Context: an optimization exercise on an open-source flow, tuned for a short achievable clock period and few clock cycles. The choices shown serve that exercise and are no tape-out recipe.
In this exercise RTL edits were held to simulation tests only and were not proved equivalent to the original.
Some runs may be left out. An edit can pass the tests and still lose a function that they never use.

## flow/run.sh

```bash
#!/bin/bash
# synth_recipe.tcl (not shown) runs the flow's synth.tcl, then flattens the netlist and writes it again
# the make line also repeats each setting of config.mk as NAME=value (left out here)
make -C /OpenROAD-flow-scripts/flow DESIGN_CONFIG=/design/flow/config.mk WORK_HOME=/design/flow/orfs CLKGATE_MAP_FILE= SYNTH_SCRIPT=/design/flow/synth_recipe.tcl finish
```

## flow/config.mk

```make
export PLATFORM = sky130hd
export DESIGN_NAME = ljt_core
export DESIGN_NICKNAME = ljt_core
export VERILOG_FILES = /design/flow/design.v
export SDC_FILE = /design/flow/constraint.sdc
export NUM_CORES = 4
export LEC_CHECK = 0
export CAP_MARGIN = 20
export CELL_PAD_IN_SITES_DETAIL_PLACEMENT = 1
export CELL_PAD_IN_SITES_GLOBAL_PLACEMENT = 1
export CORE_MARGIN = 2
export CORE_UTILIZATION = 22
export PLACE_DENSITY = 0.35
export SLEW_MARGIN = 20
```

## flow/constraint.sdc

```tcl
create_clock -name core_clock -period 13.0 [get_ports {clock}]
set_input_delay 2.6000 -clock core_clock [delete_from_list [all_inputs] [get_ports {clock}]]
set_output_delay 2.6000 -clock core_clock [all_outputs]
set_load 0.01 [all_outputs]
```

## flow/design.v

```verilog
`timescale 1ns / 1ps
module pc_stage(
    input wire clk,
    input wire rst,
    input wire stall, 
    input wire pc_redir_en,
    input wire  [63 : 0] pre_pc,
    input wire  [63 : 0] pc_redir,
    output wire [63 : 0] pc,
    input  wire [31 : 0] imem_rdata,
    output wire [31 : 0] inst
    );
    parameter PC_START_RESET = 64'h00000000_80000000;
    wire [63:0] pc_d;
    reg [63:0]  pc_q;
    always @(posedge clk or posedge rst) begin 
        if (rst) 
            pc_q <= PC_START_RESET; 
        else if (1'b1) 
            pc_q <= pc_d; 
    end
    assign pc_d = pc_redir_en ? pc_redir : stall ? pc_q : pre_pc;
    assign pc   = pc_q;
    assign inst = imem_rdata;
endmodule
module if_pre_decode(
    input wire [63:0]   pc_i,
    input wire [31:0]     inst_i,
    output wire predict_is_yes,
    output wire [63:0]  pre_pc_o
);
    wire is_bxx    = (inst_i[6:0] == 7'b1100011);    
    wire is_jal    = (inst_i[6:0] == 7'b1101111   );    
    wire is_jalr   = (inst_i[6:0] == 7'b1100111  ) && (inst_i[14:12] == 3'b000);
    wire [11:0] B_imm       = {inst_i[31],inst_i[7],inst_i[30:25],inst_i[11:8]  };
     wire [63:0]  rv64_b_imm = {{51{inst_i[31]}},B_imm,1'b0};
    wire [63:0] j_imm   = {{44{inst_i[31]}}, inst_i[19:12], inst_i[20], inst_i[30:21], 1'b0};
    wire [63:0] branch_target =  
                                 is_jal                      ? j_imm :
                                (is_bxx & rv64_b_imm[63])    ? rv64_b_imm : 'd4;
   assign predict_is_yes = (is_bxx & rv64_b_imm[63]) || (is_jalr);
    assign pre_pc_o  =  pc_i + branch_target;
endmodule
module if_pipline(
    input wire clk,
    input wire rst,
    input wire flush,
    input wire stall,
    input wire [63:0] pc_i,
    input wire [31:0] inst_i,
    input wire predict_is_yes_i,
    output reg difftest_flush_o,
    output reg predict_is_yes_o,
    output reg [63:0] pc_o,
    output reg [31:0] inst_o
);
    wire [63:0] pc_d;
    wire [31:0] inst_d;
    wire predict_is_yes_d;
    always @(posedge clk or posedge rst) begin 
        if (rst) 
            pc_o <= 'd0; 
        else if (1'b1) 
            pc_o <= pc_d; 
    end
    assign pc_d   = flush ? 'd0 : stall ? pc_o : pc_i;
    always @(posedge clk or posedge rst) begin 
        if (rst) 
            inst_o <= 'd0; 
        else if (1'b1) 
            inst_o <= inst_d; 
    end
    assign inst_d = flush ? 'd0 : stall ? inst_o : inst_i;
    always @(posedge clk or posedge rst) begin 
        if (rst) 
            predict_is_yes_o <= 'd0; 
        else if (1'b1) 
            predict_is_yes_o <= predict_is_yes_d; 
    end
    assign predict_is_yes_d = flush ? 'd0 : stall ? predict_is_yes_o : predict_is_yes_i;
    always @(posedge clk or posedge rst) begin 
        if (rst) 
            difftest_flush_o <= 'd0; 
        else if (1'b1) 
            difftest_flush_o <= flush; 
    end
endmodule
module decode(
    input wire [63:0]  pc_i,
    input wire [31:0]  inst_i,
    input wire predict_is_yes_i,
    input wire [63:0]  wb_data_i,
    input wire [63:0]  ex_data_comb_i,
    input wire [63:0]  mem_data_comb_i,
    input wire [1:0]   if_rs1_foward_type_i,
    input wire [1:0]   if_rs2_foward_type_i,
    input wire [63:0]  load_data_i,
    input wire         load_forward_rs1_en,
    input wire         load_forward_rs2_en,
    input wire [63:0]  rs1_data_i,
    input wire [63:0]  rs2_data_i,
    output wire flush_and_pc_redir_en,
    output wire [63:0] pc_redir,
    output wire [4:0] rs1_addr_o,
    output wire [4:0] rs2_addr_o,
    output wire       rs1_r_en_o,
    output wire       rs2_r_en_o,
    output wire [7:0]   aluop_o, 
    output wire [2:0]  alusel_o, 
    output wire [63:0]        rs1_data_o,
    output wire [63:0]        rs2_data_o,
    output wire [63:0]        pc_addr_o,
    output wire [4:0]         wb_addr_o, 
    output wire               wb_en_o,
    output wire               mem_r_en_o,
    output wire               mem_w_en_o,
    output wire [7:0]         mem_mask_o,
    output wire               mem_load_is_signed_o,
    output wire [63:0]        difftest_pc_o,
    output wire [63:0]        mem_wr_data_o
);
  wire [63:0] id_rs1;
  wire [63:0] id_rs2;
  wire [31:0]              branch_add_result;
  wire [31:0]              branch_rs2_complement_sel;
  wire [31:0]         branch_pc_addr;
  wire branch_check;
  wire [1:0] branch_check_type;
  wire [6:0] opcode       = inst_i[6:0];
  wire [4:0] rv64_rd_addr = inst_i[11:7];
  wire [2:0] rv64_func3   = inst_i[14:12];
  wire [6:0] rv64_func7   = inst_i[31:25];
  wire [4:0] rv64_rs1     = inst_i[19:15];
  wire [4:0] rv64_rs2     = inst_i[24:20];
  wire [11:0] I_imm       = inst_i[31:20];
  wire [19:0] U_imm       = inst_i[31:12];
  wire [19:0] J_imm       = {inst_i[31],inst_i[19:12],inst_i[20],inst_i[30:21]};
  wire [11:0] B_imm       = {inst_i[31],inst_i[7],inst_i[30:25],inst_i[11:8]  };
  wire [11:0] S_imm       = {inst_i[31:25],inst_i[11:7]};
  wire opcode_1_0_00  = (opcode[1:0] == 2'b00 );
  wire opcode_1_0_01  = (opcode[1:0] == 2'b01 );
  wire opcode_1_0_10  = (opcode[1:0] == 2'b10 );
  wire opcode_1_0_11  = (opcode[1:0] == 2'b11 );
  wire opcode_4_2_000 = (opcode[4:2] == 3'b000);
  wire opcode_4_2_001 = (opcode[4:2] == 3'b001);
  wire opcode_4_2_010 = (opcode[4:2] == 3'b010);
  wire opcode_4_2_011 = (opcode[4:2] == 3'b011);
  wire opcode_4_2_100 = (opcode[4:2] == 3'b100);
  wire opcode_4_2_101 = (opcode[4:2] == 3'b101);
  wire opcode_4_2_110 = (opcode[4:2] == 3'b110);
  wire opcode_4_2_111 = (opcode[4:2] == 3'b111);
  wire opcode_6_5_00  = (opcode[6:5] == 2'b00 );
  wire opcode_6_5_01  = (opcode[6:5] == 2'b01 );
  wire opcode_6_5_10  = (opcode[6:5] == 2'b10 );
  wire opcode_6_5_11  = (opcode[6:5] == 2'b11 );
  wire rv64_func3_000 = (rv64_func3 == 3'b000);
  wire rv64_func3_001 = (rv64_func3 == 3'b001);
  wire rv64_func3_010 = (rv64_func3 == 3'b010);
  wire rv64_func3_011 = (rv64_func3 == 3'b011);
  wire rv64_func3_100 = (rv64_func3 == 3'b100);
  wire rv64_func3_101 = (rv64_func3 == 3'b101);
  wire rv64_func3_110 = (rv64_func3 == 3'b110);
  wire rv64_func3_111 = (rv64_func3 == 3'b111);
  wire rv64_func7_0000000 = (rv64_func7 == 7'b0000000);
  wire rv64_func7_0100000 = (rv64_func7 == 7'b0100000);
  wire rv64_func7_0000001 = (rv64_func7 == 7'b0000001);
  wire rv64_func7_0000101 = (rv64_func7 == 7'b0000101);
  wire rv64_func7_0001001 = (rv64_func7 == 7'b0001001);
  wire rv64_func7_0001101 = (rv64_func7 == 7'b0001101);
  wire rv64_func7_0010101 = (rv64_func7 == 7'b0010101);
  wire rv64_func7_0100001 = (rv64_func7 == 7'b0100001);
  wire rv64_func7_0010001 = (rv64_func7 == 7'b0010001);
  wire rv64_func7_0101101 = (rv64_func7 == 7'b0101101);
  wire rv64_func7_1111111 = (rv64_func7 == 7'b1111111);
  wire rv64_func7_0000100 = (rv64_func7 == 7'b0000100); 
  wire rv64_func7_0001000 = (rv64_func7 == 7'b0001000); 
  wire rv64_func7_0001100 = (rv64_func7 == 7'b0001100); 
  wire rv64_func7_0101100 = (rv64_func7 == 7'b0101100); 
  wire rv64_func7_0010000 = (rv64_func7 == 7'b0010000); 
  wire rv64_func7_0010100 = (rv64_func7 == 7'b0010100); 
  wire rv64_func7_1100000 = (rv64_func7 == 7'b1100000); 
  wire rv64_func7_1110000 = (rv64_func7 == 7'b1110000); 
  wire rv64_func7_1010000 = (rv64_func7 == 7'b1010000); 
  wire rv64_func7_1101000 = (rv64_func7 == 7'b1101000); 
  wire rv64_func7_1111000 = (rv64_func7 == 7'b1111000); 
  wire rv64_func7_1010001 = (rv64_func7 == 7'b1010001);  
  wire rv64_func7_1110001 = (rv64_func7 == 7'b1110001);  
  wire rv64_func7_1100001 = (rv64_func7 == 7'b1100001);  
  wire rv64_func7_1101001 = (rv64_func7 == 7'b1101001);  
  wire rv64_rs1_x0        = (rv64_rs1      == 5'b00000);
  wire rv64_rd_addr_x0    = (rv64_rd_addr  == 5'b00000);
  wire rv64_rd_addr_x2    = (rv64_rd_addr  == 5'b00010);
  wire rv64_rs2_x0        = (rv64_rs2      == 5'b00000);
  wire rv64_rs1_x31       = (rv64_rs1      == 5'b11111);
  wire rv64_rd_addr_x31   = (rv64_rd_addr  == 5'b11111);
  wire rv64_op_I     = opcode_6_5_00 & opcode_4_2_110 & opcode_1_0_11;
  wire rv32_op_imm   = opcode_6_5_00 & opcode_4_2_100 & opcode_1_0_11;
  wire rv64_op_csr   = opcode_6_5_11 & opcode_4_2_100 & opcode_1_0_11;
  wire rv64_op_load  = opcode_6_5_00 & opcode_4_2_000 & opcode_1_0_11; 
  wire rv64_op_lui   = opcode_6_5_01 & opcode_4_2_101 & opcode_1_0_11;
  wire rv32_op_R     = opcode_6_5_01 & opcode_4_2_100 & opcode_1_0_11;
  wire rv64_op_R     = opcode_6_5_01 & opcode_4_2_110 & opcode_1_0_11;
  wire rv64_op_auipc = opcode_6_5_00 & opcode_4_2_101 & opcode_1_0_11;
  wire rv64_op_jal   = opcode_6_5_11 & opcode_4_2_011 & opcode_1_0_11;
  wire rv64_op_jalr  = opcode_6_5_11 & opcode_4_2_001 & opcode_1_0_11;
  wire rv64_op_B     = opcode_6_5_11 & opcode_4_2_000 & opcode_1_0_11;
  wire rv64_op_S     = opcode_6_5_01 & opcode_4_2_000 & opcode_1_0_11;
  wire I_type  = rv32_op_imm | rv64_op_load | rv64_op_I;
  wire U_type  = rv64_op_lui | rv64_op_auipc;
  wire R_type  = rv32_op_R   | rv64_op_R;
  wire J_type  = rv64_op_jal | rv64_op_jalr;
  wire B_type  = rv64_op_B;
  wire S_type  = rv64_op_S;
  wire CSR_type= rv64_op_csr;
  wire rv64_imm_sel_i = I_type;               
  wire rv64_imm_sel_u = U_type;
  wire rv64_imm_sel_j = J_type;
  wire rv64_imm_sel_b = B_type;
  wire rv64_imm_sel_s = S_type;
  wire [63:0]  rv64_i_imm = {{52{inst_i[31]}},I_imm};
  wire [63:0]  rv64_u_imm = {{32{U_imm[19]}},U_imm,{12{1'b0}}};
  wire [63:0]  rv64_j_imm = {{43{inst_i[31]}},J_imm,1'b0};
  wire [63:0]  rv64_b_imm = {{51{inst_i[31]}},B_imm,1'b0};
  wire [63:0]  rv64_s_imm = {{52{inst_i[31]}},S_imm};
  wire [63:0]  rv64_imm   = ({64{rv64_imm_sel_i}} & rv64_i_imm)
                          | ({64{rv64_imm_sel_u}} & rv64_u_imm)
                          | ({64{rv64_imm_sel_j}} & rv64_j_imm)
                          | ({64{rv64_imm_sel_s}} & rv64_s_imm)
                          | ({64{rv64_imm_sel_b}} & rv64_b_imm);
  wire rv64_inst_addiw = rv64_op_I    && rv64_func3_000;
  wire rv64_inst_addi  = rv32_op_imm  && rv64_func3_000;
  wire rv64_inst_ori   = rv32_op_imm  && rv64_func3_110;
  wire rv64_inst_andi  = rv32_op_imm  && rv64_func3_111;
  wire rv64_inst_xori  = rv32_op_imm  && rv64_func3_100;
  wire rv64_inst_slli  = rv32_op_imm  && rv64_func3_001;
  wire rv64_inst_srli  = rv32_op_imm  && rv64_func3_101;
  wire rv64_inst_srai  = rv32_op_imm  && rv64_func3_101 && I_imm[10];
  wire rv64_inst_slti  = rv32_op_imm  && rv64_func3_010;
  wire rv64_inst_sltiu = rv32_op_imm  && rv64_func3_011;
  wire rv64_inst_sraiw = rv64_op_I    && rv64_func3_101 && rv64_func7_0100000;
  wire rv64_inst_srliw = rv64_op_I    && rv64_func3_101 && rv64_func7_0000000;
  wire rv64_inst_slliw = rv64_op_I    && rv64_func3_001 && rv64_func7_0000000;
  wire rv64_inst_jalr  = rv64_op_jalr && rv64_func3_000;
  wire rv64_inst_lb    = rv64_op_load && rv64_func3_000;
  wire rv64_inst_lh    = rv64_op_load && rv64_func3_001;
  wire rv64_inst_lw    = rv64_op_load && rv64_func3_010;
  wire rv64_inst_lwu   = rv64_op_load && rv64_func3_110;
  wire rv64_inst_lbu   = rv64_op_load && rv64_func3_100;
  wire rv64_inst_lhu   = rv64_op_load && rv64_func3_101;
  wire rv64_inst_ld    = rv64_op_load && rv64_func3_011;
  wire rv64_inst_lui   = rv64_op_lui;
  wire rv64_inst_auipc = rv64_op_auipc;
  wire rv64_inst_jal   = rv64_op_jal;  
  wire rv64_inst_beq   = rv64_op_B && rv64_func3_000;
  wire rv64_inst_bne   = rv64_op_B && rv64_func3_001;
  wire rv64_inst_blt   = rv64_op_B && rv64_func3_100;
  wire rv64_inst_bge   = rv64_op_B && rv64_func3_101;
  wire rv64_inst_bltu  = rv64_op_B && rv64_func3_110;
  wire rv64_inst_bgeu  = rv64_op_B && rv64_func3_111;
  wire beq_cond;
  wire bne_cond;
  wire blt_cond;
  wire bge_cond;
  wire bltu_cond;
  wire bgeu_cond;
  wire rv64_inst_add   = rv32_op_R && rv64_func3_000 && rv64_func7_0000000;
  wire rv64_inst_sub   = rv32_op_R && rv64_func3_000 && rv64_func7_0100000;
  wire rv64_inst_and   = rv32_op_R && rv64_func3_111 && rv64_func7_0000000;
  wire rv64_inst_xor   = rv32_op_R && rv64_func3_100 && rv64_func7_0000000;
  wire rv64_inst_or    = rv32_op_R && rv64_func3_110 && rv64_func7_0000000;
  wire rv64_inst_sll   = rv32_op_R && rv64_func3_001 && rv64_func7_0000000;
  wire rv64_inst_srl   = rv32_op_R && rv64_func3_101 && rv64_func7_0000000;
  wire rv64_inst_srlw  = rv64_op_R && rv64_func3_101 && rv64_func7_0000000;
  wire rv64_inst_sra   = rv32_op_R && rv64_func3_101 && rv64_func7_0100000;
  wire rv64_inst_slt   = rv32_op_R && rv64_func3_010 && rv64_func7_0000000;
  wire rv64_inst_sltu  = rv32_op_R && rv64_func3_011 && rv64_func7_0000000;
  wire rv64_inst_sllw  = rv64_op_R && rv64_func3_001 && rv64_func7_0000000;
  wire rv64_inst_sraw  = rv64_op_R && rv64_func3_101 && rv64_func7_0100000;
  wire rv64_inst_addw  = rv64_op_R && rv64_func3_000 && rv64_func7_0000000;
  wire rv64_inst_subw  = rv64_op_R && rv64_func3_000 && rv64_func7_0100000;
  wire rv64_inst_div   = rv32_op_R && rv64_func3_100 && rv64_func7_0000001;
  wire rv64_inst_divu  = rv32_op_R && rv64_func3_101 && rv64_func7_0000001;
  wire rv64_inst_rem   = rv32_op_R && rv64_func3_110 && rv64_func7_0000001;
  wire rv64_inst_remu  = rv32_op_R && rv64_func3_111 && rv64_func7_0000001;
  wire rv64_inst_sb  = rv64_op_S && rv64_func3_000;
  wire rv64_inst_sh  = rv64_op_S && rv64_func3_001;
  wire rv64_inst_sw  = rv64_op_S && rv64_func3_010;
  wire rv64_inst_sd  = rv64_op_S && rv64_func3_011;
  wire rv64_rd_en           = I_type | U_type | R_type | J_type;
  wire rv64_rs1_en          = I_type | R_type | B_type | S_type;
  wire rv64_rs2_en          = R_type | B_type | S_type;
  wire rs2_is_imm           = I_type | U_type | S_type;
  wire rs1_is_pc            = J_type | rv64_inst_auipc;
  assign id_rs1 = (if_rs1_foward_type_i == 2'b01) ? ex_data_comb_i  :
                  load_forward_rs1_en ? load_data_i:
                  (if_rs1_foward_type_i == 2'b11) ? mem_data_comb_i : 
                  (if_rs1_foward_type_i == 2'b10) ? wb_data_i       :
                                                    rs1_data_i      ;
  assign id_rs2 = (if_rs2_foward_type_i == 2'b01) ? ex_data_comb_i  :
                  load_forward_rs2_en ? load_data_i :
                  (if_rs2_foward_type_i == 2'b11) ? mem_data_comb_i : 
                  (if_rs2_foward_type_i == 2'b10) ? wb_data_i       :
                                                    rs2_data_i  ;             
  assign flush_and_pc_redir_en =  rv64_inst_jalr ? 'd1 : (branch_check != predict_is_yes_i) ? 'd1: 'd0;
  assign branch_check_type     =  rv64_inst_jalr ? 2'b10 : (
                                  ({2{(predict_is_yes_i & (!branch_check))}} & 2'b01)   
                                | ({2{((!predict_is_yes_i) & (branch_check))}} & 2'b11)); 
  assign mem_mask_o = ({8{(rv64_inst_sb | rv64_inst_lb | rv64_inst_lbu)}}                   & 8'b0000_0001 )
                    | ({8{(rv64_inst_sh | rv64_inst_lh | rv64_inst_lhu)}}                   & 8'b0000_0011 )
                    | ({8{(rv64_inst_sw | rv64_inst_lw | rv64_inst_lwu)}}                   & 8'b0000_1111 )
                    | ({8{(rv64_inst_sd | rv64_inst_ld )}}                                  & 8'b1111_1111 );
  assign mem_load_is_signed_o = !(rv64_inst_lbu | rv64_inst_lhu | rv64_inst_lwu);
  assign rs1_r_en_o   = rv64_rs1_en | rv64_inst_jalr;
  assign rs2_r_en_o   = rv64_rs2_en;
  assign rs1_addr_o    = rv64_rs1&{5{rv64_rs1_en| | rv64_inst_jalr}};
  assign rs2_addr_o    = rv64_rs2&{5{rv64_rs2_en}};
  assign beq_cond = (id_rs1 == id_rs2) && rv64_inst_beq;
  assign bne_cond = (id_rs1 != id_rs2) && rv64_inst_bne;
  assign blt_cond = ($signed(id_rs1) < $signed(id_rs2)) && rv64_inst_blt;
  assign bge_cond = ($signed(id_rs1) >= $signed(id_rs2)) && rv64_inst_bge;
  assign bltu_cond = (id_rs1 < id_rs2) && rv64_inst_bltu;
  assign bgeu_cond = (id_rs1 >= id_rs2) && rv64_inst_bgeu;
  assign branch_check = beq_cond | bne_cond | blt_cond | bge_cond | bltu_cond | bgeu_cond ;
  assign alusel_o =   ({3{(rv64_inst_ori |rv64_inst_xori |rv64_inst_andi|rv64_inst_lui |rv64_inst_and|rv64_inst_xor|rv64_inst_or)}} & 3'b001)
                    | ({3{(rv64_inst_sll |rv64_inst_slli |rv64_inst_srl |rv64_inst_srlw| rv64_inst_srliw|rv64_inst_srli|rv64_inst_sra|rv64_inst_srai| rv64_inst_sraiw | rv64_inst_sllw | rv64_inst_sraw | rv64_inst_slliw)}} & 3'b010)
                    | ({3{(rv64_inst_sltiu|rv64_inst_sltu|rv64_inst_slti | rv64_inst_slt )}} & 3'b110)
                    | ({3{(rv64_inst_subw)}} & 3'b011)
                    | ({3{(rv64_inst_ld|rv64_inst_lwu|rv64_inst_sd|rv64_inst_sw|rv64_inst_sh|rv64_inst_sb|rv64_inst_auipc|rv64_inst_addw|rv64_inst_lw|rv64_inst_addiw|rv64_inst_addi|rv64_inst_add  |rv64_inst_sub |rv64_inst_slti|rv64_inst_sltiu|rv64_inst_slt|rv64_inst_sltu|rv64_op_load|rv64_inst_jal | rv64_inst_jalr)}} & 3'b100);
  assign aluop_o  =   ({8{(rv64_inst_ori  |rv64_inst_lui|rv64_inst_or)}}                   & 8'b0010_0101    )
                    | ({8{(rv64_inst_xori |rv64_inst_xor )}}                               & 8'b0101_1011  )
                    | ({8{(rv64_inst_andi |rv64_inst_and )}}                               & 8'b0101_1001  )
                    | ({8{(rv64_inst_sll  |rv64_inst_slli)}}                               & 8'b0111_1100   )
                    | ({8{(rv64_inst_srl  |rv64_inst_srli)}}                               & 8'b0000_0010   )
                    | ({8{(rv64_inst_addi |rv64_inst_add |rv64_op_load|rv64_inst_sb|rv64_inst_sh|rv64_inst_sw|rv64_inst_sd| rv64_inst_ld
                          |rv64_inst_lwu  |rv64_inst_jal | rv64_inst_auipc | rv64_inst_jalr|rv64_inst_lw)}}  & 8'b0010_0000   )
                    | ({8{(rv64_inst_sub )}}                                               & 8'b0010_0010   )
                    | ({8{(rv64_inst_sra  |rv64_inst_srai)}}                               & 8'b0000_0011   )
                    | ({8{(rv64_inst_slti |rv64_inst_slt )}}                               & 8'b0010_1010  )
                    | ({8{(rv64_inst_sltiu|rv64_inst_sltu)}}                               & 8'b0010_1011  )
                    | ({8{(rv64_inst_srlw | rv64_inst_srliw)}}                             & 8'b1100_0000  )
                    | ({8{(rv64_inst_subw)}}                                               & 8'b0010_1111  )
                    | ({8{(rv64_inst_div)}}                                                & 8'b00011010   )
                    | ({8{(rv64_inst_divu)}}                                               & 8'b00011011  )
                    | ({8{(rv64_inst_rem)}}                                                & 8'b1011_0000   )
                    | ({8{(rv64_inst_remu)}}                                               & 8'b1011_0001  )
                    | ({8{rv64_inst_addiw | rv64_inst_addw}}                               & 8'b0101_1101  )
                    | ({8{rv64_inst_sllw  | rv64_inst_slliw}}                              & 8'b0101_1111  )
                    | ({8{rv64_inst_sraiw | rv64_inst_sraw }}                              & 8'b1000_0000  );
  assign pc_addr_o = pc_i;  
  assign pc_redir = ((pc_i + 64'd4)    &{64{(branch_check_type == 2'b01)}})
                  | (((id_rs1+rv64_i_imm)&(64'hffff_ffff_ffff_fffe)) &{64{(branch_check_type == 2'b10)}})
                  | ((pc_i+ rv64_b_imm)&{64{(branch_check_type == 2'b11)}}) ;
  assign mem_r_en_o = rv64_inst_lb | rv64_inst_lbu | rv64_inst_lh | rv64_inst_lhu | rv64_inst_lw | rv64_inst_lwu | rv64_inst_ld;
  assign mem_w_en_o = rv64_inst_sb | rv64_inst_sh  | rv64_inst_sw | rv64_inst_sd;
  assign mem_wr_data_o = rv64_inst_sb ? {56'd0,id_rs2[7:0]} : 
                         rv64_inst_sh ? {48'd0,id_rs2[15:0]}:
                         rv64_inst_sw ? {32'd0,id_rs2[31:0]}: 
                         rv64_inst_sd ? id_rs2:'d0;
  assign wb_en_o    =  rv64_rd_en; 
  assign wb_addr_o  =  {5{rv64_rd_en}}&rv64_rd_addr;
  assign rs1_data_o = rv64_rs1_en ? id_rs1 : 
                      rs1_is_pc   ? pc_i   :
                                 64'h00000000_00000000;
  assign rs2_data_o = rs2_is_imm  ? rv64_imm : 
                      rv64_rs2_en ? id_rs2   : 
                      (rv64_op_jal|rv64_inst_jalr) ?  'd4     :
                       64'h00000000_00000000;
  assign difftest_pc_o = pc_i; 
endmodule
module hazard(
    input wire       id_inst_is_load_i,
    input wire [4:0] id_rd_addr_i,
    input wire [4:0] if_rs1_addr_i,
    input wire [4:0] if_rs2_addr_i,
    output wire stall
);
    wire addr_is_eq = (id_rd_addr_i ==  if_rs1_addr_i) || (id_rd_addr_i ==  if_rs2_addr_i);
    assign stall = id_inst_is_load_i && addr_is_eq;
endmodule
module id_pipline(
    input wire clk,
    input wire rst,
    input wire [31:0] inst_i,
    input wire [7:0]   aluop_i, 
    input wire [2:0]  alusel_i, 
    input wire [63:0]        rs1_data_i,
    input wire [63:0]        rs2_data_i,
    input wire [63:0]        pc_addr_i,
    input wire [4:0]         wb_addr_i, 
    input wire               wb_en_i,
    input wire               hazard_flush_i,
    input wire               mem_r_en_i,
    input wire               mem_w_en_i,
    input wire               mem_is_signed_i,
    input wire [7:0]         mem_mask_i,
    input wire [63:0]        mem_wr_data_i,
    input wire [4:0]         rs1_addr_id_i,
    input wire [4:0]         rs2_addr_id_i,
    input wire [63:0]        difftest_pc_i,
    input wire               difftest_flush_i,
    output reg               mem_is_signed_o,
    output reg               difftest_flush_o,
    output reg [31:0]        inst_o,
    output reg [63:0]        difftest_pc_o,
    output reg [4:0]         rs1_addr_id_o,
    output reg [4:0]         rs2_addr_id_o,
    output reg [7:0]   aluop_o, 
    output reg [2:0]  alusel_o, 
    output reg [63:0]        rs1_data_pipline_o,
    output reg [63:0]        rs2_data_pipline_o,
    output reg [63:0]        pc_addr_o,
    output reg [4:0]         wb_addr_o, 
    output reg               wb_en_o,
    output reg               mem_r_en_o,
    output reg               mem_w_en_o,
    output reg [7:0]         mem_mask_o,
    output reg [63:0]        mem_wr_data_o
);
wire [7:0] aluop_new_i;
    always @(posedge clk or posedge rst) begin 
        if (rst) 
            aluop_o <= 'd0; 
        else if (1'b1) 
            aluop_o <= aluop_new_i; 
    end
assign aluop_new_i = hazard_flush_i ? 'd0 : aluop_i;
wire [2:0] alusel_new_i;
    always @(posedge clk or posedge rst) begin 
        if (rst) 
            alusel_o <= 'd0; 
        else if (1'b1) 
            alusel_o <= alusel_new_i; 
    end
assign alusel_new_i = hazard_flush_i ? 'd0 : alusel_i;
wire [63:0] rs1_data_new_i;
    always @(posedge clk or posedge rst) begin 
        if (rst) 
            rs1_data_pipline_o <= 'd0; 
        else if (1'b1) 
            rs1_data_pipline_o <= rs1_data_new_i; 
    end
assign rs1_data_new_i = hazard_flush_i ? 'd0 : rs1_data_i;
wire [63:0] rs2_data_new_i;
    always @(posedge clk or posedge rst) begin 
        if (rst) 
            rs2_data_pipline_o <= 'd0; 
        else if (1'b1) 
            rs2_data_pipline_o <= rs2_data_new_i; 
    end
assign rs2_data_new_i = hazard_flush_i ? 'd0 : rs2_data_i;
wire [63:0] pc_addr_new_i;
    always @(posedge clk or posedge rst) begin 
        if (rst) 
            pc_addr_o <= 'd0; 
        else if (1'b1) 
            pc_addr_o <= pc_addr_new_i; 
    end
assign pc_addr_new_i = hazard_flush_i ? 'd0 : pc_addr_i;
wire [4:0] wb_addr_new_i;
    always @(posedge clk or posedge rst) begin 
        if (rst) 
            wb_addr_o <= 'd0; 
        else if (1'b1) 
            wb_addr_o <= wb_addr_new_i; 
    end
assign wb_addr_new_i = hazard_flush_i ? 'd0 : wb_addr_i;
wire wb_en_new_i;
    always @(posedge clk or posedge rst) begin 
        if (rst) 
            wb_en_o <= 'd0; 
        else if (1'b1) 
            wb_en_o <= wb_en_new_i; 
    end
assign wb_en_new_i = hazard_flush_i ? 'd0 : wb_en_i;
wire mem_is_signed_new_i;
    always @(posedge clk or posedge rst) begin 
        if (rst) 
            mem_is_signed_o <= 'd0; 
        else if (1'b1) 
            mem_is_signed_o <= mem_is_signed_new_i; 
    end
assign mem_is_signed_new_i = hazard_flush_i ? 'd0 : mem_is_signed_i;
wire mem_r_en_new_i;
    always @(posedge clk or posedge rst) begin 
        if (rst) 
            mem_r_en_o <= 'd0; 
        else if (1'b1) 
            mem_r_en_o <= mem_r_en_new_i; 
    end
assign mem_r_en_new_i = hazard_flush_i ? 'd0 : mem_r_en_i;
wire mem_w_en_new_i;
    always @(posedge clk or posedge rst) begin 
        if (rst) 
            mem_w_en_o <= 'd0; 
        else if (1'b1) 
            mem_w_en_o <= mem_w_en_new_i; 
    end
assign mem_w_en_new_i = hazard_flush_i ? 'd0 : mem_w_en_i;
wire [7:0] mem_mask_new_i;
    always @(posedge clk or posedge rst) begin 
        if (rst) 
            mem_mask_o <= 'd0; 
        else if (1'b1) 
            mem_mask_o <= mem_mask_new_i; 
    end
assign mem_mask_new_i = hazard_flush_i ? 'd0 : mem_mask_i;
wire[63:0] mem_wr_data_new_i;
    always @(posedge clk or posedge rst) begin 
        if (rst) 
            mem_wr_data_o <= 'd0; 
        else if (1'b1) 
            mem_wr_data_o <= mem_wr_data_new_i; 
    end
assign mem_wr_data_new_i = hazard_flush_i ? 'd0 : mem_wr_data_i;
wire [4:0] rs1_addr_id_new_i;
    always @(posedge clk or posedge rst) begin 
        if (rst) 
            rs1_addr_id_o <= 'd0; 
        else if (1'b1) 
            rs1_addr_id_o <= rs1_addr_id_new_i; 
    end
assign rs1_addr_id_new_i = hazard_flush_i ? 'd0 : rs1_addr_id_i;
wire [4:0] rs2_addr_id_new_i;
    always @(posedge clk or posedge rst) begin 
        if (rst) 
            rs2_addr_id_o <= 'd0; 
        else if (1'b1) 
            rs2_addr_id_o <= rs2_addr_id_new_i; 
    end
assign rs2_addr_id_new_i = hazard_flush_i ? 'd0 : rs2_addr_id_i;
wire [31:0] inst_new_i;
    always @(posedge clk or posedge rst) begin 
        if (rst) 
            inst_o <= 'd0; 
        else if (1'b1) 
            inst_o <= inst_new_i; 
    end
assign inst_new_i = hazard_flush_i ? 'd0 : inst_i;
wire[63:0] difftest_pc_new_i;
    always @(posedge clk or posedge rst) begin 
        if (rst) 
            difftest_pc_o <= 'd0; 
        else if (1'b1) 
            difftest_pc_o <= difftest_pc_new_i; 
    end
assign difftest_pc_new_i = hazard_flush_i ? 'd0 : difftest_pc_i;
wire  difftest_flush_new_i;
    always @(posedge clk or posedge rst) begin 
        if (rst) 
            difftest_flush_o <= 'd0; 
        else if (1'b1) 
            difftest_flush_o <= difftest_flush_new_i; 
    end
assign difftest_flush_new_i = hazard_flush_i ? 'd1 : difftest_flush_i;
endmodule
module alu(
    input wire [7:0]    aluop_i,
    input wire [2:0]   alusel_i,
    input wire [63:0]         rs1_data_i,
    input wire [63:0]         rs2_data_i,
    input wire [63:0]         forward_load_data_i,
    input wire                forward_load_rs1_en,
    input wire                forward_load_rs2_en,
    output wire [63:0]     wb_data_o
);
    wire [63:0] pccount;
    wire [63:0] logiccount;
    reg [63:0]  shiftcount;
    reg  [63:0] arithmeticcount;
    wire [63:0] add_result;
    wire [63:0] rs2_complement_sel;
    wire compare_result;
    wire rv32_aluop_or             = ( aluop_i  == 8'b0010_0101  );
    wire rv32_aluop_and            = ( aluop_i  == 8'b0101_1001);
    wire rv32_aluop_xor            = ( aluop_i  == 8'b0101_1011);
    wire rv32_aluop_shift_left     = ( aluop_i  == 8'b0111_1100 );
    wire rv32_aluop_shift_signed   = ( aluop_i  == 8'b0000_0011 );
    wire rv32_aluop_shift_right    = ( aluop_i  == 8'b0000_0010 );
    wire rv32_aluop_add            = ( aluop_i  == 8'b0010_0000 );
    wire rv32_aluop_sub            = ( aluop_i  == 8'b0010_0010 );
    wire rv32_aluop_slti           = ( aluop_i  == 8'b0010_1010);
    wire rv32_aluop_sltu           = ( aluop_i  == 8'b0010_1011);
    wire rv32_aluop_divu           = ( aluop_i  == 8'b00011011);
    wire rv32_aluop_div            = ( aluop_i  == 8'b00011010 );
    wire rv32_aluop_remu           = ( aluop_i  == 8'b1011_0001);
    wire rv32_aluop_rem            = ( aluop_i  == 8'b1011_0000 );
    wire rv64_aluop_addiw          = ( aluop_i  == 8'b0101_1101);
    wire rv32_alusel_logic         = ( alusel_i == 3'b001);
    wire rv32_alusel_shift         = ( alusel_i == 3'b010);
    wire rv32_alusel_arithmetic    = ( alusel_i == 3'b100);
    wire rv32_alusel_compare       = ( alusel_i == 3'b110);
    wire rv32_alusel_subw          = ( alusel_i == 3'b011);
    wire [63:0] alu_rs1;
    wire [63:0] alu_rs2;
    wire [63:0] rv64_alu_result;
    wire [31:0] rv32_arithmetic_result=((({32{alu_rs1[31]}})<<(6'd32-({1'b0,alu_rs2[4:0]}))) | (alu_rs1[31:0]>>alu_rs2[4:0]));
    wire [64:0]   sltu_intern = {1'b0,alu_rs1} - {1'b0,alu_rs2};   
    wire [63:0] unsigned_result;
    reg  [63:0] subwcount;
    wire [63:0]   sltu_result = {63'b0 , sltu_intern[64]};  
    wire [31:0]   sub_result  = alu_rs1[31:0] - alu_rs2[31:0];
    wire [63:0]   slt_result  = {63'b0, compare_result};
    reg  [63:0]   signed_result;
    reg [63:0]   comparecount; 
    assign alu_rs1 = forward_load_rs1_en ? forward_load_data_i :  rs1_data_i;
    assign alu_rs2 = forward_load_rs2_en ? forward_load_data_i :  rs2_data_i;
    assign rs2_complement_sel   = (rv32_aluop_sub||rv32_aluop_slti) ?((~alu_rs2)+1):(alu_rs2);
    assign add_result = alu_rs1 + rs2_complement_sel;
    assign compare_result =  ( alu_rs1[63] && (~alu_rs2[63]))                    
                        || (((~alu_rs1[63])&& (~alu_rs2[63]))&&add_result[63])
                        || ((( alu_rs1[63])&& ( alu_rs2[63]))&&add_result[63]); 
    always @(*) signed_result  = {63'd0,compare_result};
always @(*) begin
    arithmeticcount = 'd0;
    shiftcount      = 'd0;
    case (aluop_i)
      8'b0010_0000:   arithmeticcount = add_result;
      8'b0010_0010:   arithmeticcount = alu_rs1 - alu_rs2;
      8'b0101_1101:  begin 
                     arithmeticcount[31:0] = alu_rs1[31:0] + alu_rs2[31:0];
                     arithmeticcount[63:32] = {32{arithmeticcount[31]}};  
                     end
        8'b0111_1100:   shiftcount = alu_rs1 << alu_rs2[5:0];
        8'b0000_0010:   shiftcount = alu_rs1 >> alu_rs2[5:0];
        8'b0000_0011:   shiftcount = ((({64{alu_rs1[63]}})<<(7'd64-({1'b0,alu_rs2[5:0]}))) | (alu_rs1>>alu_rs2[5:0]));
        8'b0101_1111:  begin shiftcount[31:0] = alu_rs1[31:0] << alu_rs2[4:0];
                             shiftcount[63:32] = {32{shiftcount[31]}};  
                       end
        8'b1000_0000:  begin 
                      shiftcount[31:0] = rv32_arithmetic_result;               
                      shiftcount[63:32] = {32{alu_rs1[31]}};  
                      end
        8'b1100_0000:begin 
                      shiftcount[31:0]  = alu_rs1[31:0] >> alu_rs2[4:0];              
                      shiftcount[63:32] = {32{shiftcount[31]}};  
                      end
      default:   begin 
                      arithmeticcount = 'd0;
                      shiftcount      = 'd0; 
                 end
    endcase
  end
  always @(*) begin
    case (aluop_i)
      8'b0010_1010: comparecount = slt_result;
      8'b0010_1011: comparecount = sltu_result; 
      default: comparecount = 'd0; 
    endcase
  end
   always @(*) begin
    case (aluop_i)
      8'b0010_1111: begin
                    subwcount[31:0]  = sub_result;
                    subwcount[63:32] ={32{sub_result[31]}}; 
                    end
      default: subwcount = 'd0; 
    endcase
  end
    assign logiccount =  ({64{rv32_aluop_or }}   & (alu_rs1 | alu_rs2))
                       | ({64{rv32_aluop_and}}   & (alu_rs1 & alu_rs2))
                       | ({64{rv32_aluop_xor}}   & (alu_rs1 ^ alu_rs2));
    assign wb_data_o  = ({64{rv32_alusel_logic}}      & logiccount)
                       |({64{rv32_alusel_shift}}      & shiftcount)
                       |({64{rv32_alusel_compare}}    & comparecount)
                       |({64{rv32_alusel_subw}}       & subwcount)
                       |({64{rv32_alusel_arithmetic}} & arithmeticcount);
endmodule 
module fowarding(
    input  wire [4:0] if_rs1_addr_i,
    input  wire [4:0] if_rs2_addr_i,
    input  wire [4:0] id_rs1_addr_i,
    input  wire [4:0] id_rs2_addr_i,
    input  wire [4:0] ex_rd_addr_i,
    input  wire       ex_rd_en_i,
    input  wire       ex_inst_is_load_i,
    input  wire [4:0] mem_rd_addr_i,
    input  wire       mem_rd_en_i,
    input wire  wb_inst_is_load_i,
    input  wire [4:0] wb_rd_addr_i,
    input  wire       wb_rd_en_i,
    output wire       id_foward_rs1_en,
    output wire       id_foward_rs2_en,
    output wire       load_forward_rs1_en,
    output wire       load_forward_rs2_en,
    output wire [1:0] if_rs1_foward_type,
    output wire [1:0] if_rs2_foward_type 
);
    wire ex_cond  = ex_rd_en_i  && (ex_rd_addr_i != 'd0);
    wire mem_cond = mem_rd_en_i && (mem_rd_addr_i != 'd0);
    wire wb_cond  = wb_rd_en_i  && (wb_rd_addr_i != 'd0);
    assign if_rs1_foward_type = (ex_cond  && (if_rs1_addr_i == ex_rd_addr_i))   ? 2'b01 : 
                                (mem_cond && (if_rs1_addr_i == mem_rd_addr_i))  ? 2'b11 :
                                (wb_cond  && (if_rs1_addr_i == wb_rd_addr_i))   ? 2'b10 :
                                                                                  2'd0  ;
    assign if_rs2_foward_type = (ex_cond  && (if_rs2_addr_i == ex_rd_addr_i))   ? 2'b01 : 
                                (mem_cond && (if_rs2_addr_i == mem_rd_addr_i))  ? 2'b11 :
                                (wb_cond  && (if_rs2_addr_i == wb_rd_addr_i))   ? 2'b10 : 
                                                                                  2'd0  ;
    assign load_forward_rs1_en = (id_rs1_addr_i == wb_rd_addr_i) && wb_cond && wb_inst_is_load_i;
    assign load_forward_rs2_en = (id_rs2_addr_i == wb_rd_addr_i) && wb_cond && wb_inst_is_load_i;
    assign id_foward_rs1_en = (if_rs1_addr_i == mem_rd_addr_i) && mem_cond && ex_inst_is_load_i;
    assign id_foward_rs2_en = (if_rs2_addr_i == mem_rd_addr_i) && mem_cond && ex_inst_is_load_i;
endmodule
module ex_pipline(
    input wire clk,
    input wire rst,
    input wire [63:0]     wb_data_i,
    input wire [4:0]      wb_addr_i, 
    input wire            wb_en_i,
    input wire [31:0]     inst_i,
    input wire [63:0]     pc_i, 
    input wire            difftest_flush_i, 
    input wire            mem_is_signed_i,
    input wire            mem_r_en_i,
    input wire            mem_w_en_i,
    input wire [7:0]      mem_mask_i,
    input wire [63:0]     mem_wr_data_i,
    output reg [31:0]     inst_o,
    output reg [63:0]     pc_o,
    output reg [63:0]     wb_data_o,
    output reg [4:0]      wb_addr_o, 
    output reg            wb_en_o,
    output reg            difftest_flush_o,
    output reg            mem_is_signed_o,
    output reg            mem_r_en_o,
    output reg            mem_w_en_o,
    output reg [7:0]      mem_mask_o,
    output reg [63:0]     mem_wr_data_o
);
wire [63:0] mem_wr_data_temp_i;
    always @(posedge clk or posedge rst) begin 
        if (rst) 
            wb_data_o <= 'd0; 
        else if (1'b1) 
            wb_data_o <= wb_data_i; 
    end
    always @(posedge clk or posedge rst) begin 
        if (rst) 
            wb_addr_o <= 'd0; 
        else if (1'b1) 
            wb_addr_o <= wb_addr_i; 
    end
    always @(posedge clk or posedge rst) begin 
        if (rst) 
            wb_en_o <= 'd0; 
        else if (1'b1) 
            wb_en_o <= wb_en_i; 
    end
    always @(posedge clk or posedge rst) begin 
        if (rst) 
            mem_r_en_o <= 'd0; 
        else if (1'b1) 
            mem_r_en_o <= mem_r_en_i; 
    end
    always @(posedge clk or posedge rst) begin 
        if (rst) 
            mem_w_en_o <= 'd0; 
        else if (1'b1) 
            mem_w_en_o <= mem_w_en_i; 
    end
    always @(posedge clk or posedge rst) begin 
        if (rst) 
            mem_mask_o <= 'd0; 
        else if (1'b1) 
            mem_mask_o <= mem_mask_i; 
    end
    always @(posedge clk or posedge rst) begin 
        if (rst) 
            mem_wr_data_o <= 'd0; 
        else if (1'b1) 
            mem_wr_data_o <= mem_wr_data_temp_i; 
    end
assign mem_wr_data_temp_i = mem_wr_data_i; 
    always @(posedge clk or posedge rst) begin 
        if (rst) 
            inst_o <= 'd0; 
        else if (1'b1) 
            inst_o <= inst_i; 
    end
    always @(posedge clk or posedge rst) begin 
        if (rst) 
            pc_o <= 'd0; 
        else if (1'b1) 
            pc_o <= pc_i; 
    end
    always @(posedge clk or posedge rst) begin 
        if (rst) 
            difftest_flush_o <= 'd0; 
        else if (1'b1) 
            difftest_flush_o <= difftest_flush_i; 
    end
    always @(posedge clk or posedge rst) begin 
        if (rst) 
            mem_is_signed_o <= 'd0; 
        else if (1'b1) 
            mem_is_signed_o <= mem_is_signed_i; 
    end
endmodule
module mem_ctrl(
    input rst,
    input clk,
    input wire mem_load_is_signed,
    input wire [7:0]mem_byte_enble,  
    input wire [63:0]mem_addr, 
    input wire mem_rd_en,
    input wire mem_wr_en,
    input wire [63:0]mem_wr_data, 
    output reg [63:0]mem_rd_data,
    output wire ram_wr_en,
    output wire ram_rd_en,
    output reg  [63:0]ram_wmask,
    output wire [63:0]ram_addr,
    output reg  [63:0]ram_wr_data,
    input  wire [63:0]ram_rd_data
);
    reg [63:0] sb_ram_wmask   ;
    reg [63:0] sb_ram_wr_data ;
    reg [63:0] sh_ram_wmask   ;
    reg [63:0] sh_ram_wr_data ;
    reg [63:0] sw_ram_wmask   ;
    reg [63:0] sw_ram_wr_data ;
    reg [63:0] sd_ram_wmask   ;
    reg [63:0] sd_ram_wr_data ;
    reg [63:0] lb_ram_rd_data ;
    reg [63:0] lh_ram_rd_data ;
    reg [63:0] lw_ram_rd_data ;
    reg [63:0] ld_ram_rd_data ;
    assign ram_addr = mem_addr;
    assign ram_wr_en = rst ? 0 : mem_wr_en;
    assign ram_rd_en = rst ? 0 : mem_rd_en;
    wire sb_signal = mem_wr_en & (mem_byte_enble == 8'b0000_0001);
    wire sh_signal = mem_wr_en & (mem_byte_enble == 8'b0000_0011);
    wire sw_signal = mem_wr_en & (mem_byte_enble == 8'b0000_1111);
    wire sd_signal = mem_wr_en & (mem_byte_enble == 8'b1111_1111);
    wire lb_signal = mem_rd_en & (mem_byte_enble == 8'b0000_0001);
    wire lh_signal = mem_rd_en & (mem_byte_enble == 8'b0000_0011);
    wire lw_signal = mem_rd_en & (mem_byte_enble == 8'b0000_1111);
    wire ld_signal = mem_rd_en & (mem_byte_enble == 8'b1111_1111);
    always @(*) begin
        if(rst)begin
            ram_wmask   = 64'h00000000_00000000;
            ram_wr_data = 64'h00000000_00000000;
        end 
        else if(sb_signal)begin
            ram_wmask   = sb_ram_wmask  ;
            ram_wr_data = sb_ram_wr_data;
        end 
        else if(sh_signal)begin
            ram_wmask   = sh_ram_wmask  ;
            ram_wr_data = sh_ram_wr_data;
        end
        else if(sw_signal)begin
            ram_wmask   = sw_ram_wmask  ;
            ram_wr_data = sw_ram_wr_data;           
        end
        else if(sd_signal)begin
            ram_wmask   = sd_ram_wmask  ;
            ram_wr_data = sd_ram_wr_data;        
        end
        else begin
            ram_wmask   = 64'h00000000_00000000;
            ram_wr_data = 64'h00000000_00000000;
        end
    end
    always @(*) begin
        if(rst)
            mem_rd_data = 64'h00000000_00000000;
        else if(lb_signal)
            mem_rd_data = lb_ram_rd_data;
        else if(lh_signal)
            mem_rd_data = lh_ram_rd_data;
        else if(lw_signal)
            mem_rd_data = lw_ram_rd_data;
        else if(ld_signal)
            mem_rd_data = ld_ram_rd_data;
        else
            mem_rd_data = 64'h00000000_00000000;
    end
    always @(sb_signal or mem_addr[2:0] or mem_wr_data[7:0]) begin
        if(sb_signal)begin
            case(mem_addr[2:0])
                3'd0:begin 
                    sb_ram_wmask   = 64'h0000_0000_0000_00FF;
                    sb_ram_wr_data = {56'd0,mem_wr_data[7:0]};
                end
                3'd1:begin 
                    sb_ram_wmask   = 64'h0000_0000_0000_FF00;
                    sb_ram_wr_data = {48'd0,mem_wr_data[7:0],8'd0};
                end
                3'd2:begin 
                    sb_ram_wmask   = 64'h0000_0000_00FF_0000;
                    sb_ram_wr_data = {40'd0,mem_wr_data[7:0],16'd0};
                end
                3'd3:begin 
                    sb_ram_wmask   = 64'h0000_0000_FF00_0000;
                    sb_ram_wr_data = {32'd0,mem_wr_data[7:0],24'd0};
                end
                3'd4:begin 
                    sb_ram_wmask   = 64'h0000_00FF_0000_0000;
                    sb_ram_wr_data = {24'd0,mem_wr_data[7:0],32'd0};
                end
                3'd5:begin 
                    sb_ram_wmask   = 64'h0000_FF00_0000_0000;
                    sb_ram_wr_data = {16'd0,mem_wr_data[7:0],40'd0};
                end
                3'd6:begin 
                    sb_ram_wmask   = 64'h00FF_0000_0000_0000;
                    sb_ram_wr_data = {8'd0,mem_wr_data[7:0],48'd0};
                end
                3'd7:begin 
                    sb_ram_wmask   = 64'hFF00_0000_0000_0000;
                    sb_ram_wr_data = {mem_wr_data[7:0],56'd0};
                end
            endcase
        end
        else begin
            sb_ram_wmask   = 64'h00000000_00000000;
            sb_ram_wr_data = 64'h00000000_00000000;
        end
    end
    always @(sh_signal or mem_addr[2:1] or mem_wr_data[15:0]) begin
        if(sh_signal)begin
            case(mem_addr[2:1])
                2'd0:begin  
                    sh_ram_wmask   = 64'h0000_0000_0000_FFFF;
                    sh_ram_wr_data = {48'd0,mem_wr_data[15:0]};
                end
                2'd1:begin  
                    sh_ram_wmask   = 64'h0000_0000_FFFF_0000;
                    sh_ram_wr_data = {32'd0,mem_wr_data[15:0],16'd0};
                end
                2'd2:begin  
                    sh_ram_wmask   = 64'h0000_FFFF_0000_0000;
                    sh_ram_wr_data = {16'd0,mem_wr_data[15:0],32'd0};
                end
                2'd3:begin  
                    sh_ram_wmask   = 64'hFFFF_0000_0000_0000;
                    sh_ram_wr_data = {mem_wr_data[15:0],48'd0};
                end
            endcase
        end
        else begin
            sh_ram_wmask   = 64'h00000000_00000000;
            sh_ram_wr_data = 64'h00000000_00000000;
        end
    end
    always @(sw_signal or mem_addr[2] or mem_wr_data[31:0]) begin
        if(sw_signal)begin
            case(mem_addr[2])
                1'b0:begin  
                    sw_ram_wmask   = 64'h0000_0000_FFFF_FFFF;
                    sw_ram_wr_data = {32'd0,mem_wr_data[31:0]};
                end
                1'b1:begin  
                    sw_ram_wmask   = 64'hFFFF_FFFF_0000_0000;
                    sw_ram_wr_data = {mem_wr_data[31:0],32'd0};
                end
            endcase
        end
        else begin
            sw_ram_wmask   = 64'h00000000_00000000;
            sw_ram_wr_data = 64'h00000000_00000000;
        end
    end
    always @(sd_signal or mem_wr_data) begin
        if(sd_signal) begin
            sd_ram_wmask   = 64'hFFFF_FFFF_FFFF_FFFF;
            sd_ram_wr_data = mem_wr_data;
        end
        else begin
            sd_ram_wmask   = 64'h00000000_00000000;
            sd_ram_wr_data = 64'h00000000_00000000;
        end
    end
    always @(lb_signal or mem_addr[2:0] or ram_rd_data or mem_load_is_signed) begin
        if(lb_signal)
            case(mem_addr[2:0])
                3'd0:lb_ram_rd_data = {{56{mem_load_is_signed ? ram_rd_data [7]:1'b0}},ram_rd_data[ 7: 0]};
                3'd1:lb_ram_rd_data = {{56{mem_load_is_signed ? ram_rd_data[15]:1'b0}},ram_rd_data[15: 8]};
                3'd2:lb_ram_rd_data = {{56{mem_load_is_signed ? ram_rd_data[23]:1'b0}},ram_rd_data[23:16]};
                3'd3:lb_ram_rd_data = {{56{mem_load_is_signed ? ram_rd_data[31]:1'b0}},ram_rd_data[31:24]};
                3'd4:lb_ram_rd_data = {{56{mem_load_is_signed ? ram_rd_data[39]:1'b0}},ram_rd_data[39:32]};
                3'd5:lb_ram_rd_data = {{56{mem_load_is_signed ? ram_rd_data[47]:1'b0}},ram_rd_data[47:40]};
                3'd6:lb_ram_rd_data = {{56{mem_load_is_signed ? ram_rd_data[55]:1'b0}},ram_rd_data[55:48]};
                3'd7:lb_ram_rd_data = {{56{mem_load_is_signed ? ram_rd_data[63]:1'b0}},ram_rd_data[63:56]};
            endcase
        else 
            lb_ram_rd_data = 64'h00000000_00000000;
    end
    always @(lh_signal or mem_addr[2:1] or ram_rd_data or mem_load_is_signed) begin
        if(lh_signal)
            case(mem_addr[2:1])
                2'd0:lh_ram_rd_data = {{48{mem_load_is_signed ? ram_rd_data[15]:1'b0}},ram_rd_data[15: 0]};
                2'd1:lh_ram_rd_data = {{48{mem_load_is_signed ? ram_rd_data[31]:1'b0}},ram_rd_data[31:16]};
                2'd2:lh_ram_rd_data = {{48{mem_load_is_signed ? ram_rd_data[47]:1'b0}},ram_rd_data[47:32]};
                2'd3:lh_ram_rd_data = {{48{mem_load_is_signed ? ram_rd_data[63]:1'b0}},ram_rd_data[63:48]};
            endcase
        else
            lh_ram_rd_data = 64'h00000000_00000000;
    end
    always @(lw_signal or mem_addr[2] or ram_rd_data or mem_load_is_signed) begin
        if(lw_signal)
            case(mem_addr[2])
            1'b0:lw_ram_rd_data = {{32{mem_load_is_signed ? ram_rd_data[31]:1'b0}},ram_rd_data[31: 0]};
            1'b1:lw_ram_rd_data = {{32{mem_load_is_signed ? ram_rd_data[63]:1'b0}},ram_rd_data[63:32]};
            endcase
        else
            lw_ram_rd_data = 64'h00000000_00000000;
    end
    always @(ld_signal or ram_rd_data) begin
        if(ld_signal)
            ld_ram_rd_data = ram_rd_data;
        else
            ld_ram_rd_data = 64'h00000000_00000000;
    end
endmodule
module mem_pipline(
    input wire clk,
    input wire rst,
    input wire [63:0]     mem_load_data_i,
    input wire [63:0]     wb_data_i,
    input wire [4:0]      wb_addr_i, 
    input wire            wb_en_i,
    input wire [31:0]     inst_i,
    input wire [63:0]     pc_i,
    input wire            difftest_flush_i,
    output reg            difftest_flush_o,
    input wire            inst_is_load_i,
    output reg [63:0]     pc_o,
    output reg [31:0]     inst_o,
    output reg [63:0]     mem_load_data_o,
    output reg [63:0]     wb_data_o,
    output reg [4:0]      wb_addr_o, 
    output reg            wb_en_o,
    output reg            inst_is_load_o         
);
    always @(posedge clk or posedge rst) begin 
        if (rst) 
            wb_data_o <= 'd0; 
        else if (1'b1) 
            wb_data_o <= wb_data_i; 
    end
    always @(posedge clk or posedge rst) begin 
        if (rst) 
            wb_addr_o <= 'd0; 
        else if (1'b1) 
            wb_addr_o <= wb_addr_i; 
    end
    always @(posedge clk or posedge rst) begin 
        if (rst) 
            wb_en_o <= 'd0; 
        else if (1'b1) 
            wb_en_o <= wb_en_i; 
    end
    always @(posedge clk or posedge rst) begin 
        if (rst) 
            inst_is_load_o <= 'd0; 
        else if (1'b1) 
            inst_is_load_o <= inst_is_load_i; 
    end
    always @(posedge clk or posedge rst) begin 
        if (rst) 
            mem_load_data_o <= 'd0; 
        else if (1'b1) 
            mem_load_data_o <= mem_load_data_i; 
    end
    always @(posedge clk or posedge rst) begin 
        if (rst) 
            inst_o <= 'd0; 
        else if (1'b1) 
            inst_o <= inst_i; 
    end
    always @(posedge clk or posedge rst) begin 
        if (rst) 
            pc_o <= 'd0; 
        else if (1'b1) 
            pc_o <= pc_i; 
    end
    always @(posedge clk or posedge rst) begin 
        if (rst) 
            difftest_flush_o <= 'd0; 
        else if (1'b1) 
            difftest_flush_o <= difftest_flush_i; 
    end
endmodule
module wbu(
    input  wire [63:0]     mem_load_data_i,
    input  wire [63:0]     wb_data_i,
    input  wire            wb_en_i,
    input  wire            inst_is_load_i,
    output wire [63:0]     wb_data_result         
);
    assign wb_data_result = (wb_en_i && inst_is_load_i) ? mem_load_data_i : wb_data_i;
endmodule
module regfile(
    input  wire clk,
	input  wire rst,
	input  wire  [4  : 0] w_addr,
	input  wire  [63 : 0] w_data,
	input  wire 		  w_ena,
	input  wire  [4  : 0] r_addr1,
	output reg   [63 : 0] r_data1,
	input  wire 		  r_ena1,
	input  wire  [4  : 0] r_addr2,
	output reg   [63 : 0] r_data2,
	input  wire 		  r_ena2
    );
	reg [63 : 0] 	regs[0 : 31];
	always @(posedge clk) 
	begin
		if ( rst == 1'b1 ) 
		begin
			regs[ 0] <= 64'h00000000_00000000;
			regs[ 1] <= 64'h00000000_00000000;
			regs[ 2] <= 64'h00000000_00000000;
			regs[ 3] <= 64'h00000000_00000000;
			regs[ 4] <= 64'h00000000_00000000;
			regs[ 5] <= 64'h00000000_00000000;
			regs[ 6] <= 64'h00000000_00000000;
			regs[ 7] <= 64'h00000000_00000000;
			regs[ 8] <= 64'h00000000_00000000;
			regs[ 9] <= 64'h00000000_00000000;
			regs[10] <= 64'h00000000_00000000;
			regs[11] <= 64'h00000000_00000000;
			regs[12] <= 64'h00000000_00000000;
			regs[13] <= 64'h00000000_00000000;
			regs[14] <= 64'h00000000_00000000;
			regs[15] <= 64'h00000000_00000000;
			regs[16] <= 64'h00000000_00000000;
			regs[17] <= 64'h00000000_00000000;
			regs[18] <= 64'h00000000_00000000;
			regs[19] <= 64'h00000000_00000000;
			regs[20] <= 64'h00000000_00000000;
			regs[21] <= 64'h00000000_00000000;
			regs[22] <= 64'h00000000_00000000;
			regs[23] <= 64'h00000000_00000000;
			regs[24] <= 64'h00000000_00000000;
			regs[25] <= 64'h00000000_00000000;
			regs[26] <= 64'h00000000_00000000;
			regs[27] <= 64'h00000000_00000000;
			regs[28] <= 64'h00000000_00000000;
			regs[29] <= 64'h00000000_00000000;
			regs[30] <= 64'h00000000_00000000;
			regs[31] <= 64'h00000000_00000000;
		end
		else 
		begin
			if ((w_ena == 1'b1) && (w_addr != 5'h00))	
				regs[w_addr] <= w_data;
		end
	end
	always @(*) begin
		if (rst == 1'b1)
			r_data1 = 64'h00000000_00000000;
		else if (r_ena1 == 1'b1)
			r_data1 = regs[r_addr1];
		else
			r_data1 = 64'h00000000_00000000;
	end
	always @(*) begin
		if (rst == 1'b1)
			r_data2 = 64'h00000000_00000000;
		else if (r_ena2 == 1'b1)
			r_data2 = regs[r_addr2];
		else
			r_data2 = 64'h00000000_00000000;
	end
endmodule
module ljt_core(
    input         clock,
    input         reset,
    output [63:0] imem_addr,
    input  [31:0] imem_rdata,
    output [63:0] dmem_addr,
    output        dmem_ren,
    input  [63:0] dmem_rdata,
    output        dmem_wen,
    output [7:0]  dmem_wstrb,
    output [63:0] dmem_wdata,
    output        commit_valid,
    output [63:0] commit_pc,
    output [31:0] commit_inst,
    output        commit_rd_wen,
    output [4:0]  commit_rd,
    output [63:0] commit_rd_wdata
);
wire decode_redir_en;
wire [63:0] ram_wmask;
wire [63 : 0] pc;
wire [31 : 0] inst;
wire pc_redir_en;
wire [63 : 0] pc_redir;
wire [63:0] if_pipline_pc;
wire [31:0] if_pipline_inst;
wire [63:0] pre_pc;
wire predict_is_yes;
wire predict_is_yes_o;
wire flush_and_pc_redir_en;
wire [4:0] rs1_addr_id,rs2_addr_id; 
wire [7:0]   aluop_decode;
wire [2:0]  alusel_decode;
wire rs1_r_en_o,rs2_r_en_o;
wire [63:0] rs1_data_o;
wire [63:0] rs2_data_o;
wire [63:0] pc_addr_o;
wire [4:0] wb_addr_o;
wire wb_en_o;
wire mem_r_en_o,mem_w_en_o;
wire [7:0] mem_mask_o;
wire [63:0] mem_wr_data_o,difftest_pc_o,difftest_pc_id;
wire [31:0] inst_id_o,inst_ex_o,inst_mem_o;
wire rs1_r_ena;
wire [4 : 0]rs1_r_addr;
wire rs2_r_ena;
wire [4 : 0]rs2_r_addr;
wire rd_w_ena;
wire [4 : 0]rd_w_addr;
wire [4 : 0]inst_type;
wire [7 : 0]inst_opcode;
wire [63 : 0]op1;
wire [63 : 0]op2;
wire [63 : 0] r_data1;
wire [63 : 0] r_data2;
wire [63:0] pc_addr_id,pc_addr_id_i;
wire [63:0] rs1_data_i,rs2_data_i,pc_addr_i;
wire wb_en_i;
wire [4:0] wb_addr_i;
wire mem_r_en_i,mem_w_en_i;
wire [7:0] mem_mask_i;
wire [63:0] mem_wr_data_i;
wire [7:0] aluop_id,aluop_i;
wire [2:0]  alusel_id,alusel_i;
wire [4:0] rs1_addr_id_i,rs2_addr_id_i;
wire stall;
wire [4:0] wb_addr_exe,wb_addr_alu;
wire       wb_en_exe,wb_en_alu;
wire [63:0] wb_data_alu;
wire [7:0]  mem_mask_alu;
wire [63:0] mem_wr_data_alu;
wire mem_r_en_alu,mem_w_en_alu;
wire [63:0] rs1_data_alu;
wire [63:0] rs2_data_alu;
wire [4 : 0]inst_type_o;
wire [1:0] alu_rs1_foward_type,if_rs1_foward_type;
wire [1:0] alu_rs2_foward_type,if_rs2_foward_type;
wire [63:0] pc_o_ex;
wire [63:0] pc_o_mem;
wire [63 : 0]rd_data;
wire mem_rd_en;
wire mem_wr_en;
wire [63:0] mem_addr;
wire [63:0] mem_wr_data,mem_rd_data;
wire [7:0] mem_byte_enble;
wire [63:0] mem_load_data;
wire [63:0] wb_regfile_data;
wire [4:0]  wb_addr;
wire        wb_w_en;
wire        inst_is_load_mem;
wire [63:0]   wb_data_result;
pc_stage u_pc_stage(
  .clk                (clock),
  .rst                (reset),
  .stall              (stall),
  .pc_redir_en        (flush_and_pc_redir_en),
  .pre_pc             (pre_pc),
  .pc_redir           (pc_redir),
  .imem_rdata         (imem_rdata),
  .pc                 (pc),
  .inst               (inst)
);
if_pre_decode u_if_pre_decode(
  .pc_i               (pc),
  .inst_i             (inst),
  .predict_is_yes     (predict_is_yes),
  .pre_pc_o           (pre_pc)
);
wire difftest_flush_o;
if_pipline  u_if_pipline (
    .clk              ( clock  ),
    .rst              ( reset  ),
    .flush            (flush_and_pc_redir_en),
    .stall            (stall),
    .pc_i             ( pc     ),
    .inst_i           ( inst   ),
    .predict_is_yes_i (predict_is_yes),
    .difftest_flush_o (difftest_flush_o),
    .predict_is_yes_o (predict_is_yes_o),
    .pc_o             ( if_pipline_pc    ),
    .inst_o           ( if_pipline_inst  )
);
wire mem_load_is_signed_id_comb;
decode  u_decode (
    .pc_i                    ( if_pipline_pc           ),
    .inst_i                  ( if_pipline_inst         ),
    .load_data_i             ( mem_rd_data),
    .load_forward_rs1_en     ( id_foward_rs1_en),
    .load_forward_rs2_en     ( id_foward_rs2_en),
    .wb_data_i               ( wb_data_result          ),
    .predict_is_yes_i        ( predict_is_yes_o        ),
    .rs1_data_i              ( rs1_data_i              ),
    .rs2_data_i              ( rs2_data_i              ),
    .ex_data_comb_i          ( wb_data_alu                ),
    .mem_data_comb_i         ( mem_addr          ),
    .if_rs1_foward_type_i    ( if_rs1_foward_type      ),
    .if_rs2_foward_type_i    ( if_rs2_foward_type      ),
    .flush_and_pc_redir_en   ( decode_redir_en         ),
    .pc_redir                ( pc_redir                ),
    .aluop_o                 ( aluop_i                 ),
    .alusel_o                ( alusel_i                ),
    .rs1_addr_o              ( rs1_addr_id_i           ),
    .rs2_addr_o              ( rs2_addr_id_i           ),
    .rs1_r_en_o              ( rs1_r_en_o              ),
    .rs2_r_en_o              ( rs2_r_en_o              ),
    .rs1_data_o              ( rs1_data_o              ),
    .rs2_data_o              ( rs2_data_o              ),
    .pc_addr_o               ( pc_addr_o               ),
    .wb_addr_o               ( wb_addr_o               ),
    .wb_en_o                 ( wb_en_o                 ),
    .difftest_pc_o           ( difftest_pc_o           ),
    .mem_r_en_o              ( mem_r_en_o              ),
    .mem_w_en_o              ( mem_w_en_o              ),
    .mem_mask_o              ( mem_mask_o              ),
    .mem_load_is_signed_o    ( mem_load_is_signed_id_comb),
    .mem_wr_data_o           ( mem_wr_data_o           )
);
hazard  u_hazard (
    .id_inst_is_load_i       ( mem_r_en_alu        ),
    .id_rd_addr_i            ( wb_addr_alu         ),
    .if_rs1_addr_i           ( rs1_addr_id_i       ),
    .if_rs2_addr_i           ( rs2_addr_id_i       ),
    .stall                   ( stall               )
);
wire difftest_flush_id_o;
wire mem_is_signed_id_o;
id_pipline  u_id_pipline (
    .clk                     ( clock           ),
    .rst                     ( reset           ),
    .mem_is_signed_i         (mem_load_is_signed_id_comb),
    .difftest_pc_i            (difftest_pc_o   ), 
    .inst_i                  ( if_pipline_inst ),
    .aluop_i                 ( aluop_i         ),
    .alusel_i                ( alusel_i        ),
    .hazard_flush_i          ( stall           ),
    .rs1_data_i              ( rs1_data_o      ),
    .rs2_data_i              ( rs2_data_o      ),
    .pc_addr_i               ( if_pipline_pc       ),
    .wb_addr_i               ( wb_addr_o       ),
    .wb_en_i                 ( wb_en_o         ),
    .mem_r_en_i              ( mem_r_en_o      ),
    .mem_w_en_i              ( mem_w_en_o      ),
    .mem_mask_i              ( mem_mask_o      ),
    .mem_wr_data_i           ( mem_wr_data_o   ),
    .rs1_addr_id_i           ( rs1_addr_id_i),
    .rs2_addr_id_i           ( rs2_addr_id_i),
    .difftest_flush_i        ( difftest_flush_o || stall),
    .difftest_pc_o           ( difftest_pc_id    ),
    .difftest_flush_o        ( difftest_flush_id_o),
    .inst_o                  ( inst_id_o),
    .aluop_o                 ( aluop_id),
    .alusel_o                ( alusel_id),
    .rs1_addr_id_o           ( rs1_addr_id), 
    .rs2_addr_id_o           ( rs2_addr_id), 
    .rs1_data_pipline_o      ( rs1_data_alu      ),
    .rs2_data_pipline_o      ( rs2_data_alu      ),
    .pc_addr_o               ( pc_addr_id      ),
    .wb_addr_o               ( wb_addr_alu       ),
    .wb_en_o                 ( wb_en_alu         ),
    .mem_r_en_o              ( mem_r_en_alu      ),
    .mem_w_en_o              ( mem_w_en_alu      ),
    .mem_mask_o              ( mem_mask_alu      ),
    .mem_is_signed_o         ( mem_is_signed_id_o),
    .mem_wr_data_o           ( mem_wr_data_alu   )
);
alu  u_alu (
    .rs1_data_i              ( rs1_data_alu          ),
    .rs2_data_i              ( rs2_data_alu          ),
    .aluop_i                 (aluop_id),
    .alusel_i                (alusel_id),
    .forward_load_rs1_en     (1'b0),
    .forward_load_rs2_en     (1'b0),
    .forward_load_data_i     (mem_load_data),
    .wb_data_o               ( wb_data_alu           )
);
wire load_forward_rs1_en,load_forward_rs2_en;
wire id_foward_rs1_en,id_foward_rs2_en;
fowarding  u_fowarding (
    .if_rs1_addr_i           ( rs1_addr_id_i     ),
    .if_rs2_addr_i           ( rs2_addr_id_i    ),
    .id_rs1_addr_i           ( rs1_addr_id     ),
    .id_rs2_addr_i           ( rs2_addr_id    ),
    .wb_rd_addr_i            ( wb_addr     ), 
    .wb_rd_en_i              ( wb_w_en     ), 
    .wb_inst_is_load_i       ( inst_is_load_mem),
    .ex_rd_addr_i            ( wb_addr_alu      ),
    .ex_rd_en_i              ( wb_en_alu        ),
    .ex_inst_is_load_i       ( mem_rd_en),
    .id_foward_rs1_en        ( id_foward_rs1_en),
    .id_foward_rs2_en        ( id_foward_rs2_en),
    .mem_rd_addr_i           ( wb_addr_exe    ),
    .mem_rd_en_i             ( wb_en_exe       ),
    .if_rs1_foward_type         ( if_rs1_foward_type   ),
    .if_rs2_foward_type         ( if_rs2_foward_type   ),
    .load_forward_rs1_en     ( load_forward_rs1_en   ),
    .load_forward_rs2_en     ( load_forward_rs2_en   )
);
wire difftest_flush_ex_o;
wire mem_is_signed_ex_o;
ex_pipline  u_ex_pipline (
    .clk                     ( clock             ),
    .rst                     ( reset             ),
    .inst_i                  ( inst_id_o         ),
    .pc_i                    ( difftest_pc_id        ),
    .wb_data_i               ( wb_data_alu       ),
    .wb_addr_i               ( wb_addr_alu       ),
    .wb_en_i                 ( wb_en_alu         ),
    .mem_is_signed_i         ( mem_is_signed_id_o),
    .mem_r_en_i              ( mem_r_en_alu      ),
    .mem_w_en_i              ( mem_w_en_alu    ),
    .mem_mask_i              ( mem_mask_alu      ),
    .mem_wr_data_i           ( mem_wr_data_alu   ),
    .difftest_flush_i        ( difftest_flush_id_o),
    .difftest_flush_o        ( difftest_flush_ex_o),
    .inst_o                  ( inst_ex_o         ),
    .pc_o                    ( pc_o_ex           ),
    .wb_data_o               ( mem_addr       ),
    .wb_addr_o               ( wb_addr_exe     ),
    .wb_en_o                 ( wb_en_exe         ),
    .mem_is_signed_o         ( mem_is_signed_ex_o),
    .mem_r_en_o              ( mem_rd_en      ),
    .mem_w_en_o              ( mem_wr_en      ),
    .mem_mask_o              ( mem_byte_enble  ),
    .mem_wr_data_o           ( mem_wr_data     )
);
mem_ctrl  u_mem_ctrl (
    .rst                     ( reset                   ),
    .clk                     ( clock                   ),
    .mem_load_is_signed      ( mem_is_signed_ex_o),
    .mem_byte_enble          ( mem_byte_enble        ),
    .mem_addr                ( mem_addr              ),
    .mem_rd_en               ( mem_rd_en             ),
    .mem_wr_en               ( mem_wr_en             ),
    .mem_wr_data             ( mem_wr_data           ),
    .mem_rd_data             ( mem_rd_data           ),
    .ram_wr_en               ( dmem_wen              ),
    .ram_rd_en               ( dmem_ren              ),
    .ram_wmask               ( ram_wmask             ),
    .ram_addr                ( dmem_addr             ),
    .ram_wr_data             ( dmem_wdata            ),
    .ram_rd_data             ( dmem_rdata            )
);
wire difftest_flush_mem_o;
mem_pipline  u_mem_pipline (
    .clk                     ( clock               ),
    .rst                     ( reset               ),
    .mem_load_data_i         ( mem_rd_data   ),
    .wb_data_i               ( mem_addr         ),
    .wb_addr_i               ( wb_addr_exe         ),
    .wb_en_i                 ( wb_en_exe           ),
    .inst_is_load_i          ( mem_rd_en    ),
    .inst_i                  ( inst_ex_o    ),
    .pc_i                    ( pc_o_ex),
    .difftest_flush_i        (difftest_flush_ex_o),
    .difftest_flush_o        (difftest_flush_mem_o),
    .pc_o                    ( pc_o_mem),
    .inst_o                  ( inst_mem_o   ),
    .mem_load_data_o         ( mem_load_data   ),
    .wb_data_o               ( wb_regfile_data   ),
    .wb_addr_o               ( wb_addr         ),
    .wb_en_o                 ( wb_w_en           ),
    .inst_is_load_o          ( inst_is_load_mem   )
);
wbu  u_wbu (
    .mem_load_data_i         ( mem_load_data     ),
    .wb_data_i               ( wb_regfile_data   ),
    .wb_en_i                 ( wb_w_en           ),
    .inst_is_load_i          ( inst_is_load_mem  ),
    .wb_data_result          ( wb_data_result    )
);
regfile Regfile(
  .clk                (clock),
  .rst                (reset),
  .w_addr             (wb_addr),
  .w_data             (wb_data_result),
  .w_ena              (wb_w_en),
  .r_addr1            (rs1_addr_id_i),
  .r_data1            (rs1_data_i),
  .r_ena1             (rs1_r_en_o),
  .r_addr2            (rs2_addr_id_i),
  .r_data2            (rs2_data_i),
  .r_ena2             (rs2_r_en_o)
);
assign flush_and_pc_redir_en = decode_redir_en & ~stall;
assign imem_addr = pc;
assign dmem_wstrb = {ram_wmask[56], ram_wmask[48], ram_wmask[40], ram_wmask[32],
                     ram_wmask[24], ram_wmask[16], ram_wmask[8],  ram_wmask[0]};
assign commit_valid    = (inst_mem_o != 32'd0) && (difftest_flush_mem_o != 1'b1);
assign commit_pc       = pc_o_mem;
assign commit_inst     = inst_mem_o;
assign commit_rd_wen   = wb_w_en;
assign commit_rd       = wb_addr;
assign commit_rd_wdata = wb_data_result;
endmodule
```

==> impl_results.md, run 1 <==
* Met2 WL at 622000 um
* Avg Inst Size Synth at 9.08 sq um
* Final Non-Filler Cells at 31600
* Ys Warns at 8
* First-pass GRT wire length at roughly 1800000 um
* Clock-cell share of area at 6.12%
* Arr. time, crit path at 13.46 ns
* DRC Markers at 0
* Commonest non-fill, non-tap cells in the layout: nor2_1, nand2_1, edfxtp_1, a21oi_1, dfrtp_1
* Final Max Tran Viols at 0
* Final net count at 20800
* Synth Area in Adders at 3.55%
* Pre-antenna DRT Iters at 12
* IO Port Bufs at around 470
* Nonclk buf count at 1476
* Worst Hold Class: reg2reg
* Die area at 836000 sq um
* Placed insts at 30700
* Root buf cell: clkbuf_16
* Sequential cell count at 2993
* NonClk Buf Share at 6.15%
* Cell Rows at 334
* Area taken by multi-input logic gates at about 91000 sq um
* Multi-In Gates at 14900
* Simple-gate area share of the yosys netlist at 17.8%
* Avg WL per Cell at 44.6 um
* Hold_sp: u_ex_pipline.inst_o[5]
* Post-synth cell types at between 90 and 100
* Routability cong. at 0.995
* Worst endpoint required time at 13.99 ns
* Hold path depth at 0
* Mux contribution to synthesized area at 3.75%
* Worst r2r dst: u_if_pipline.pc_o[60]
* Final period util at between 90% and 100%
* M2 GR Usage at 50.7%
* CP max stage cell: nor3_1
* Area leader, netlist: edfxtp_1
* # clock sinks at approximately 3000
* Core Box Area at 827000 sq um
* Met3 wire length at 74600 um
* Via count at 177000
* Register area at 85200 sq um
* Reg2reg start: u_id_pipline.aluop_o[6]
* Final Hold Fails at 0
* Worst Skew at 0.143 ns
* R2R depth at 42
* Synth top area share at about a third
* Synth cell count leaders: nor2_1, nand2_1, edfxtp_1
* Layout fillers at 94000
* Top-count cell post-synth: nor2_1
* Largest net degree at the start of global routing at 160
* Async set-reset flop share out of synthesis at 31.6%
* Outcome: finished clean
* DR vias/cell at about 5.6
* Seq/Total Area, Yosys at between 40% and 50%
* Ranking of synthesized cells by area: edfxtp_1, dfrtp_1, nor2_1
* Setup Buffers After CTS at 0
* Resize count post-CTS at 4
* Post-cts hold buffer count at 0
* Worst Setup Start Kind: flip-flop
* Met1 Use GR at around 45%
* Worst Setup EP: u_if_pipline.pc_o[60]
* Fraction of area in registers at between 30 and 40%
* CLK BUF at 528
* Max reg flops at 2048
* Hold endpoint: u_mem_pipline.inst_o[5]
* Layout cells sized above 1 at 10.5%
* Final ANT Viol Nets at 0
* Max incr delay on CP at 1.09 ns
* Multi-input combinational area share at between 40% and 50%
* Synth Area in Compound Gates at 21.5%
* CP Capture Type: flip-flop
* GR peak layer: met2
* Crit path top cell by count: buf_4
Testbench counts for the RTL of run 1, summed over its fixed seeds: cycles 201,464.
Fig. 1: run 1, M3 wires
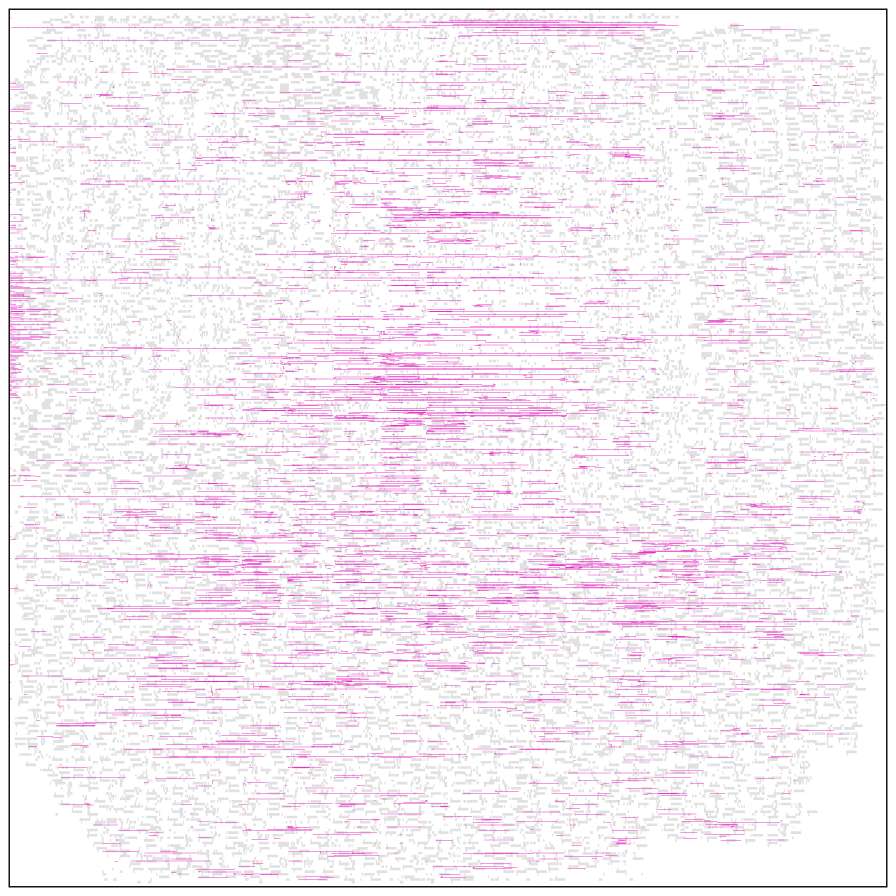
The longest straight run is 340 um. The wires run mostly horizontal. 1814 nets have wire on it. The layer holds 5.3% of the routed length.

Fig. 2: run 1, top view of the die
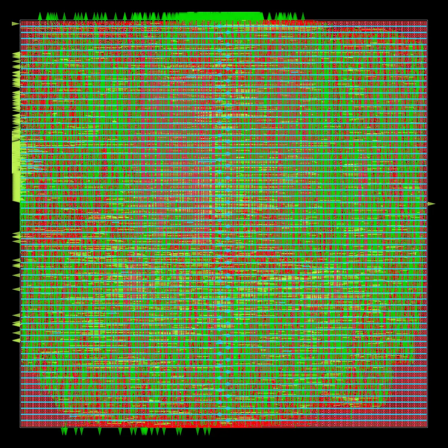
utilization after layout: 26.4%
final WL: 1410000 um
die width: 915 um
IO Count: 467

Fig. 3: run 1, placed cells, one color a class
Bar = 200 um. Fill, decap, tap and diode cells in gray.
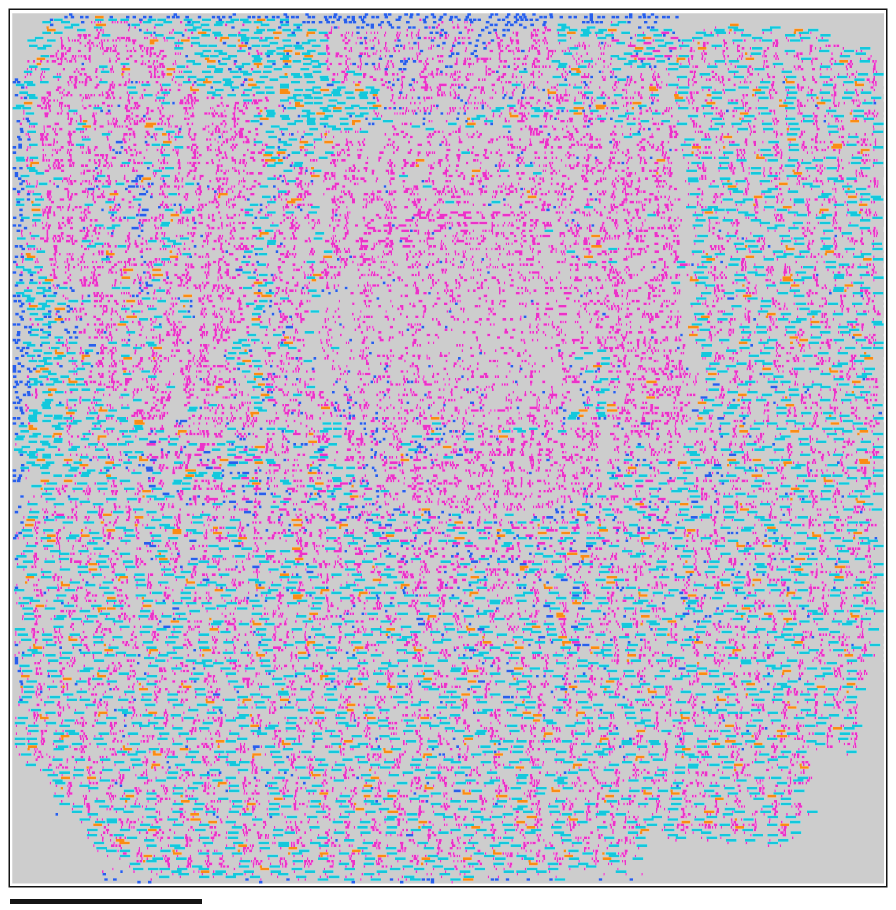
Orange marks clock drivers and dummy loads, cells 755. Magenta marks all other logic, cells 15333. Cyan marks flip-flops, cells 2993. Blue marks other buffers and delay cells, cells 1476.

Fig. 4: run 1, sequential cells grouped by signal name
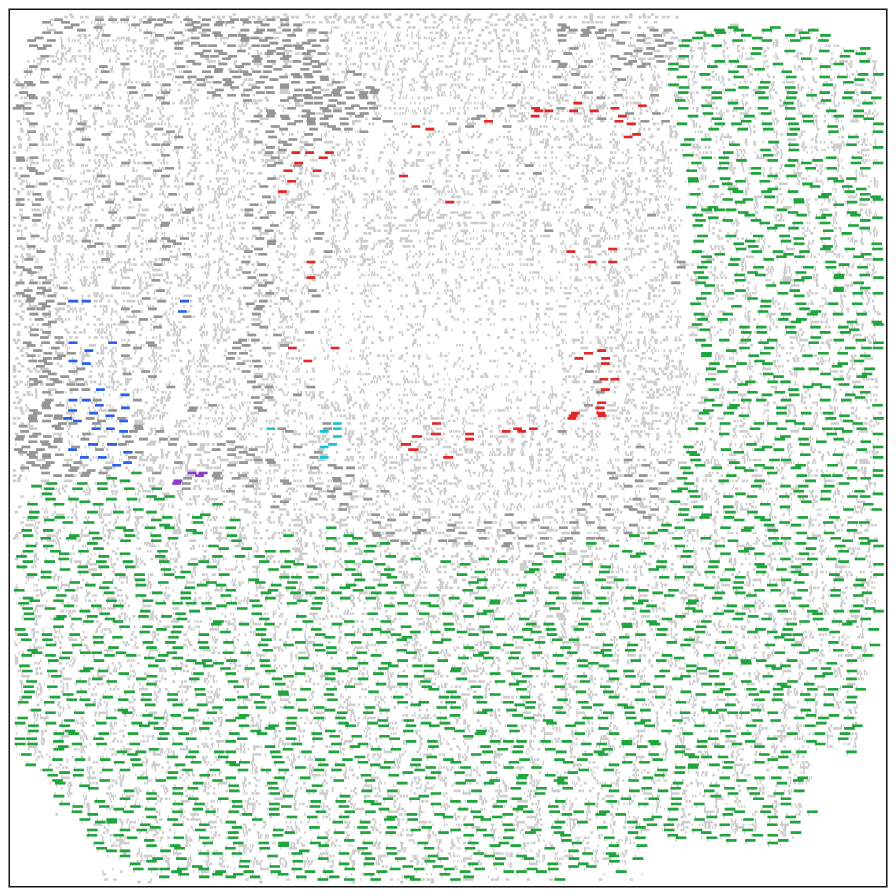
Cyan marks u_id_pipline.aluop_o, flops 8. Blue marks u_if_pipline.inst_o, flops 32, where left middle. Red marks u_id_pipline.rs2_data_pipline_o, flops 64. Purple marks u_ex_pipline.wb_addr_o, flops 5, where left middle. Green marks Regfile.regs, flops 2048, where spread over the die.
Another 836 sequential cells are not colored.

Fig. 5: run 1, a small window of the routed layout
Region (437, 254) to (477, 294) um. Cells in gray, sequential cells in the stronger gray; small squares are vias.
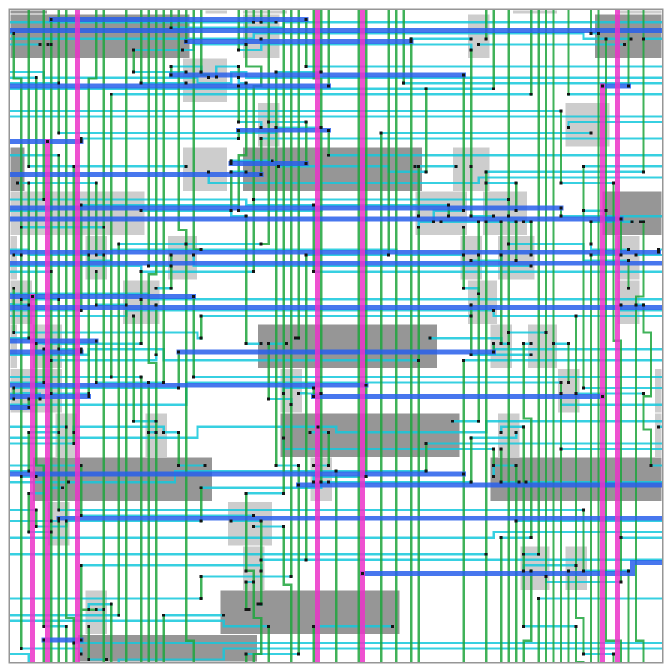

==> run 2: a larger rewrite; changed files in full <==
==> flow/design.v <==
module ljt_core(
    input         clock,
    input         reset,
    output [63:0] imem_addr,
    input  [31:0] imem_rdata,
    output [63:0] dmem_addr,
    output        dmem_ren,
    input  [63:0] dmem_rdata,
    output        dmem_wen,
    output [7:0]  dmem_wstrb,
    output [63:0] dmem_wdata,
    output        commit_valid,
    output [63:0] commit_pc,
    output [31:0] commit_inst,
    output        commit_rd_wen,
    output [4:0]  commit_rd,
    output [63:0] commit_rd_wdata
);
localparam [63:0] PC_START = 64'h0000_0000_8000_0000;
localparam BTB_N   = 32;      
localparam BTB_IB  = 5;       
localparam BTB_TB  = 14;      
localparam BIM_IB  = 8;       
localparam [1:0] K_BR  = 2'd0;
localparam [1:0] K_JMP = 2'd1;
localparam [1:0] K_RET = 2'd2;
reg  [63:0] pc_f;
reg         d_valid;
reg  [31:0] d_inst;
reg  [63:0] d_pc;
reg  [63:0] d_npc;
reg  [1:0]  d_ctr;
reg         e_valid;
reg  [63:0] e_pc;
reg  [31:0] e_inst;
reg  [63:0] e_npc;
reg  [63:0] e_a, e_b, e_sd, e_imm;
reg  [1:0]  e_sela, e_selb, e_sels;      
reg         e_op_add, e_op_sub, e_op_addw, e_op_subw;
reg         e_op_sll, e_op_srl, e_op_sra, e_op_sllw, e_op_srlw, e_op_sraw;
reg         e_op_slt, e_op_sltu, e_op_xor, e_op_or, e_op_and, e_op_passb;
reg         e_is_load, e_is_store, e_is_br, e_is_jalr, e_is_ret;
reg  [2:0]  e_f3;
reg         e_wen;
reg  [4:0]  e_rd;
reg  [1:0]  e_ctr;
reg  [63:0] e_btarget, e_pc4;
reg         m_valid;
reg  [63:0] m_pc;
reg  [31:0] m_inst;
reg  [63:0] m_res;
reg         m_ren, m_wr;
reg  [7:0]  m_wstrb;
reg  [63:0] m_wdata;
reg  [2:0]  m_f3;
reg         m_wen;
reg  [4:0]  m_rd;
reg         w_valid;
reg  [63:0] w_pc;
reg  [31:0] w_inst;
reg  [63:0] w_data;
reg         w_wen;
reg  [4:0]  w_rd;
reg                 btb_v   [0:BTB_N-1];
reg  [BTB_TB-1:0]   btb_tag [0:BTB_N-1];
reg  [1:0]          btb_k   [0:BTB_N-1];
reg  [31:1]         btb_t   [0:BTB_N-1];
reg  [1:0]          bim     [0:(1<<BIM_IB)-1];
reg  [63:0]         ras0, ras1, ras2, ras3;
reg                 rst_q;
reg  [63:0] rf [0:31];
wire [BTB_IB-1:0] f_bi   = pc_f[BTB_IB+1:2];
wire [BTB_TB-1:0] f_tag  = pc_f[BTB_TB+BTB_IB+1:BTB_IB+2];
wire              f_hit  = btb_v[f_bi] && (btb_tag[f_bi] == f_tag);
wire [1:0]        f_k    = btb_k[f_bi];
wire [1:0]        f_ctr  = bim[pc_f[BIM_IB+1:2]];
wire              f_take = f_hit && ((f_k != K_BR) || f_ctr[1]);
wire [63:0]       f_tgt  = (f_k == K_RET) ? ras0 : {pc_f[63:32], btb_t[f_bi], 1'b0};
wire [63:0]       f_pc4  = pc_f + 64'd4;
wire [63:0]       f_npc  = f_take ? f_tgt : f_pc4;
wire [6:0] d_opc = d_inst[6:0];
wire [4:0] d_rd  = d_inst[11:7];
wire [2:0] d_f3  = d_inst[14:12];
wire [4:0] d_rs1 = d_inst[19:15];
wire [4:0] d_rs2 = d_inst[24:20];
wire       d_f7b5 = d_inst[30];
wire d_lui   = (d_opc == 7'b0110111);
wire d_auipc = (d_opc == 7'b0010111);
wire d_jal   = (d_opc == 7'b1101111);
wire d_jalr  = (d_opc == 7'b1100111);
wire d_br    = (d_opc == 7'b1100011);
wire d_load  = (d_opc == 7'b0000011);
wire d_store = (d_opc == 7'b0100011);
wire d_opi   = (d_opc == 7'b0010011);
wire d_opiw  = (d_opc == 7'b0011011);
wire d_opr   = (d_opc == 7'b0110011);
wire d_oprw  = (d_opc == 7'b0111011);
wire [63:0] d_immi = {{52{d_inst[31]}}, d_inst[31:20]};
wire [63:0] d_imms = {{52{d_inst[31]}}, d_inst[31:25], d_inst[11:7]};
wire [63:0] d_immb = {{52{d_inst[31]}}, d_inst[7], d_inst[30:25], d_inst[11:8], 1'b0};
wire [63:0] d_immu = {{32{d_inst[31]}}, d_inst[31:12], 12'd0};
wire [63:0] d_immj = {{44{d_inst[31]}}, d_inst[19:12], d_inst[20], d_inst[30:21], 1'b0};
wire d_uses_rs1 = d_jalr | d_br | d_load | d_store | d_opi | d_opiw | d_opr | d_oprw;
wire d_uses_rs2 = d_br | d_store | d_opr | d_oprw;
wire d_b_is_rs2 = d_br | d_opr | d_oprw;
wire d_writes   = d_lui | d_auipc | d_jal | d_jalr | d_load | d_opi | d_opiw | d_opr | d_oprw;
wire d_is_link_rd  = (d_rd  == 5'd1) || (d_rd  == 5'd5);
wire d_is_link_rs1 = (d_rs1 == 5'd1) || (d_rs1 == 5'd5);
wire d_call  = (d_jal | d_jalr) & d_is_link_rd;
wire d_ret   = d_jalr & d_is_link_rs1 & ~d_is_link_rd;
wire [2:0] f3 = d_f3;
wire d_alu_r  = d_opr;
wire d_alu_i  = d_opi;
wire d_op_add  = d_load | d_store | (d_alu_i & f3 == 3'd0) | (d_alu_r & f3 == 3'd0 & ~d_f7b5);
wire d_op_sub  = d_alu_r & f3 == 3'd0 & d_f7b5;
wire d_op_addw = (d_opiw & f3 == 3'd0) | (d_oprw & f3 == 3'd0 & ~d_f7b5);
wire d_op_subw = d_oprw & f3 == 3'd0 & d_f7b5;
wire d_op_sll  = (d_alu_i | d_alu_r) & f3 == 3'd1;
wire d_op_srl  = (d_alu_i | d_alu_r) & f3 == 3'd5 & ~d_f7b5;
wire d_op_sra  = (d_alu_i | d_alu_r) & f3 == 3'd5 & d_f7b5;
wire d_op_sllw = (d_opiw | d_oprw) & f3 == 3'd1;
wire d_op_srlw = (d_opiw | d_oprw) & f3 == 3'd5 & ~d_f7b5;
wire d_op_sraw = (d_opiw | d_oprw) & f3 == 3'd5 & d_f7b5;
wire d_op_slt  = (d_alu_i | d_alu_r) & f3 == 3'd2;
wire d_op_sltu = (d_alu_i | d_alu_r) & f3 == 3'd3;
wire d_op_xor  = (d_alu_i | d_alu_r) & f3 == 3'd4;
wire d_op_or   = (d_alu_i | d_alu_r) & f3 == 3'd6;
wire d_op_and  = (d_alu_i | d_alu_r) & f3 == 3'd7;
wire d_op_passb = d_lui | d_auipc | d_jal | d_jalr;
wire w_fwd = w_valid & w_wen & (w_rd != 5'd0);
wire [63:0] d_rf1 = (d_rs1 == 5'd0) ? 64'd0 : rf[d_rs1];
wire [63:0] d_rf2 = (d_rs2 == 5'd0) ? 64'd0 : rf[d_rs2];
wire [63:0] d_r1  = (w_fwd && w_rd == d_rs1) ? w_data : d_rf1;
wire [63:0] d_r2  = (w_fwd && w_rd == d_rs2) ? w_data : d_rf2;
wire        d_take_pred = d_jal | (d_br & d_ctr[1]);
wire [63:0] d_tgt_imm   = d_jal ? d_immj : d_br ? d_immb : d_immu;
wire [63:0] d_pcimm     = d_pc + d_tgt_imm;             
wire [63:0] d_pc4       = d_pc + 64'd4;
wire [63:0] d_chk_imm = d_take_pred ? d_tgt_imm : 64'd4;
wire [63:0] d_cx  = d_pc ^ d_chk_imm ^ d_npc;
wire [63:0] d_cco = (d_pc & d_chk_imm) | ((d_pc ^ d_chk_imm) & d_cx);
wire        d_npc_ok = ~d_cx[0] & (d_cx[63:1] == d_cco[62:0]);
wire [63:0] d_target = d_take_pred ? d_pcimm : d_pc4;
wire [63:0] d_a = d_r1;
wire [63:0] d_b = d_b_is_rs2 ? d_r2 :
                  (d_jal | d_jalr) ? d_pc4 :
                  d_auipc ? d_pcimm :
                  d_lui ? d_immu :
                  d_store ? d_imms : d_immi;
wire e_fwdable = e_valid & e_wen & (e_rd != 5'd0);
wire m_fwdable = m_valid & m_wen & (m_rd != 5'd0);
wire d_a_m = d_uses_rs1 & e_fwdable & (e_rd == d_rs1);
wire d_a_w = d_uses_rs1 & m_fwdable & (m_rd == d_rs1);
wire d_b_m = d_b_is_rs2 & e_fwdable & (e_rd == d_rs2);
wire d_b_w = d_b_is_rs2 & m_fwdable & (m_rd == d_rs2);
wire d_s_m = d_store & e_fwdable & (e_rd == d_rs2);
wire d_s_w = d_store & m_fwdable & (m_rd == d_rs2);
wire stall = d_valid & e_valid & e_is_load & (e_rd != 5'd0) &
             ((d_uses_rs1 & (e_rd == d_rs1)) | (d_uses_rs2 & (e_rd == d_rs2)));
wire [63:0] ea = e_sela[1] ? m_res : e_sela[0] ? w_data : e_a;
wire [63:0] eb = e_selb[1] ? m_res : e_selb[0] ? w_data : e_b;
wire [63:0] es = e_sels[1] ? m_res : e_sels[0] ? w_data : e_sd;
wire [63:0] e_sum  = ea + eb;
wire [63:0] e_dif  = ea - eb;
wire        e_lts  = $signed(ea) < $signed(eb);
wire        e_ltu  = ea < eb;
wire        e_eq   = (ea == eb);
wire [5:0]  e_sh   = eb[5:0];
wire [63:0] e_sll  = ea << e_sh;
wire [63:0] e_srl  = ea >> e_sh;
wire [63:0] e_sra  = $signed(ea) >>> e_sh;
wire [31:0] e_sllw = ea[31:0] << eb[4:0];
wire [31:0] e_srlw = ea[31:0] >> eb[4:0];
wire [31:0] e_sraw = $signed(ea[31:0]) >>> eb[4:0];
wire [63:0] e_res =
      ({64{e_op_add}}   & e_sum)
    | ({64{e_op_sub}}   & e_dif)
    | ({64{e_op_addw}}  & {{32{e_sum[31]}}, e_sum[31:0]})
    | ({64{e_op_subw}}  & {{32{e_dif[31]}}, e_dif[31:0]})
    | ({64{e_op_sll}}   & e_sll)
    | ({64{e_op_srl}}   & e_srl)
    | ({64{e_op_sra}}   & e_sra)
    | ({64{e_op_sllw}}  & {{32{e_sllw[31]}}, e_sllw})
    | ({64{e_op_srlw}}  & {{32{e_srlw[31]}}, e_srlw})
    | ({64{e_op_sraw}}  & {{32{e_sraw[31]}}, e_sraw})
    | {63'd0, (e_op_slt & e_lts) | (e_op_sltu & e_ltu)}
    | ({64{e_op_xor}}   & (ea ^ eb))
    | ({64{e_op_or}}    & (ea | eb))
    | ({64{e_op_and}}   & (ea & eb))
    | ({64{e_op_passb}} & eb);
reg e_taken;
always @(*) begin
    case (e_f3)
        3'd0: e_taken = e_eq;
        3'd1: e_taken = ~e_eq;
        3'd4: e_taken = e_lts;
        3'd5: e_taken = ~e_lts;
        3'd6: e_taken = e_ltu;
        3'd7: e_taken = ~e_ltu;
        default: e_taken = 1'b0;
    endcase
end
wire [63:0] e_jt   = {e_npc[63:1], ea[0] ^ e_imm[0]};
wire [63:0] e_cx   = ea ^ e_imm ^ e_jt;
wire [63:0] e_cco  = (ea & e_imm) | ((ea ^ e_imm) & e_cx);
wire        e_jalr_ok = (e_cx[63:1] == e_cco[62:0]);
wire [63:0] e_jsum = ea + e_imm;
wire [63:0] e_jtarget = {e_jsum[63:1], 1'b0};
wire e_br_wrong   = e_is_br & (e_taken != e_ctr[1]);
wire e_jalr_wrong = e_is_jalr & ~e_jalr_ok;
wire e_redirect   = e_valid & (e_br_wrong | e_jalr_wrong);
wire [63:0] e_target = e_is_jalr ? e_jtarget : (e_ctr[1] ? e_pc4 : e_btarget);
wire [2:0]  e_off   = ea[2:0] + eb[2:0];
wire [7:0]  e_smask = (e_f3[1:0] == 2'd0) ? 8'h01 :
                      (e_f3[1:0] == 2'd1) ? 8'h03 :
                      (e_f3[1:0] == 2'd2) ? 8'h0f : 8'hff;
wire [7:0]  e_wstrb = e_smask << e_off;
wire [63:0] e_wdata = es << {e_off, 3'b000};
wire d_redirect = d_valid & ~stall & ~d_jalr & ~d_npc_ok;
wire [63:0] m_sh = dmem_rdata >> {m_res[2:0], 3'b000};
reg  [63:0] m_ld;
always @(*) begin
    case (m_f3)
        3'd0: m_ld = {{56{m_sh[7]}},  m_sh[7:0]};
        3'd1: m_ld = {{48{m_sh[15]}}, m_sh[15:0]};
        3'd2: m_ld = {{32{m_sh[31]}}, m_sh[31:0]};
        3'd4: m_ld = {56'd0, m_sh[7:0]};
        3'd5: m_ld = {48'd0, m_sh[15:0]};
        3'd6: m_ld = {32'd0, m_sh[31:0]};
        default: m_ld = m_sh;
    endcase
end
always @(posedge clock or posedge reset) begin
    if (reset) begin
        pc_f    <= PC_START;
        d_valid <= 1'b0;
        e_valid <= 1'b0;
        m_valid <= 1'b0;
        m_ren   <= 1'b0;
        m_wr    <= 1'b0;
        w_valid <= 1'b0;
    end else begin
        if (e_redirect)      pc_f <= e_target;
        else if (d_redirect) pc_f <= d_target;
        else if (!stall)     pc_f <= f_npc;
        if (e_redirect)      d_valid <= 1'b0;
        else if (!stall)     d_valid <= ~d_redirect;
        e_valid <= d_valid & ~stall & ~e_redirect;
        m_valid <= e_valid;
        m_ren   <= e_valid & e_is_load;
        m_wr    <= e_valid & e_is_store;
        w_valid <= m_valid;
    end
end
always @(posedge clock) begin
    if (!stall) begin
        d_inst <= imem_rdata;
        d_pc   <= pc_f;
        d_npc  <= f_npc;
        d_ctr  <= f_ctr;
    end
    e_pc      <= d_pc;
    e_inst    <= d_inst;
    e_npc     <= d_npc;
    e_a       <= d_a;
    e_b       <= d_b;
    e_sd      <= d_r2;
    e_imm     <= d_immi;
    e_sela    <= {d_a_m, d_a_w & ~d_a_m};
    e_selb    <= {d_b_m, d_b_w & ~d_b_m};
    e_sels    <= {d_s_m, d_s_w & ~d_s_m};
    e_op_add  <= d_op_add;
    e_op_sub  <= d_op_sub;
    e_op_addw <= d_op_addw;
    e_op_subw <= d_op_subw;
    e_op_sll  <= d_op_sll;
    e_op_srl  <= d_op_srl;
    e_op_sra  <= d_op_sra;
    e_op_sllw <= d_op_sllw;
    e_op_srlw <= d_op_srlw;
    e_op_sraw <= d_op_sraw;
    e_op_slt  <= d_op_slt;
    e_op_sltu <= d_op_sltu;
    e_op_xor  <= d_op_xor;
    e_op_or   <= d_op_or;
    e_op_and  <= d_op_and;
    e_op_passb <= d_op_passb;
    e_is_load <= d_load;
    e_is_store <= d_store;
    e_is_br   <= d_br;
    e_is_jalr <= d_jalr;
    e_is_ret  <= d_ret;
    e_f3      <= d_f3;
    e_wen     <= d_writes;
    e_rd      <= d_rd;
    e_ctr     <= d_ctr;
    e_btarget <= d_pcimm;
    e_pc4     <= d_pc4;
    m_pc    <= e_pc;
    m_inst  <= e_inst;
    m_res   <= e_res;
    m_wstrb <= e_wstrb;
    m_wdata <= e_wdata;
    m_f3    <= e_f3;
    m_wen   <= e_wen;
    m_rd    <= e_rd;
    w_pc   <= m_pc;
    w_inst <= m_inst;
    w_data <= m_ren ? m_ld : m_res;
    w_wen  <= m_wen;
    w_rd   <= m_rd;
    if (w_valid && w_wen && w_rd != 5'd0)
        rf[w_rd] <= w_data;
end
always @(posedge clock) rst_q <= reset;
wire e_upd_br   = e_valid & e_is_br;
wire e_btb_wr   = e_redirect & (e_is_jalr | e_taken);
wire d_btb_wr   = d_redirect & ~e_redirect;
wire [BTB_IB-1:0] btb_wi   = e_btb_wr ? e_pc[BTB_IB+1:2] : d_pc[BTB_IB+1:2];
wire [BTB_TB-1:0] btb_wtag = e_btb_wr ? e_pc[BTB_TB+BTB_IB+1:BTB_IB+2] : d_pc[BTB_TB+BTB_IB+1:BTB_IB+2];
wire [1:0]        btb_wk   = e_btb_wr ? (e_is_jalr ? (e_is_ret ? K_RET : K_JMP) : K_BR)
                                      : (d_jal ? K_JMP : K_BR);
wire [31:1]       btb_wt   = e_btb_wr ? (e_is_jalr ? e_jtarget[31:1] : e_btarget[31:1]) : d_pcimm[31:1];
wire              btb_wv   = e_btb_wr | d_take_pred;
integer i;
always @(posedge clock) begin
    if (rst_q) begin
        for (i = 0; i < BTB_N; i = i + 1) btb_v[i] <= 1'b0;
        for (i = 0; i < (1<<BIM_IB); i = i + 1) bim[i] <= 2'b01;
    end else begin
        if (e_btb_wr | d_btb_wr)
            btb_v[btb_wi] <= btb_wv;
        if (e_upd_br)
            bim[e_pc[BIM_IB+1:2]] <= e_taken ? ((e_ctr == 2'b11) ? 2'b11 : e_ctr + 2'b01)
                                             : ((e_ctr == 2'b00) ? 2'b00 : e_ctr - 2'b01);
    end
end
always @(posedge clock) begin
    if (e_btb_wr | d_btb_wr) begin
        btb_tag[btb_wi] <= btb_wtag;
        btb_k[btb_wi]   <= btb_wk;
        btb_t[btb_wi]   <= btb_wt;
    end
end
wire d_adv = d_valid & ~stall & ~e_redirect;
always @(posedge clock) begin
    if (rst_q) begin
        ras0 <= 64'd0; ras1 <= 64'd0; ras2 <= 64'd0; ras3 <= 64'd0;
    end else if (d_adv & d_call & d_ret) begin
        ras0 <= d_pc4;
    end else if (d_adv & d_call) begin
        ras0 <= d_pc4; ras1 <= ras0; ras2 <= ras1; ras3 <= ras2;
    end else if (d_adv & d_ret) begin
        ras0 <= ras1; ras1 <= ras2; ras2 <= ras3;
    end
end
assign imem_addr  = pc_f;
assign dmem_addr  = m_res;
assign dmem_ren   = m_ren;
assign dmem_wen   = m_wr;
assign dmem_wstrb = m_wstrb;
assign dmem_wdata = m_wdata;
assign commit_valid    = w_valid;
assign commit_pc       = w_pc;
assign commit_inst     = w_inst;
assign commit_rd_wen   = w_wen;
assign commit_rd       = w_rd;
assign commit_rd_wdata = w_data;
endmodule
Fig. 6: run 2, a small window of the routed layout
Region (530, 310) to (570, 350) um. Cells in gray, sequential cells in the stronger gray; small squares are vias.
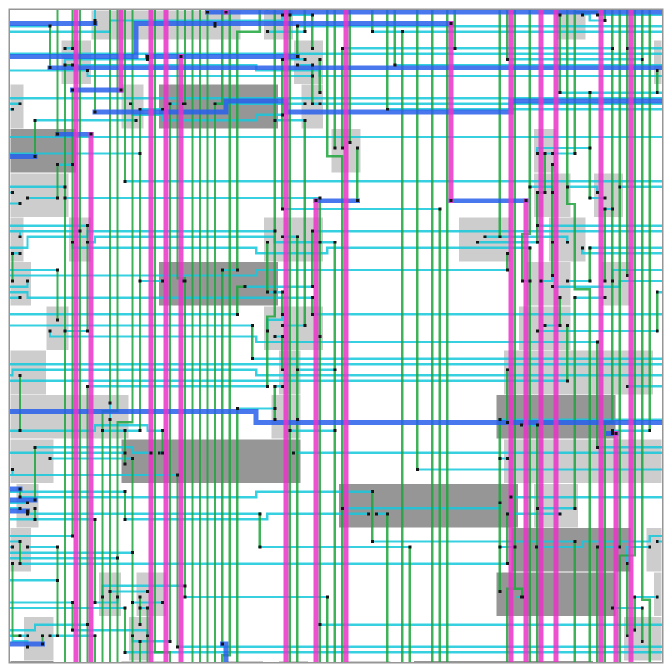
Cyan marks met1. Magenta marks met4. Green marks met2. Blue marks met3.
45 logic cells have their middle in the window. Netlist names of flops here include e_pc4 (3), d_npc (2), e_btarget (2). Most frequent: nand2_1 (6), dfxtp_1 (6), mux2i_1 (5). Sequential cells in the window: 8.

==> run 2 against run 1 <==
Effect of this change: still clean on timing, DRC and antenna; maximum frequency increased by 17%; worst hold slack improved by 0.0091 ns; routed wire length increased by 2.7%; sequential cell count increased by 2502; utilization decreased by 0.090 points; setup slack improved by 1.8 ns; cell count increased by 15%; via count increased by 2.9%; non-clock buffer count decreased by 117; clock skew increased by 0.010 ns; critical endpoint is now btb_tag[13][11].
==> impl_results.md, run 2 <==
* Commonest non-fill, non-tap cells in the layout: edfxtp_1, mux4_2, nand2_1, a21oi_1, dfxtp_1
* NonClk Buf Share at 3.82% (-2.3 points)
* Final ANT Viol Nets at 0 (unchanged)
* DR vias/cell at 5.01 (-11%)
* CTS tree: done
* Nonclk buf count at 1359 (-7.9%)
* R2R depth at 21 (-50%)
* Final Non-Filler Cells at 36300 (+15%)
* Inverters at 436
* Final WL at 1450000 um (+2.7%)
* CP Capture Type: flip-flop
* Worst Setup EP: btb_tag[13][11]
* Highest metal used: met5
* Ys Warns at 1 (-7)
* GRT overflow at 0
* Avg Inst Size Synth at 13.9 sq um (+54%)
* Worst Hold Class: reg2reg
* Utilization after layout at 26.3% (-0.090 points)
* Root buf cell: clkbuf_16
* Met1 Use GR at 30.9% (-14 points)
* Arr. time, crit path at 11.43 ns (-2.03 ns)
* N_diodes at 194
* Setup Buffers After CTS at 0 (unchanged)
* Hold_sp: m_f3[1]
* Seq/Total Area, Yosys at 58.0% (+11 points)
* Met3 wire length at 56300 um (-25%)
* Cell Rows at 402 (+20%)
* Largest net degree at the start of global routing at 162 (+1.3%)
* IO Count at 467 (unchanged)
* Async set-reset flop share out of synthesis at 1.27% (-30 points)
* Multi-input combinational area share at 33.3% (-8.3 points)
* Die Y at ~1100 um
* Outcome: finished clean
* Synth Area in Compound Gates at 9.13% (-12 points)
* Max incr delay on CP at 0.90 ns (-0.19 ns)
* Synth Area in Adders at 2.52% (-1.0 points)
* Avg WL per Cell at 39.8 um (-11%)
* Register area at 153000 sq um (+80%)
* # clock sinks at 5495 (+84%)
* Final net count at 20100 (-3.4%)
* Final period util at 82.3% (-14 points)
* Die area at 1210000 sq um (+44%)
* DRC Markers at 0 (unchanged)
* Placed insts at 34800 (+13%)
* Reg2reg start: e_selb[0]
* IO Port Bufs at 466 (unchanged)
* Fraction of area in registers at 48.6% (+9.6 points)
* Synth top area share at 48.5% (+15 points)
* Clock-cell share of area at 7.24% (+1.1 points)
* Crit path top cell by count: buf_4
* Final Hold Fails at 0 (unchanged)
* Multi-In Gates at 11600 (-22%)
* Resize count post-CTS at 0 (-4)
* Worst Setup Start Kind: flip-flop
* First-pass GRT wire length at 1900000 um (+3.8%)
* Die width at 1100 um (+20%)
* Post-synth cell types at 101 (+3.1%)
* Final Max Tran Viols at 0 (unchanged)
* Hold endpoint: w_inst[13]
* Worst endpoint required time at 13.74 ns (-0.25 ns)
* TNS Setup at 0 ns
* Mux contribution to synthesized area at 19.3% (+16 points)
* CP max stage cell: nor2_2
* Synth cell count leaders: edfxtp_1, mux4_2, nand2_1
* Top-count cell post-synth: edfxtp_1
* Area leader, netlist: edfxtp_1
* Layout fillers at 128000 (+36%)
* Max reg flops at 2048 (unchanged)
* Hold path depth at 0 (unchanged)
* Ranking of synthesized cells by area: edfxtp_1, mux4_2, dfxtp_1
* Pre-antenna DRT Iters at 6 (-6)
* Post-cts hold buffer count at 0 (unchanged)
* Routability cong. at 0.931 (-6.4%)
* Via count at 182000 (+2.9%)
* Core Box Area at 1200000 sq um (+45%)
* M2 GR Usage at 38.6% (-12 points)
* GR peak layer: met2
* Met2 WL at 690000 um (+11%)
* Layout cells sized above 1 at 21.5% (+11 points)
* Hold slack at 0.284 ns
* Simple-gate area share of the yosys netlist at 6.91% (-11 points)
* Worst Skew at 0.153 ns (+0.0101 ns)
* Worst r2r dst: btb_tag[13][11]
* Area taken by multi-input logic gates at 105000 sq um (+15%)
Testbench counts for the RTL of run 2, summed over its fixed seeds: cycles 191,668.
Fig. 7: run 2, M3 wires
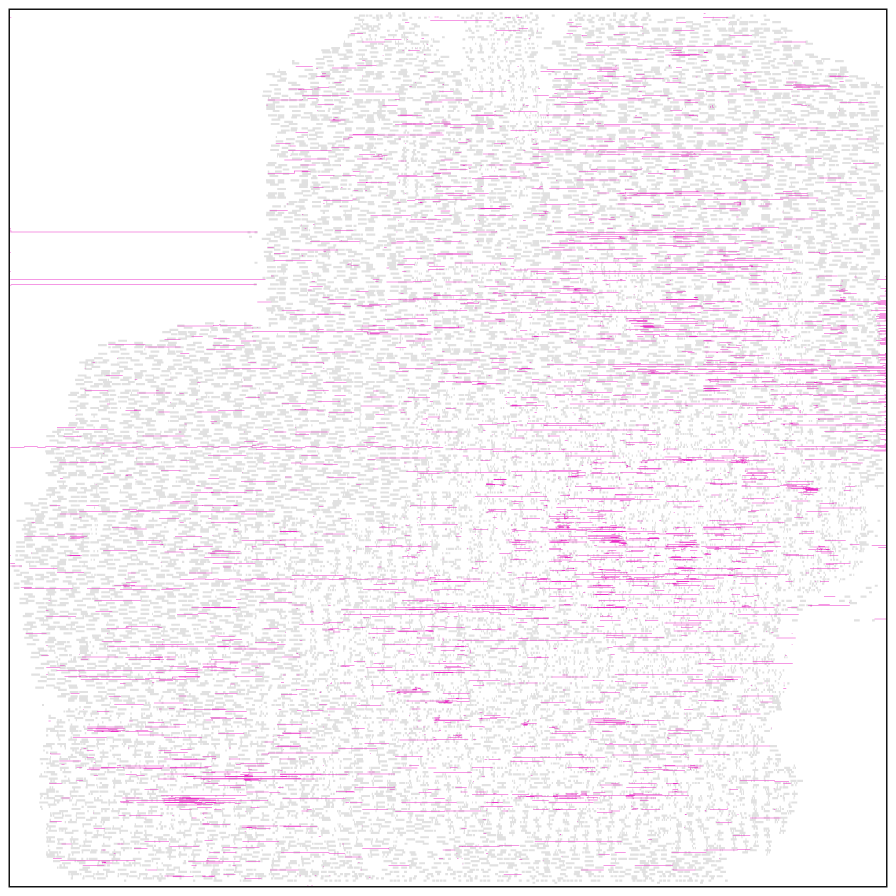
1567 nets have wire on it. The layer holds 3.9% of the routed length. The wires run mostly horizontal. The layer carries 56.3 mm of wire. The longest straight run is 320 um.

Fig. 8: run 2, top view of the die
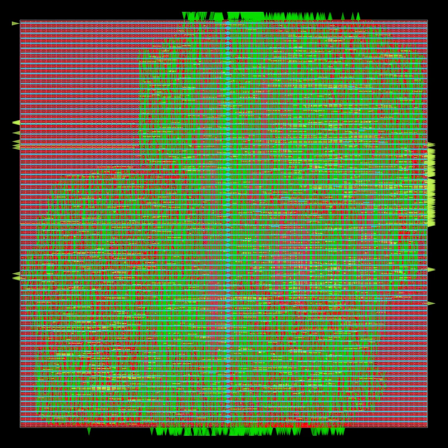

==> run 3: too many edits to list; what changed since run 2 <==
flow/design.v: 369 -> 407 lines; modules unchanged: 0
  ljt_core: edited, 369 -> 407 lines
==> flow/flow/run.sh (new file) <==
#!/bin/bash
set -o pipefail
bash standard.sh SETUP_SLACK_MARGIN=8.5 finish > standard_flow.log 2>&1
==> flow/standard.sh (new file) <==
#!/bin/bash
# synth_recipe.tcl (not shown) runs the flow's synth.tcl, then flattens the netlist and writes it again
# the make line also repeats each setting of config.mk as NAME=value (left out here)
make -C /OpenROAD-flow-scripts/flow DESIGN_CONFIG=/design/flow/config.mk WORK_HOME=/design/flow/orfs CLKGATE_MAP_FILE= SYNTH_SCRIPT=/design/flow/synth_recipe.tcl "${@:-finish}"
--- a/flow/config.mk
+++ b/flow/config.mk
@@ -10,5 +10,5 @@
 export CELL_PAD_IN_SITES_GLOBAL_PLACEMENT = 1
 export CORE_MARGIN = 2
-export CORE_UTILIZATION = 22
-export PLACE_DENSITY = 0.35
+export CORE_UTILIZATION = 45
+export PLACE_DENSITY = 0.55
 export SLEW_MARGIN = 20
removed: flow/run.sh
Fig. 9: run 3, top view of the die
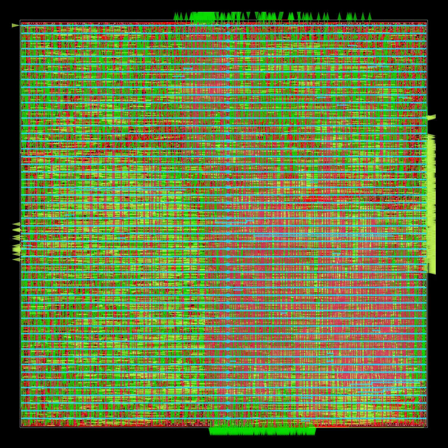
die area: 518000 sq um
Die Y: 720 um

Fig. 10: run 3, sequential cells grouped by signal name
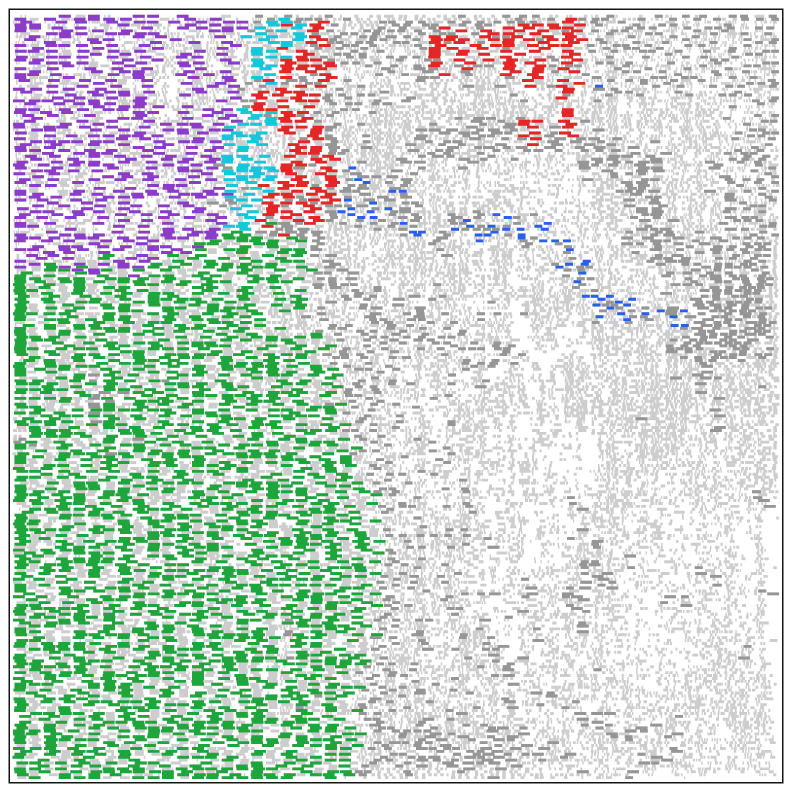
Purple marks bim, flops 512, where top left. Cyan marks btb_tag, flops 96. Red marks btb_t, flops 248. Green marks rf, flops 2048. Blue marks e_pc4, flops 64.
Another 1581 sequential cells are not colored.

==> run 3 against run 2 <==
Effect of this change: global-route usage is 20 points higher; largest cell class unchanged; synthesized cell count is 3.9% lower; maximum frequency up 47%.
==> impl_results.md, run 3 <==
* Cell Rows at 262 (-35%)
* Final WL at 1140000 um (-21%)
* First-pass GRT wire length at 1530000 um (-19%)
* Final Max Tran Viols at 0 (unchanged)
* Synth top area share at 41.7% (-6.8 points)
* Outcome: finished clean
* CP Capture Type: flip-flop
* Met3 wire length at 136000 um (+140%)
* Setup Buffers After CTS at 557 (+557)
* Async set-reset flop share out of synthesis at 1.54% (+0.26 points)
* Synth cell count leaders: edfxtp_1, nand2_1, nor2_1
* Avg Inst Size Synth at 12.7 sq um (-9.0%)
* Layout cells sized above 1 at 28.6% (+7.1 points)
* Inverters at 389 (-11%)
* Area leader, netlist: edfxtp_1
* CP max stage cell: mux4_2
* Worst Setup Start Kind: input pin
* Post-synth cell types at 106 (+5.0%)
* Area taken by multi-input logic gates at 112000 sq um (+6.7%)
* Hold path depth at 0 (unchanged)
* Ys Warns at 1 (unchanged)
* Multi-In Gates at 12000 (+3.3%)
* Core Box Area at 510000 sq um (-57%)
* DR vias/cell at 6.86 (+37%)
* Worst Hold Class: reg2reg
* Post-cts hold buffer count at 0 (unchanged)
* Layout fillers at 49700 (-61%)
* Utilization after layout at 55.0% (+29 points)
* Resize count post-CTS at 2471 (+2471)
* GRT overflow at 0 (unchanged)
* Final ANT Viol Nets at 0 (unchanged)
* Reg2reg start: e_la
* Register area at 124000 sq um (-19%)
* Worst Setup EP: o_daddr[0]
* Pre-antenna DRT Iters at 8 (+2)
* Final Hold Fails at 0 (unchanged)
* CTS tree: done
* R2R depth at 17 (-19%)
* Simple-gate area share of the yosys netlist at 8.52% (+1.6 points)
* Seq/Total Area, Yosys at 53.5% (-4.5 points)
* Largest net degree at the start of global routing at 180 (+11%)
* M2 GR Usage at 60.9% (+22 points)
* Commonest non-fill, non-tap cells in the layout: edfxtp_1, nand2_1, mux4_2, nor2_1, dfxtp_1
* Routability cong. at 1.06 (+14%)
* NonClk Buf Share at 6.59% (+2.8 points)
* Via count at 182000 (+0.028%)
* Nonclk buf count at 1929 (+42%)
* Avg WL per Cell at 42.9 um (+7.7%)
* GR peak layer: met2
* TNS Setup at 0 ns (unchanged)
* Hold endpoint: w_pc[26]
* Multi-input combinational area share at 40.0% (+6.6 points)
* Hold slack at 0.278 ns (-0.00580 ns)
* Max incr delay on CP at 0.61 ns (-0.29 ns)
* Synth Area in Compound Gates at 10.9% (+1.8 points)
Testbench counts for the RTL of run 3, summed over its fixed seeds: cycles 181,375.
Fig. 11: run 3, placed cells, one color a class
Bar = 200 um. Fill, decap, tap and diode cells in gray.
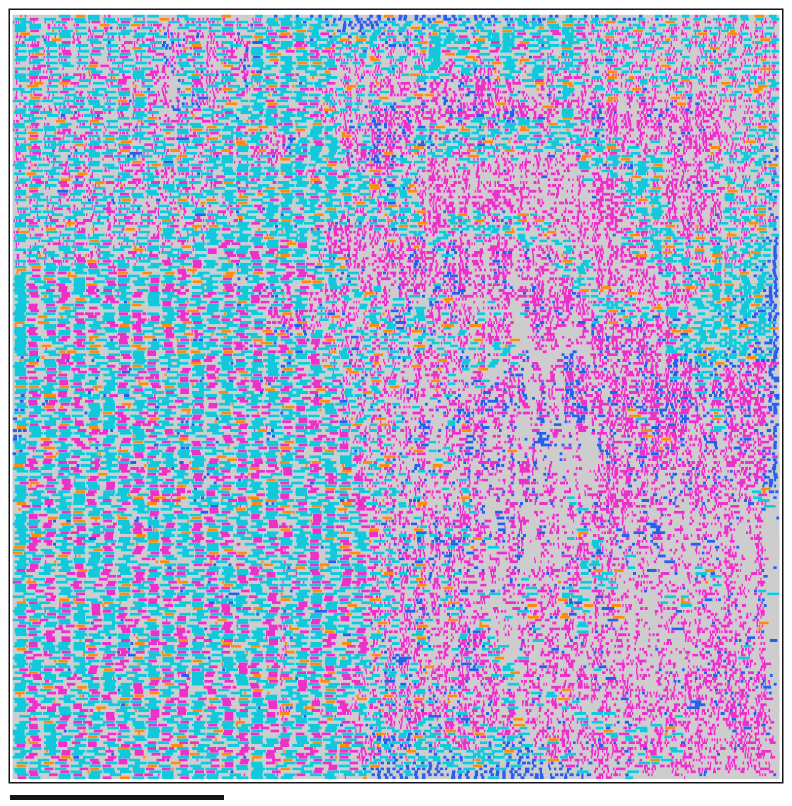

==> run 4: too many edits to list; what changed since run 3 <==
flow/design.v: 407 -> 405 lines; modules unchanged: 0
  ljt_core: edited, 407 -> 405 lines
Fig. 12: run 4, placed cells, one color a class
Bar = 200 um. Fill, decap, tap and diode cells in gray.
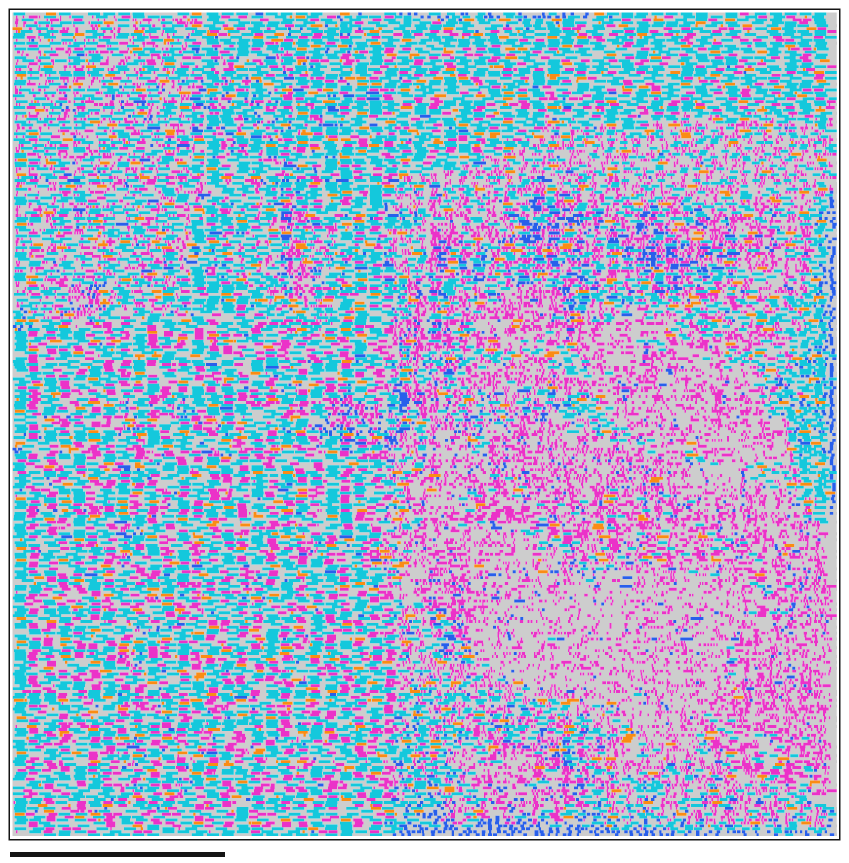
Blue marks other buffers and delay cells, cells 1863. Orange marks clock drivers and dummy loads, cells 1130. Magenta marks all other logic, cells 11976. Cyan marks flip-flops, cells 5616.

Fig. 13: run 4, M3 wires
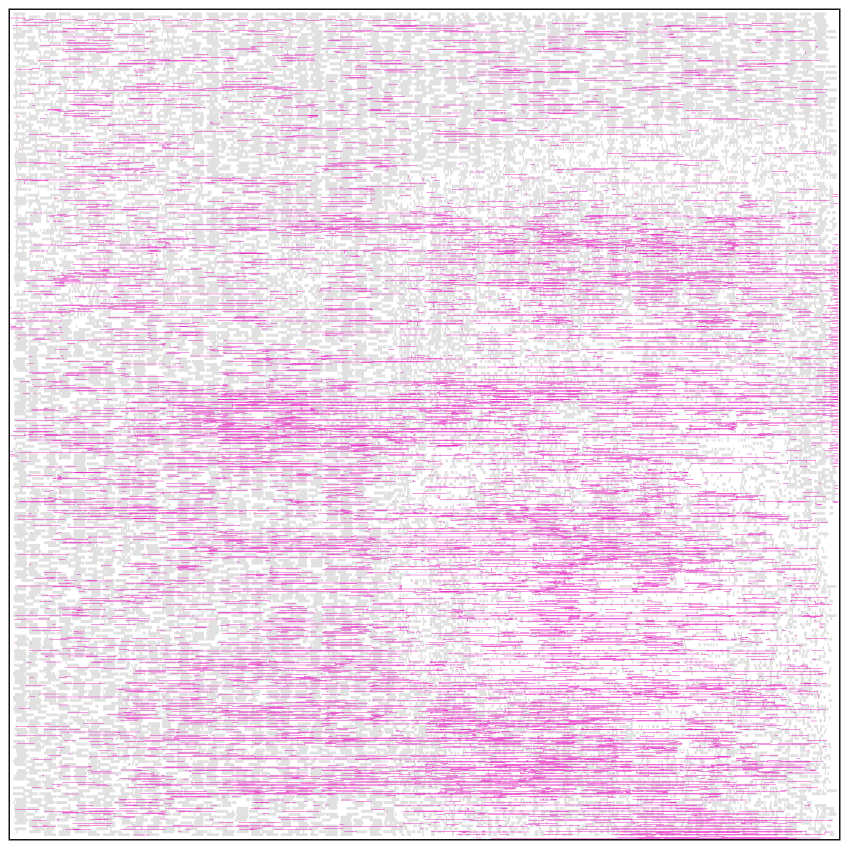
The layer holds 11% of the routed length. The layer carries 145 mm of wire. The longest straight run is 574 um. The wires run mostly horizontal. 3137 nets have wire on it.

==> run 4 against run 3 <==
Effect of this change: the layout now fails its checks (max-capacitance violations, max-slew violations); count of clock-buffer cells in the layout increased by 175; setup slack improved by 1.7 ns; synthesized cell count increased by 4.2%; highest routed layer unchanged.
==> impl_results.md, run 4 <==
* TNS Setup at 0 ns (unchanged)
* Worst Setup EP: o_pc[0]
* GRT overflow at 0 (unchanged)
* Die Y at 772 um (+7.3%)
* Worst Setup Start Kind: flip-flop
* Register area at 156000 sq um (+26%)
* Met3 wire length at 145000 um (+7.0%)
* Simple-gate area share of the yosys netlist at 6.87% (-1.7 points)
* NonClk Buf Share at 6.10% (-0.49 points)
* CTS tree: done
* Largest net degree at the start of global routing at 181 (+0.56%)
* Layout cells sized above 1 at 29.4% (+0.75 points)
* DR vias/cell at 6.80 (-0.79%)
* Setup Buffers After CTS at 413 (-26%)
* Core Box Area at 589000 sq um (+16%)
* Final Max Tran Viols at 4 (+4)
* First-pass GRT wire length at 1680000 um (+9.7%)
* Hold path depth at 0 (unchanged)
* Final ANT Viol Nets at 0 (unchanged)
* IO Port Bufs at between 400 and 500
* Main flop type after synthesis: edfxtp_1
* DRC Markers at 0
* Final period util at 42.8%
* Design area at 319000 sq um
* Area taken by multi-input logic gates at 112000 sq um (+0.34%)
* Pre-antenna DRT Iters at 6 (-2)
* Post-synth cell types at 106 (unchanged)
* Multi-input combinational area share at 35.2% (-4.8 points)
* Worst Hold Class: reg2reg
* # clock sinks at 5616
* CP max stage cell: or4_4
* Final WL at 1270000 um (+11%)
* Layout check faults: max-capacitance violations, max-slew violations
* GR peak layer: met2
* Final Hold Fails at 0 (unchanged)
* Post-cts hold buffer count at 0 (unchanged)
* R2R depth at 29 (+12)
* Inverters at 482 (+24%)
* M2 GR Usage at 59.1% (-1.8 points)
* Synth cell count leaders: edfxtp_1, mux4_2, nor2_1
* Avg WL per Cell at 44.4 um (+3.7%)
* Layout fillers at 55800 (+12%)
* Multi-In Gates at 11500 (-3.9%)
* MaxCap Viol Count at 1
* Commonest non-fill, non-tap cells in the layout: edfxtp_1, mux4_2, nor2_1, nand2_1, dfxtp_1
* CP Capture Type: flip-flop
* Die area at 596000 sq um (+15%)
* Utilization after layout at 54.2% (-0.75 points)
* Mux contribution to synthesized area at 19.1%
* Initial antenna violation count at 151
* Outcome: finished with violations
* Hold endpoint: w_pc[53]
* Synth top area share at 47.9% (+6.2 points)
* Ys Warns at 1 (unchanged)
* Routability cong. at 1.08 (+1.8%)
* Seq/Total Area, Yosys at 58.4% (+4.9 points)
* Area leader, netlist: edfxtp_1
* Synth Area in Compound Gates at 8.88% (-2.0 points)
* # setup viols final at 0
* Hold slack at 0.321 ns (+0.0427 ns)
* Placed insts at 26600
* Max Root-Sink Buffers at 4
* Via count at 194000 (+6.5%)
* Max Freq at 180 MHz
* Cell Rows at 282 (+7.6%)
* Clock transition at path regs at 0.07 ns
* Reg2reg start: e_a[16]
* Avg Inst Size Synth at 14.0 sq um (+10%)
Testbench counts for the RTL of run 4, summed over its fixed seeds: cycles 188,115.

## separate check: timing with driven ports
No port has a modelled driver above. Below, the same layouts with a new extraction and two added sets of constraints.
Step 1 assumes that a clkbuf_16 drives the clock port and a buf_2 every other input.
Step 2 moves the port delays by t, midway between the first and last clock arrival at a register: inputs arrive t later, outputs are due t later. That takes back most of the time a late clock gives input paths.
Slacks: ideal / step 1 / step 2; pairs: ideal / step 1.
| run | t (ns) | slack for setup (ns) | latest minus earliest clock arrival (ns) | worst register clock-pin slew, ns | pins driven straight from the clock port |
|---|---|---|---|---|---|
| run 1 | 1.258 | 0.535 / 0.535 / 0.535 | 0.145 / 0.145 | 0.07 / 0.07 | 1 |
| run 2 | 1.291 | 2.305 / 2.305 / 2.305 | 0.155 / 0.155 | 0.08 / 0.08 | 1 |
| run 3 | 1.196 | 5.725 / 5.773 / 4.577 | 0.146 / 0.146 | 0.09 / 0.09 | 1 |
| run 4 | 1.268 | 7.434 / 7.434 / 6.921 | 0.066 / 0.067 | 0.07 / 0.07 | 1 |
The setup slack of run 3, which loses most, moves by +0.048 ns with the drivers and by -1.148 ns with both steps.
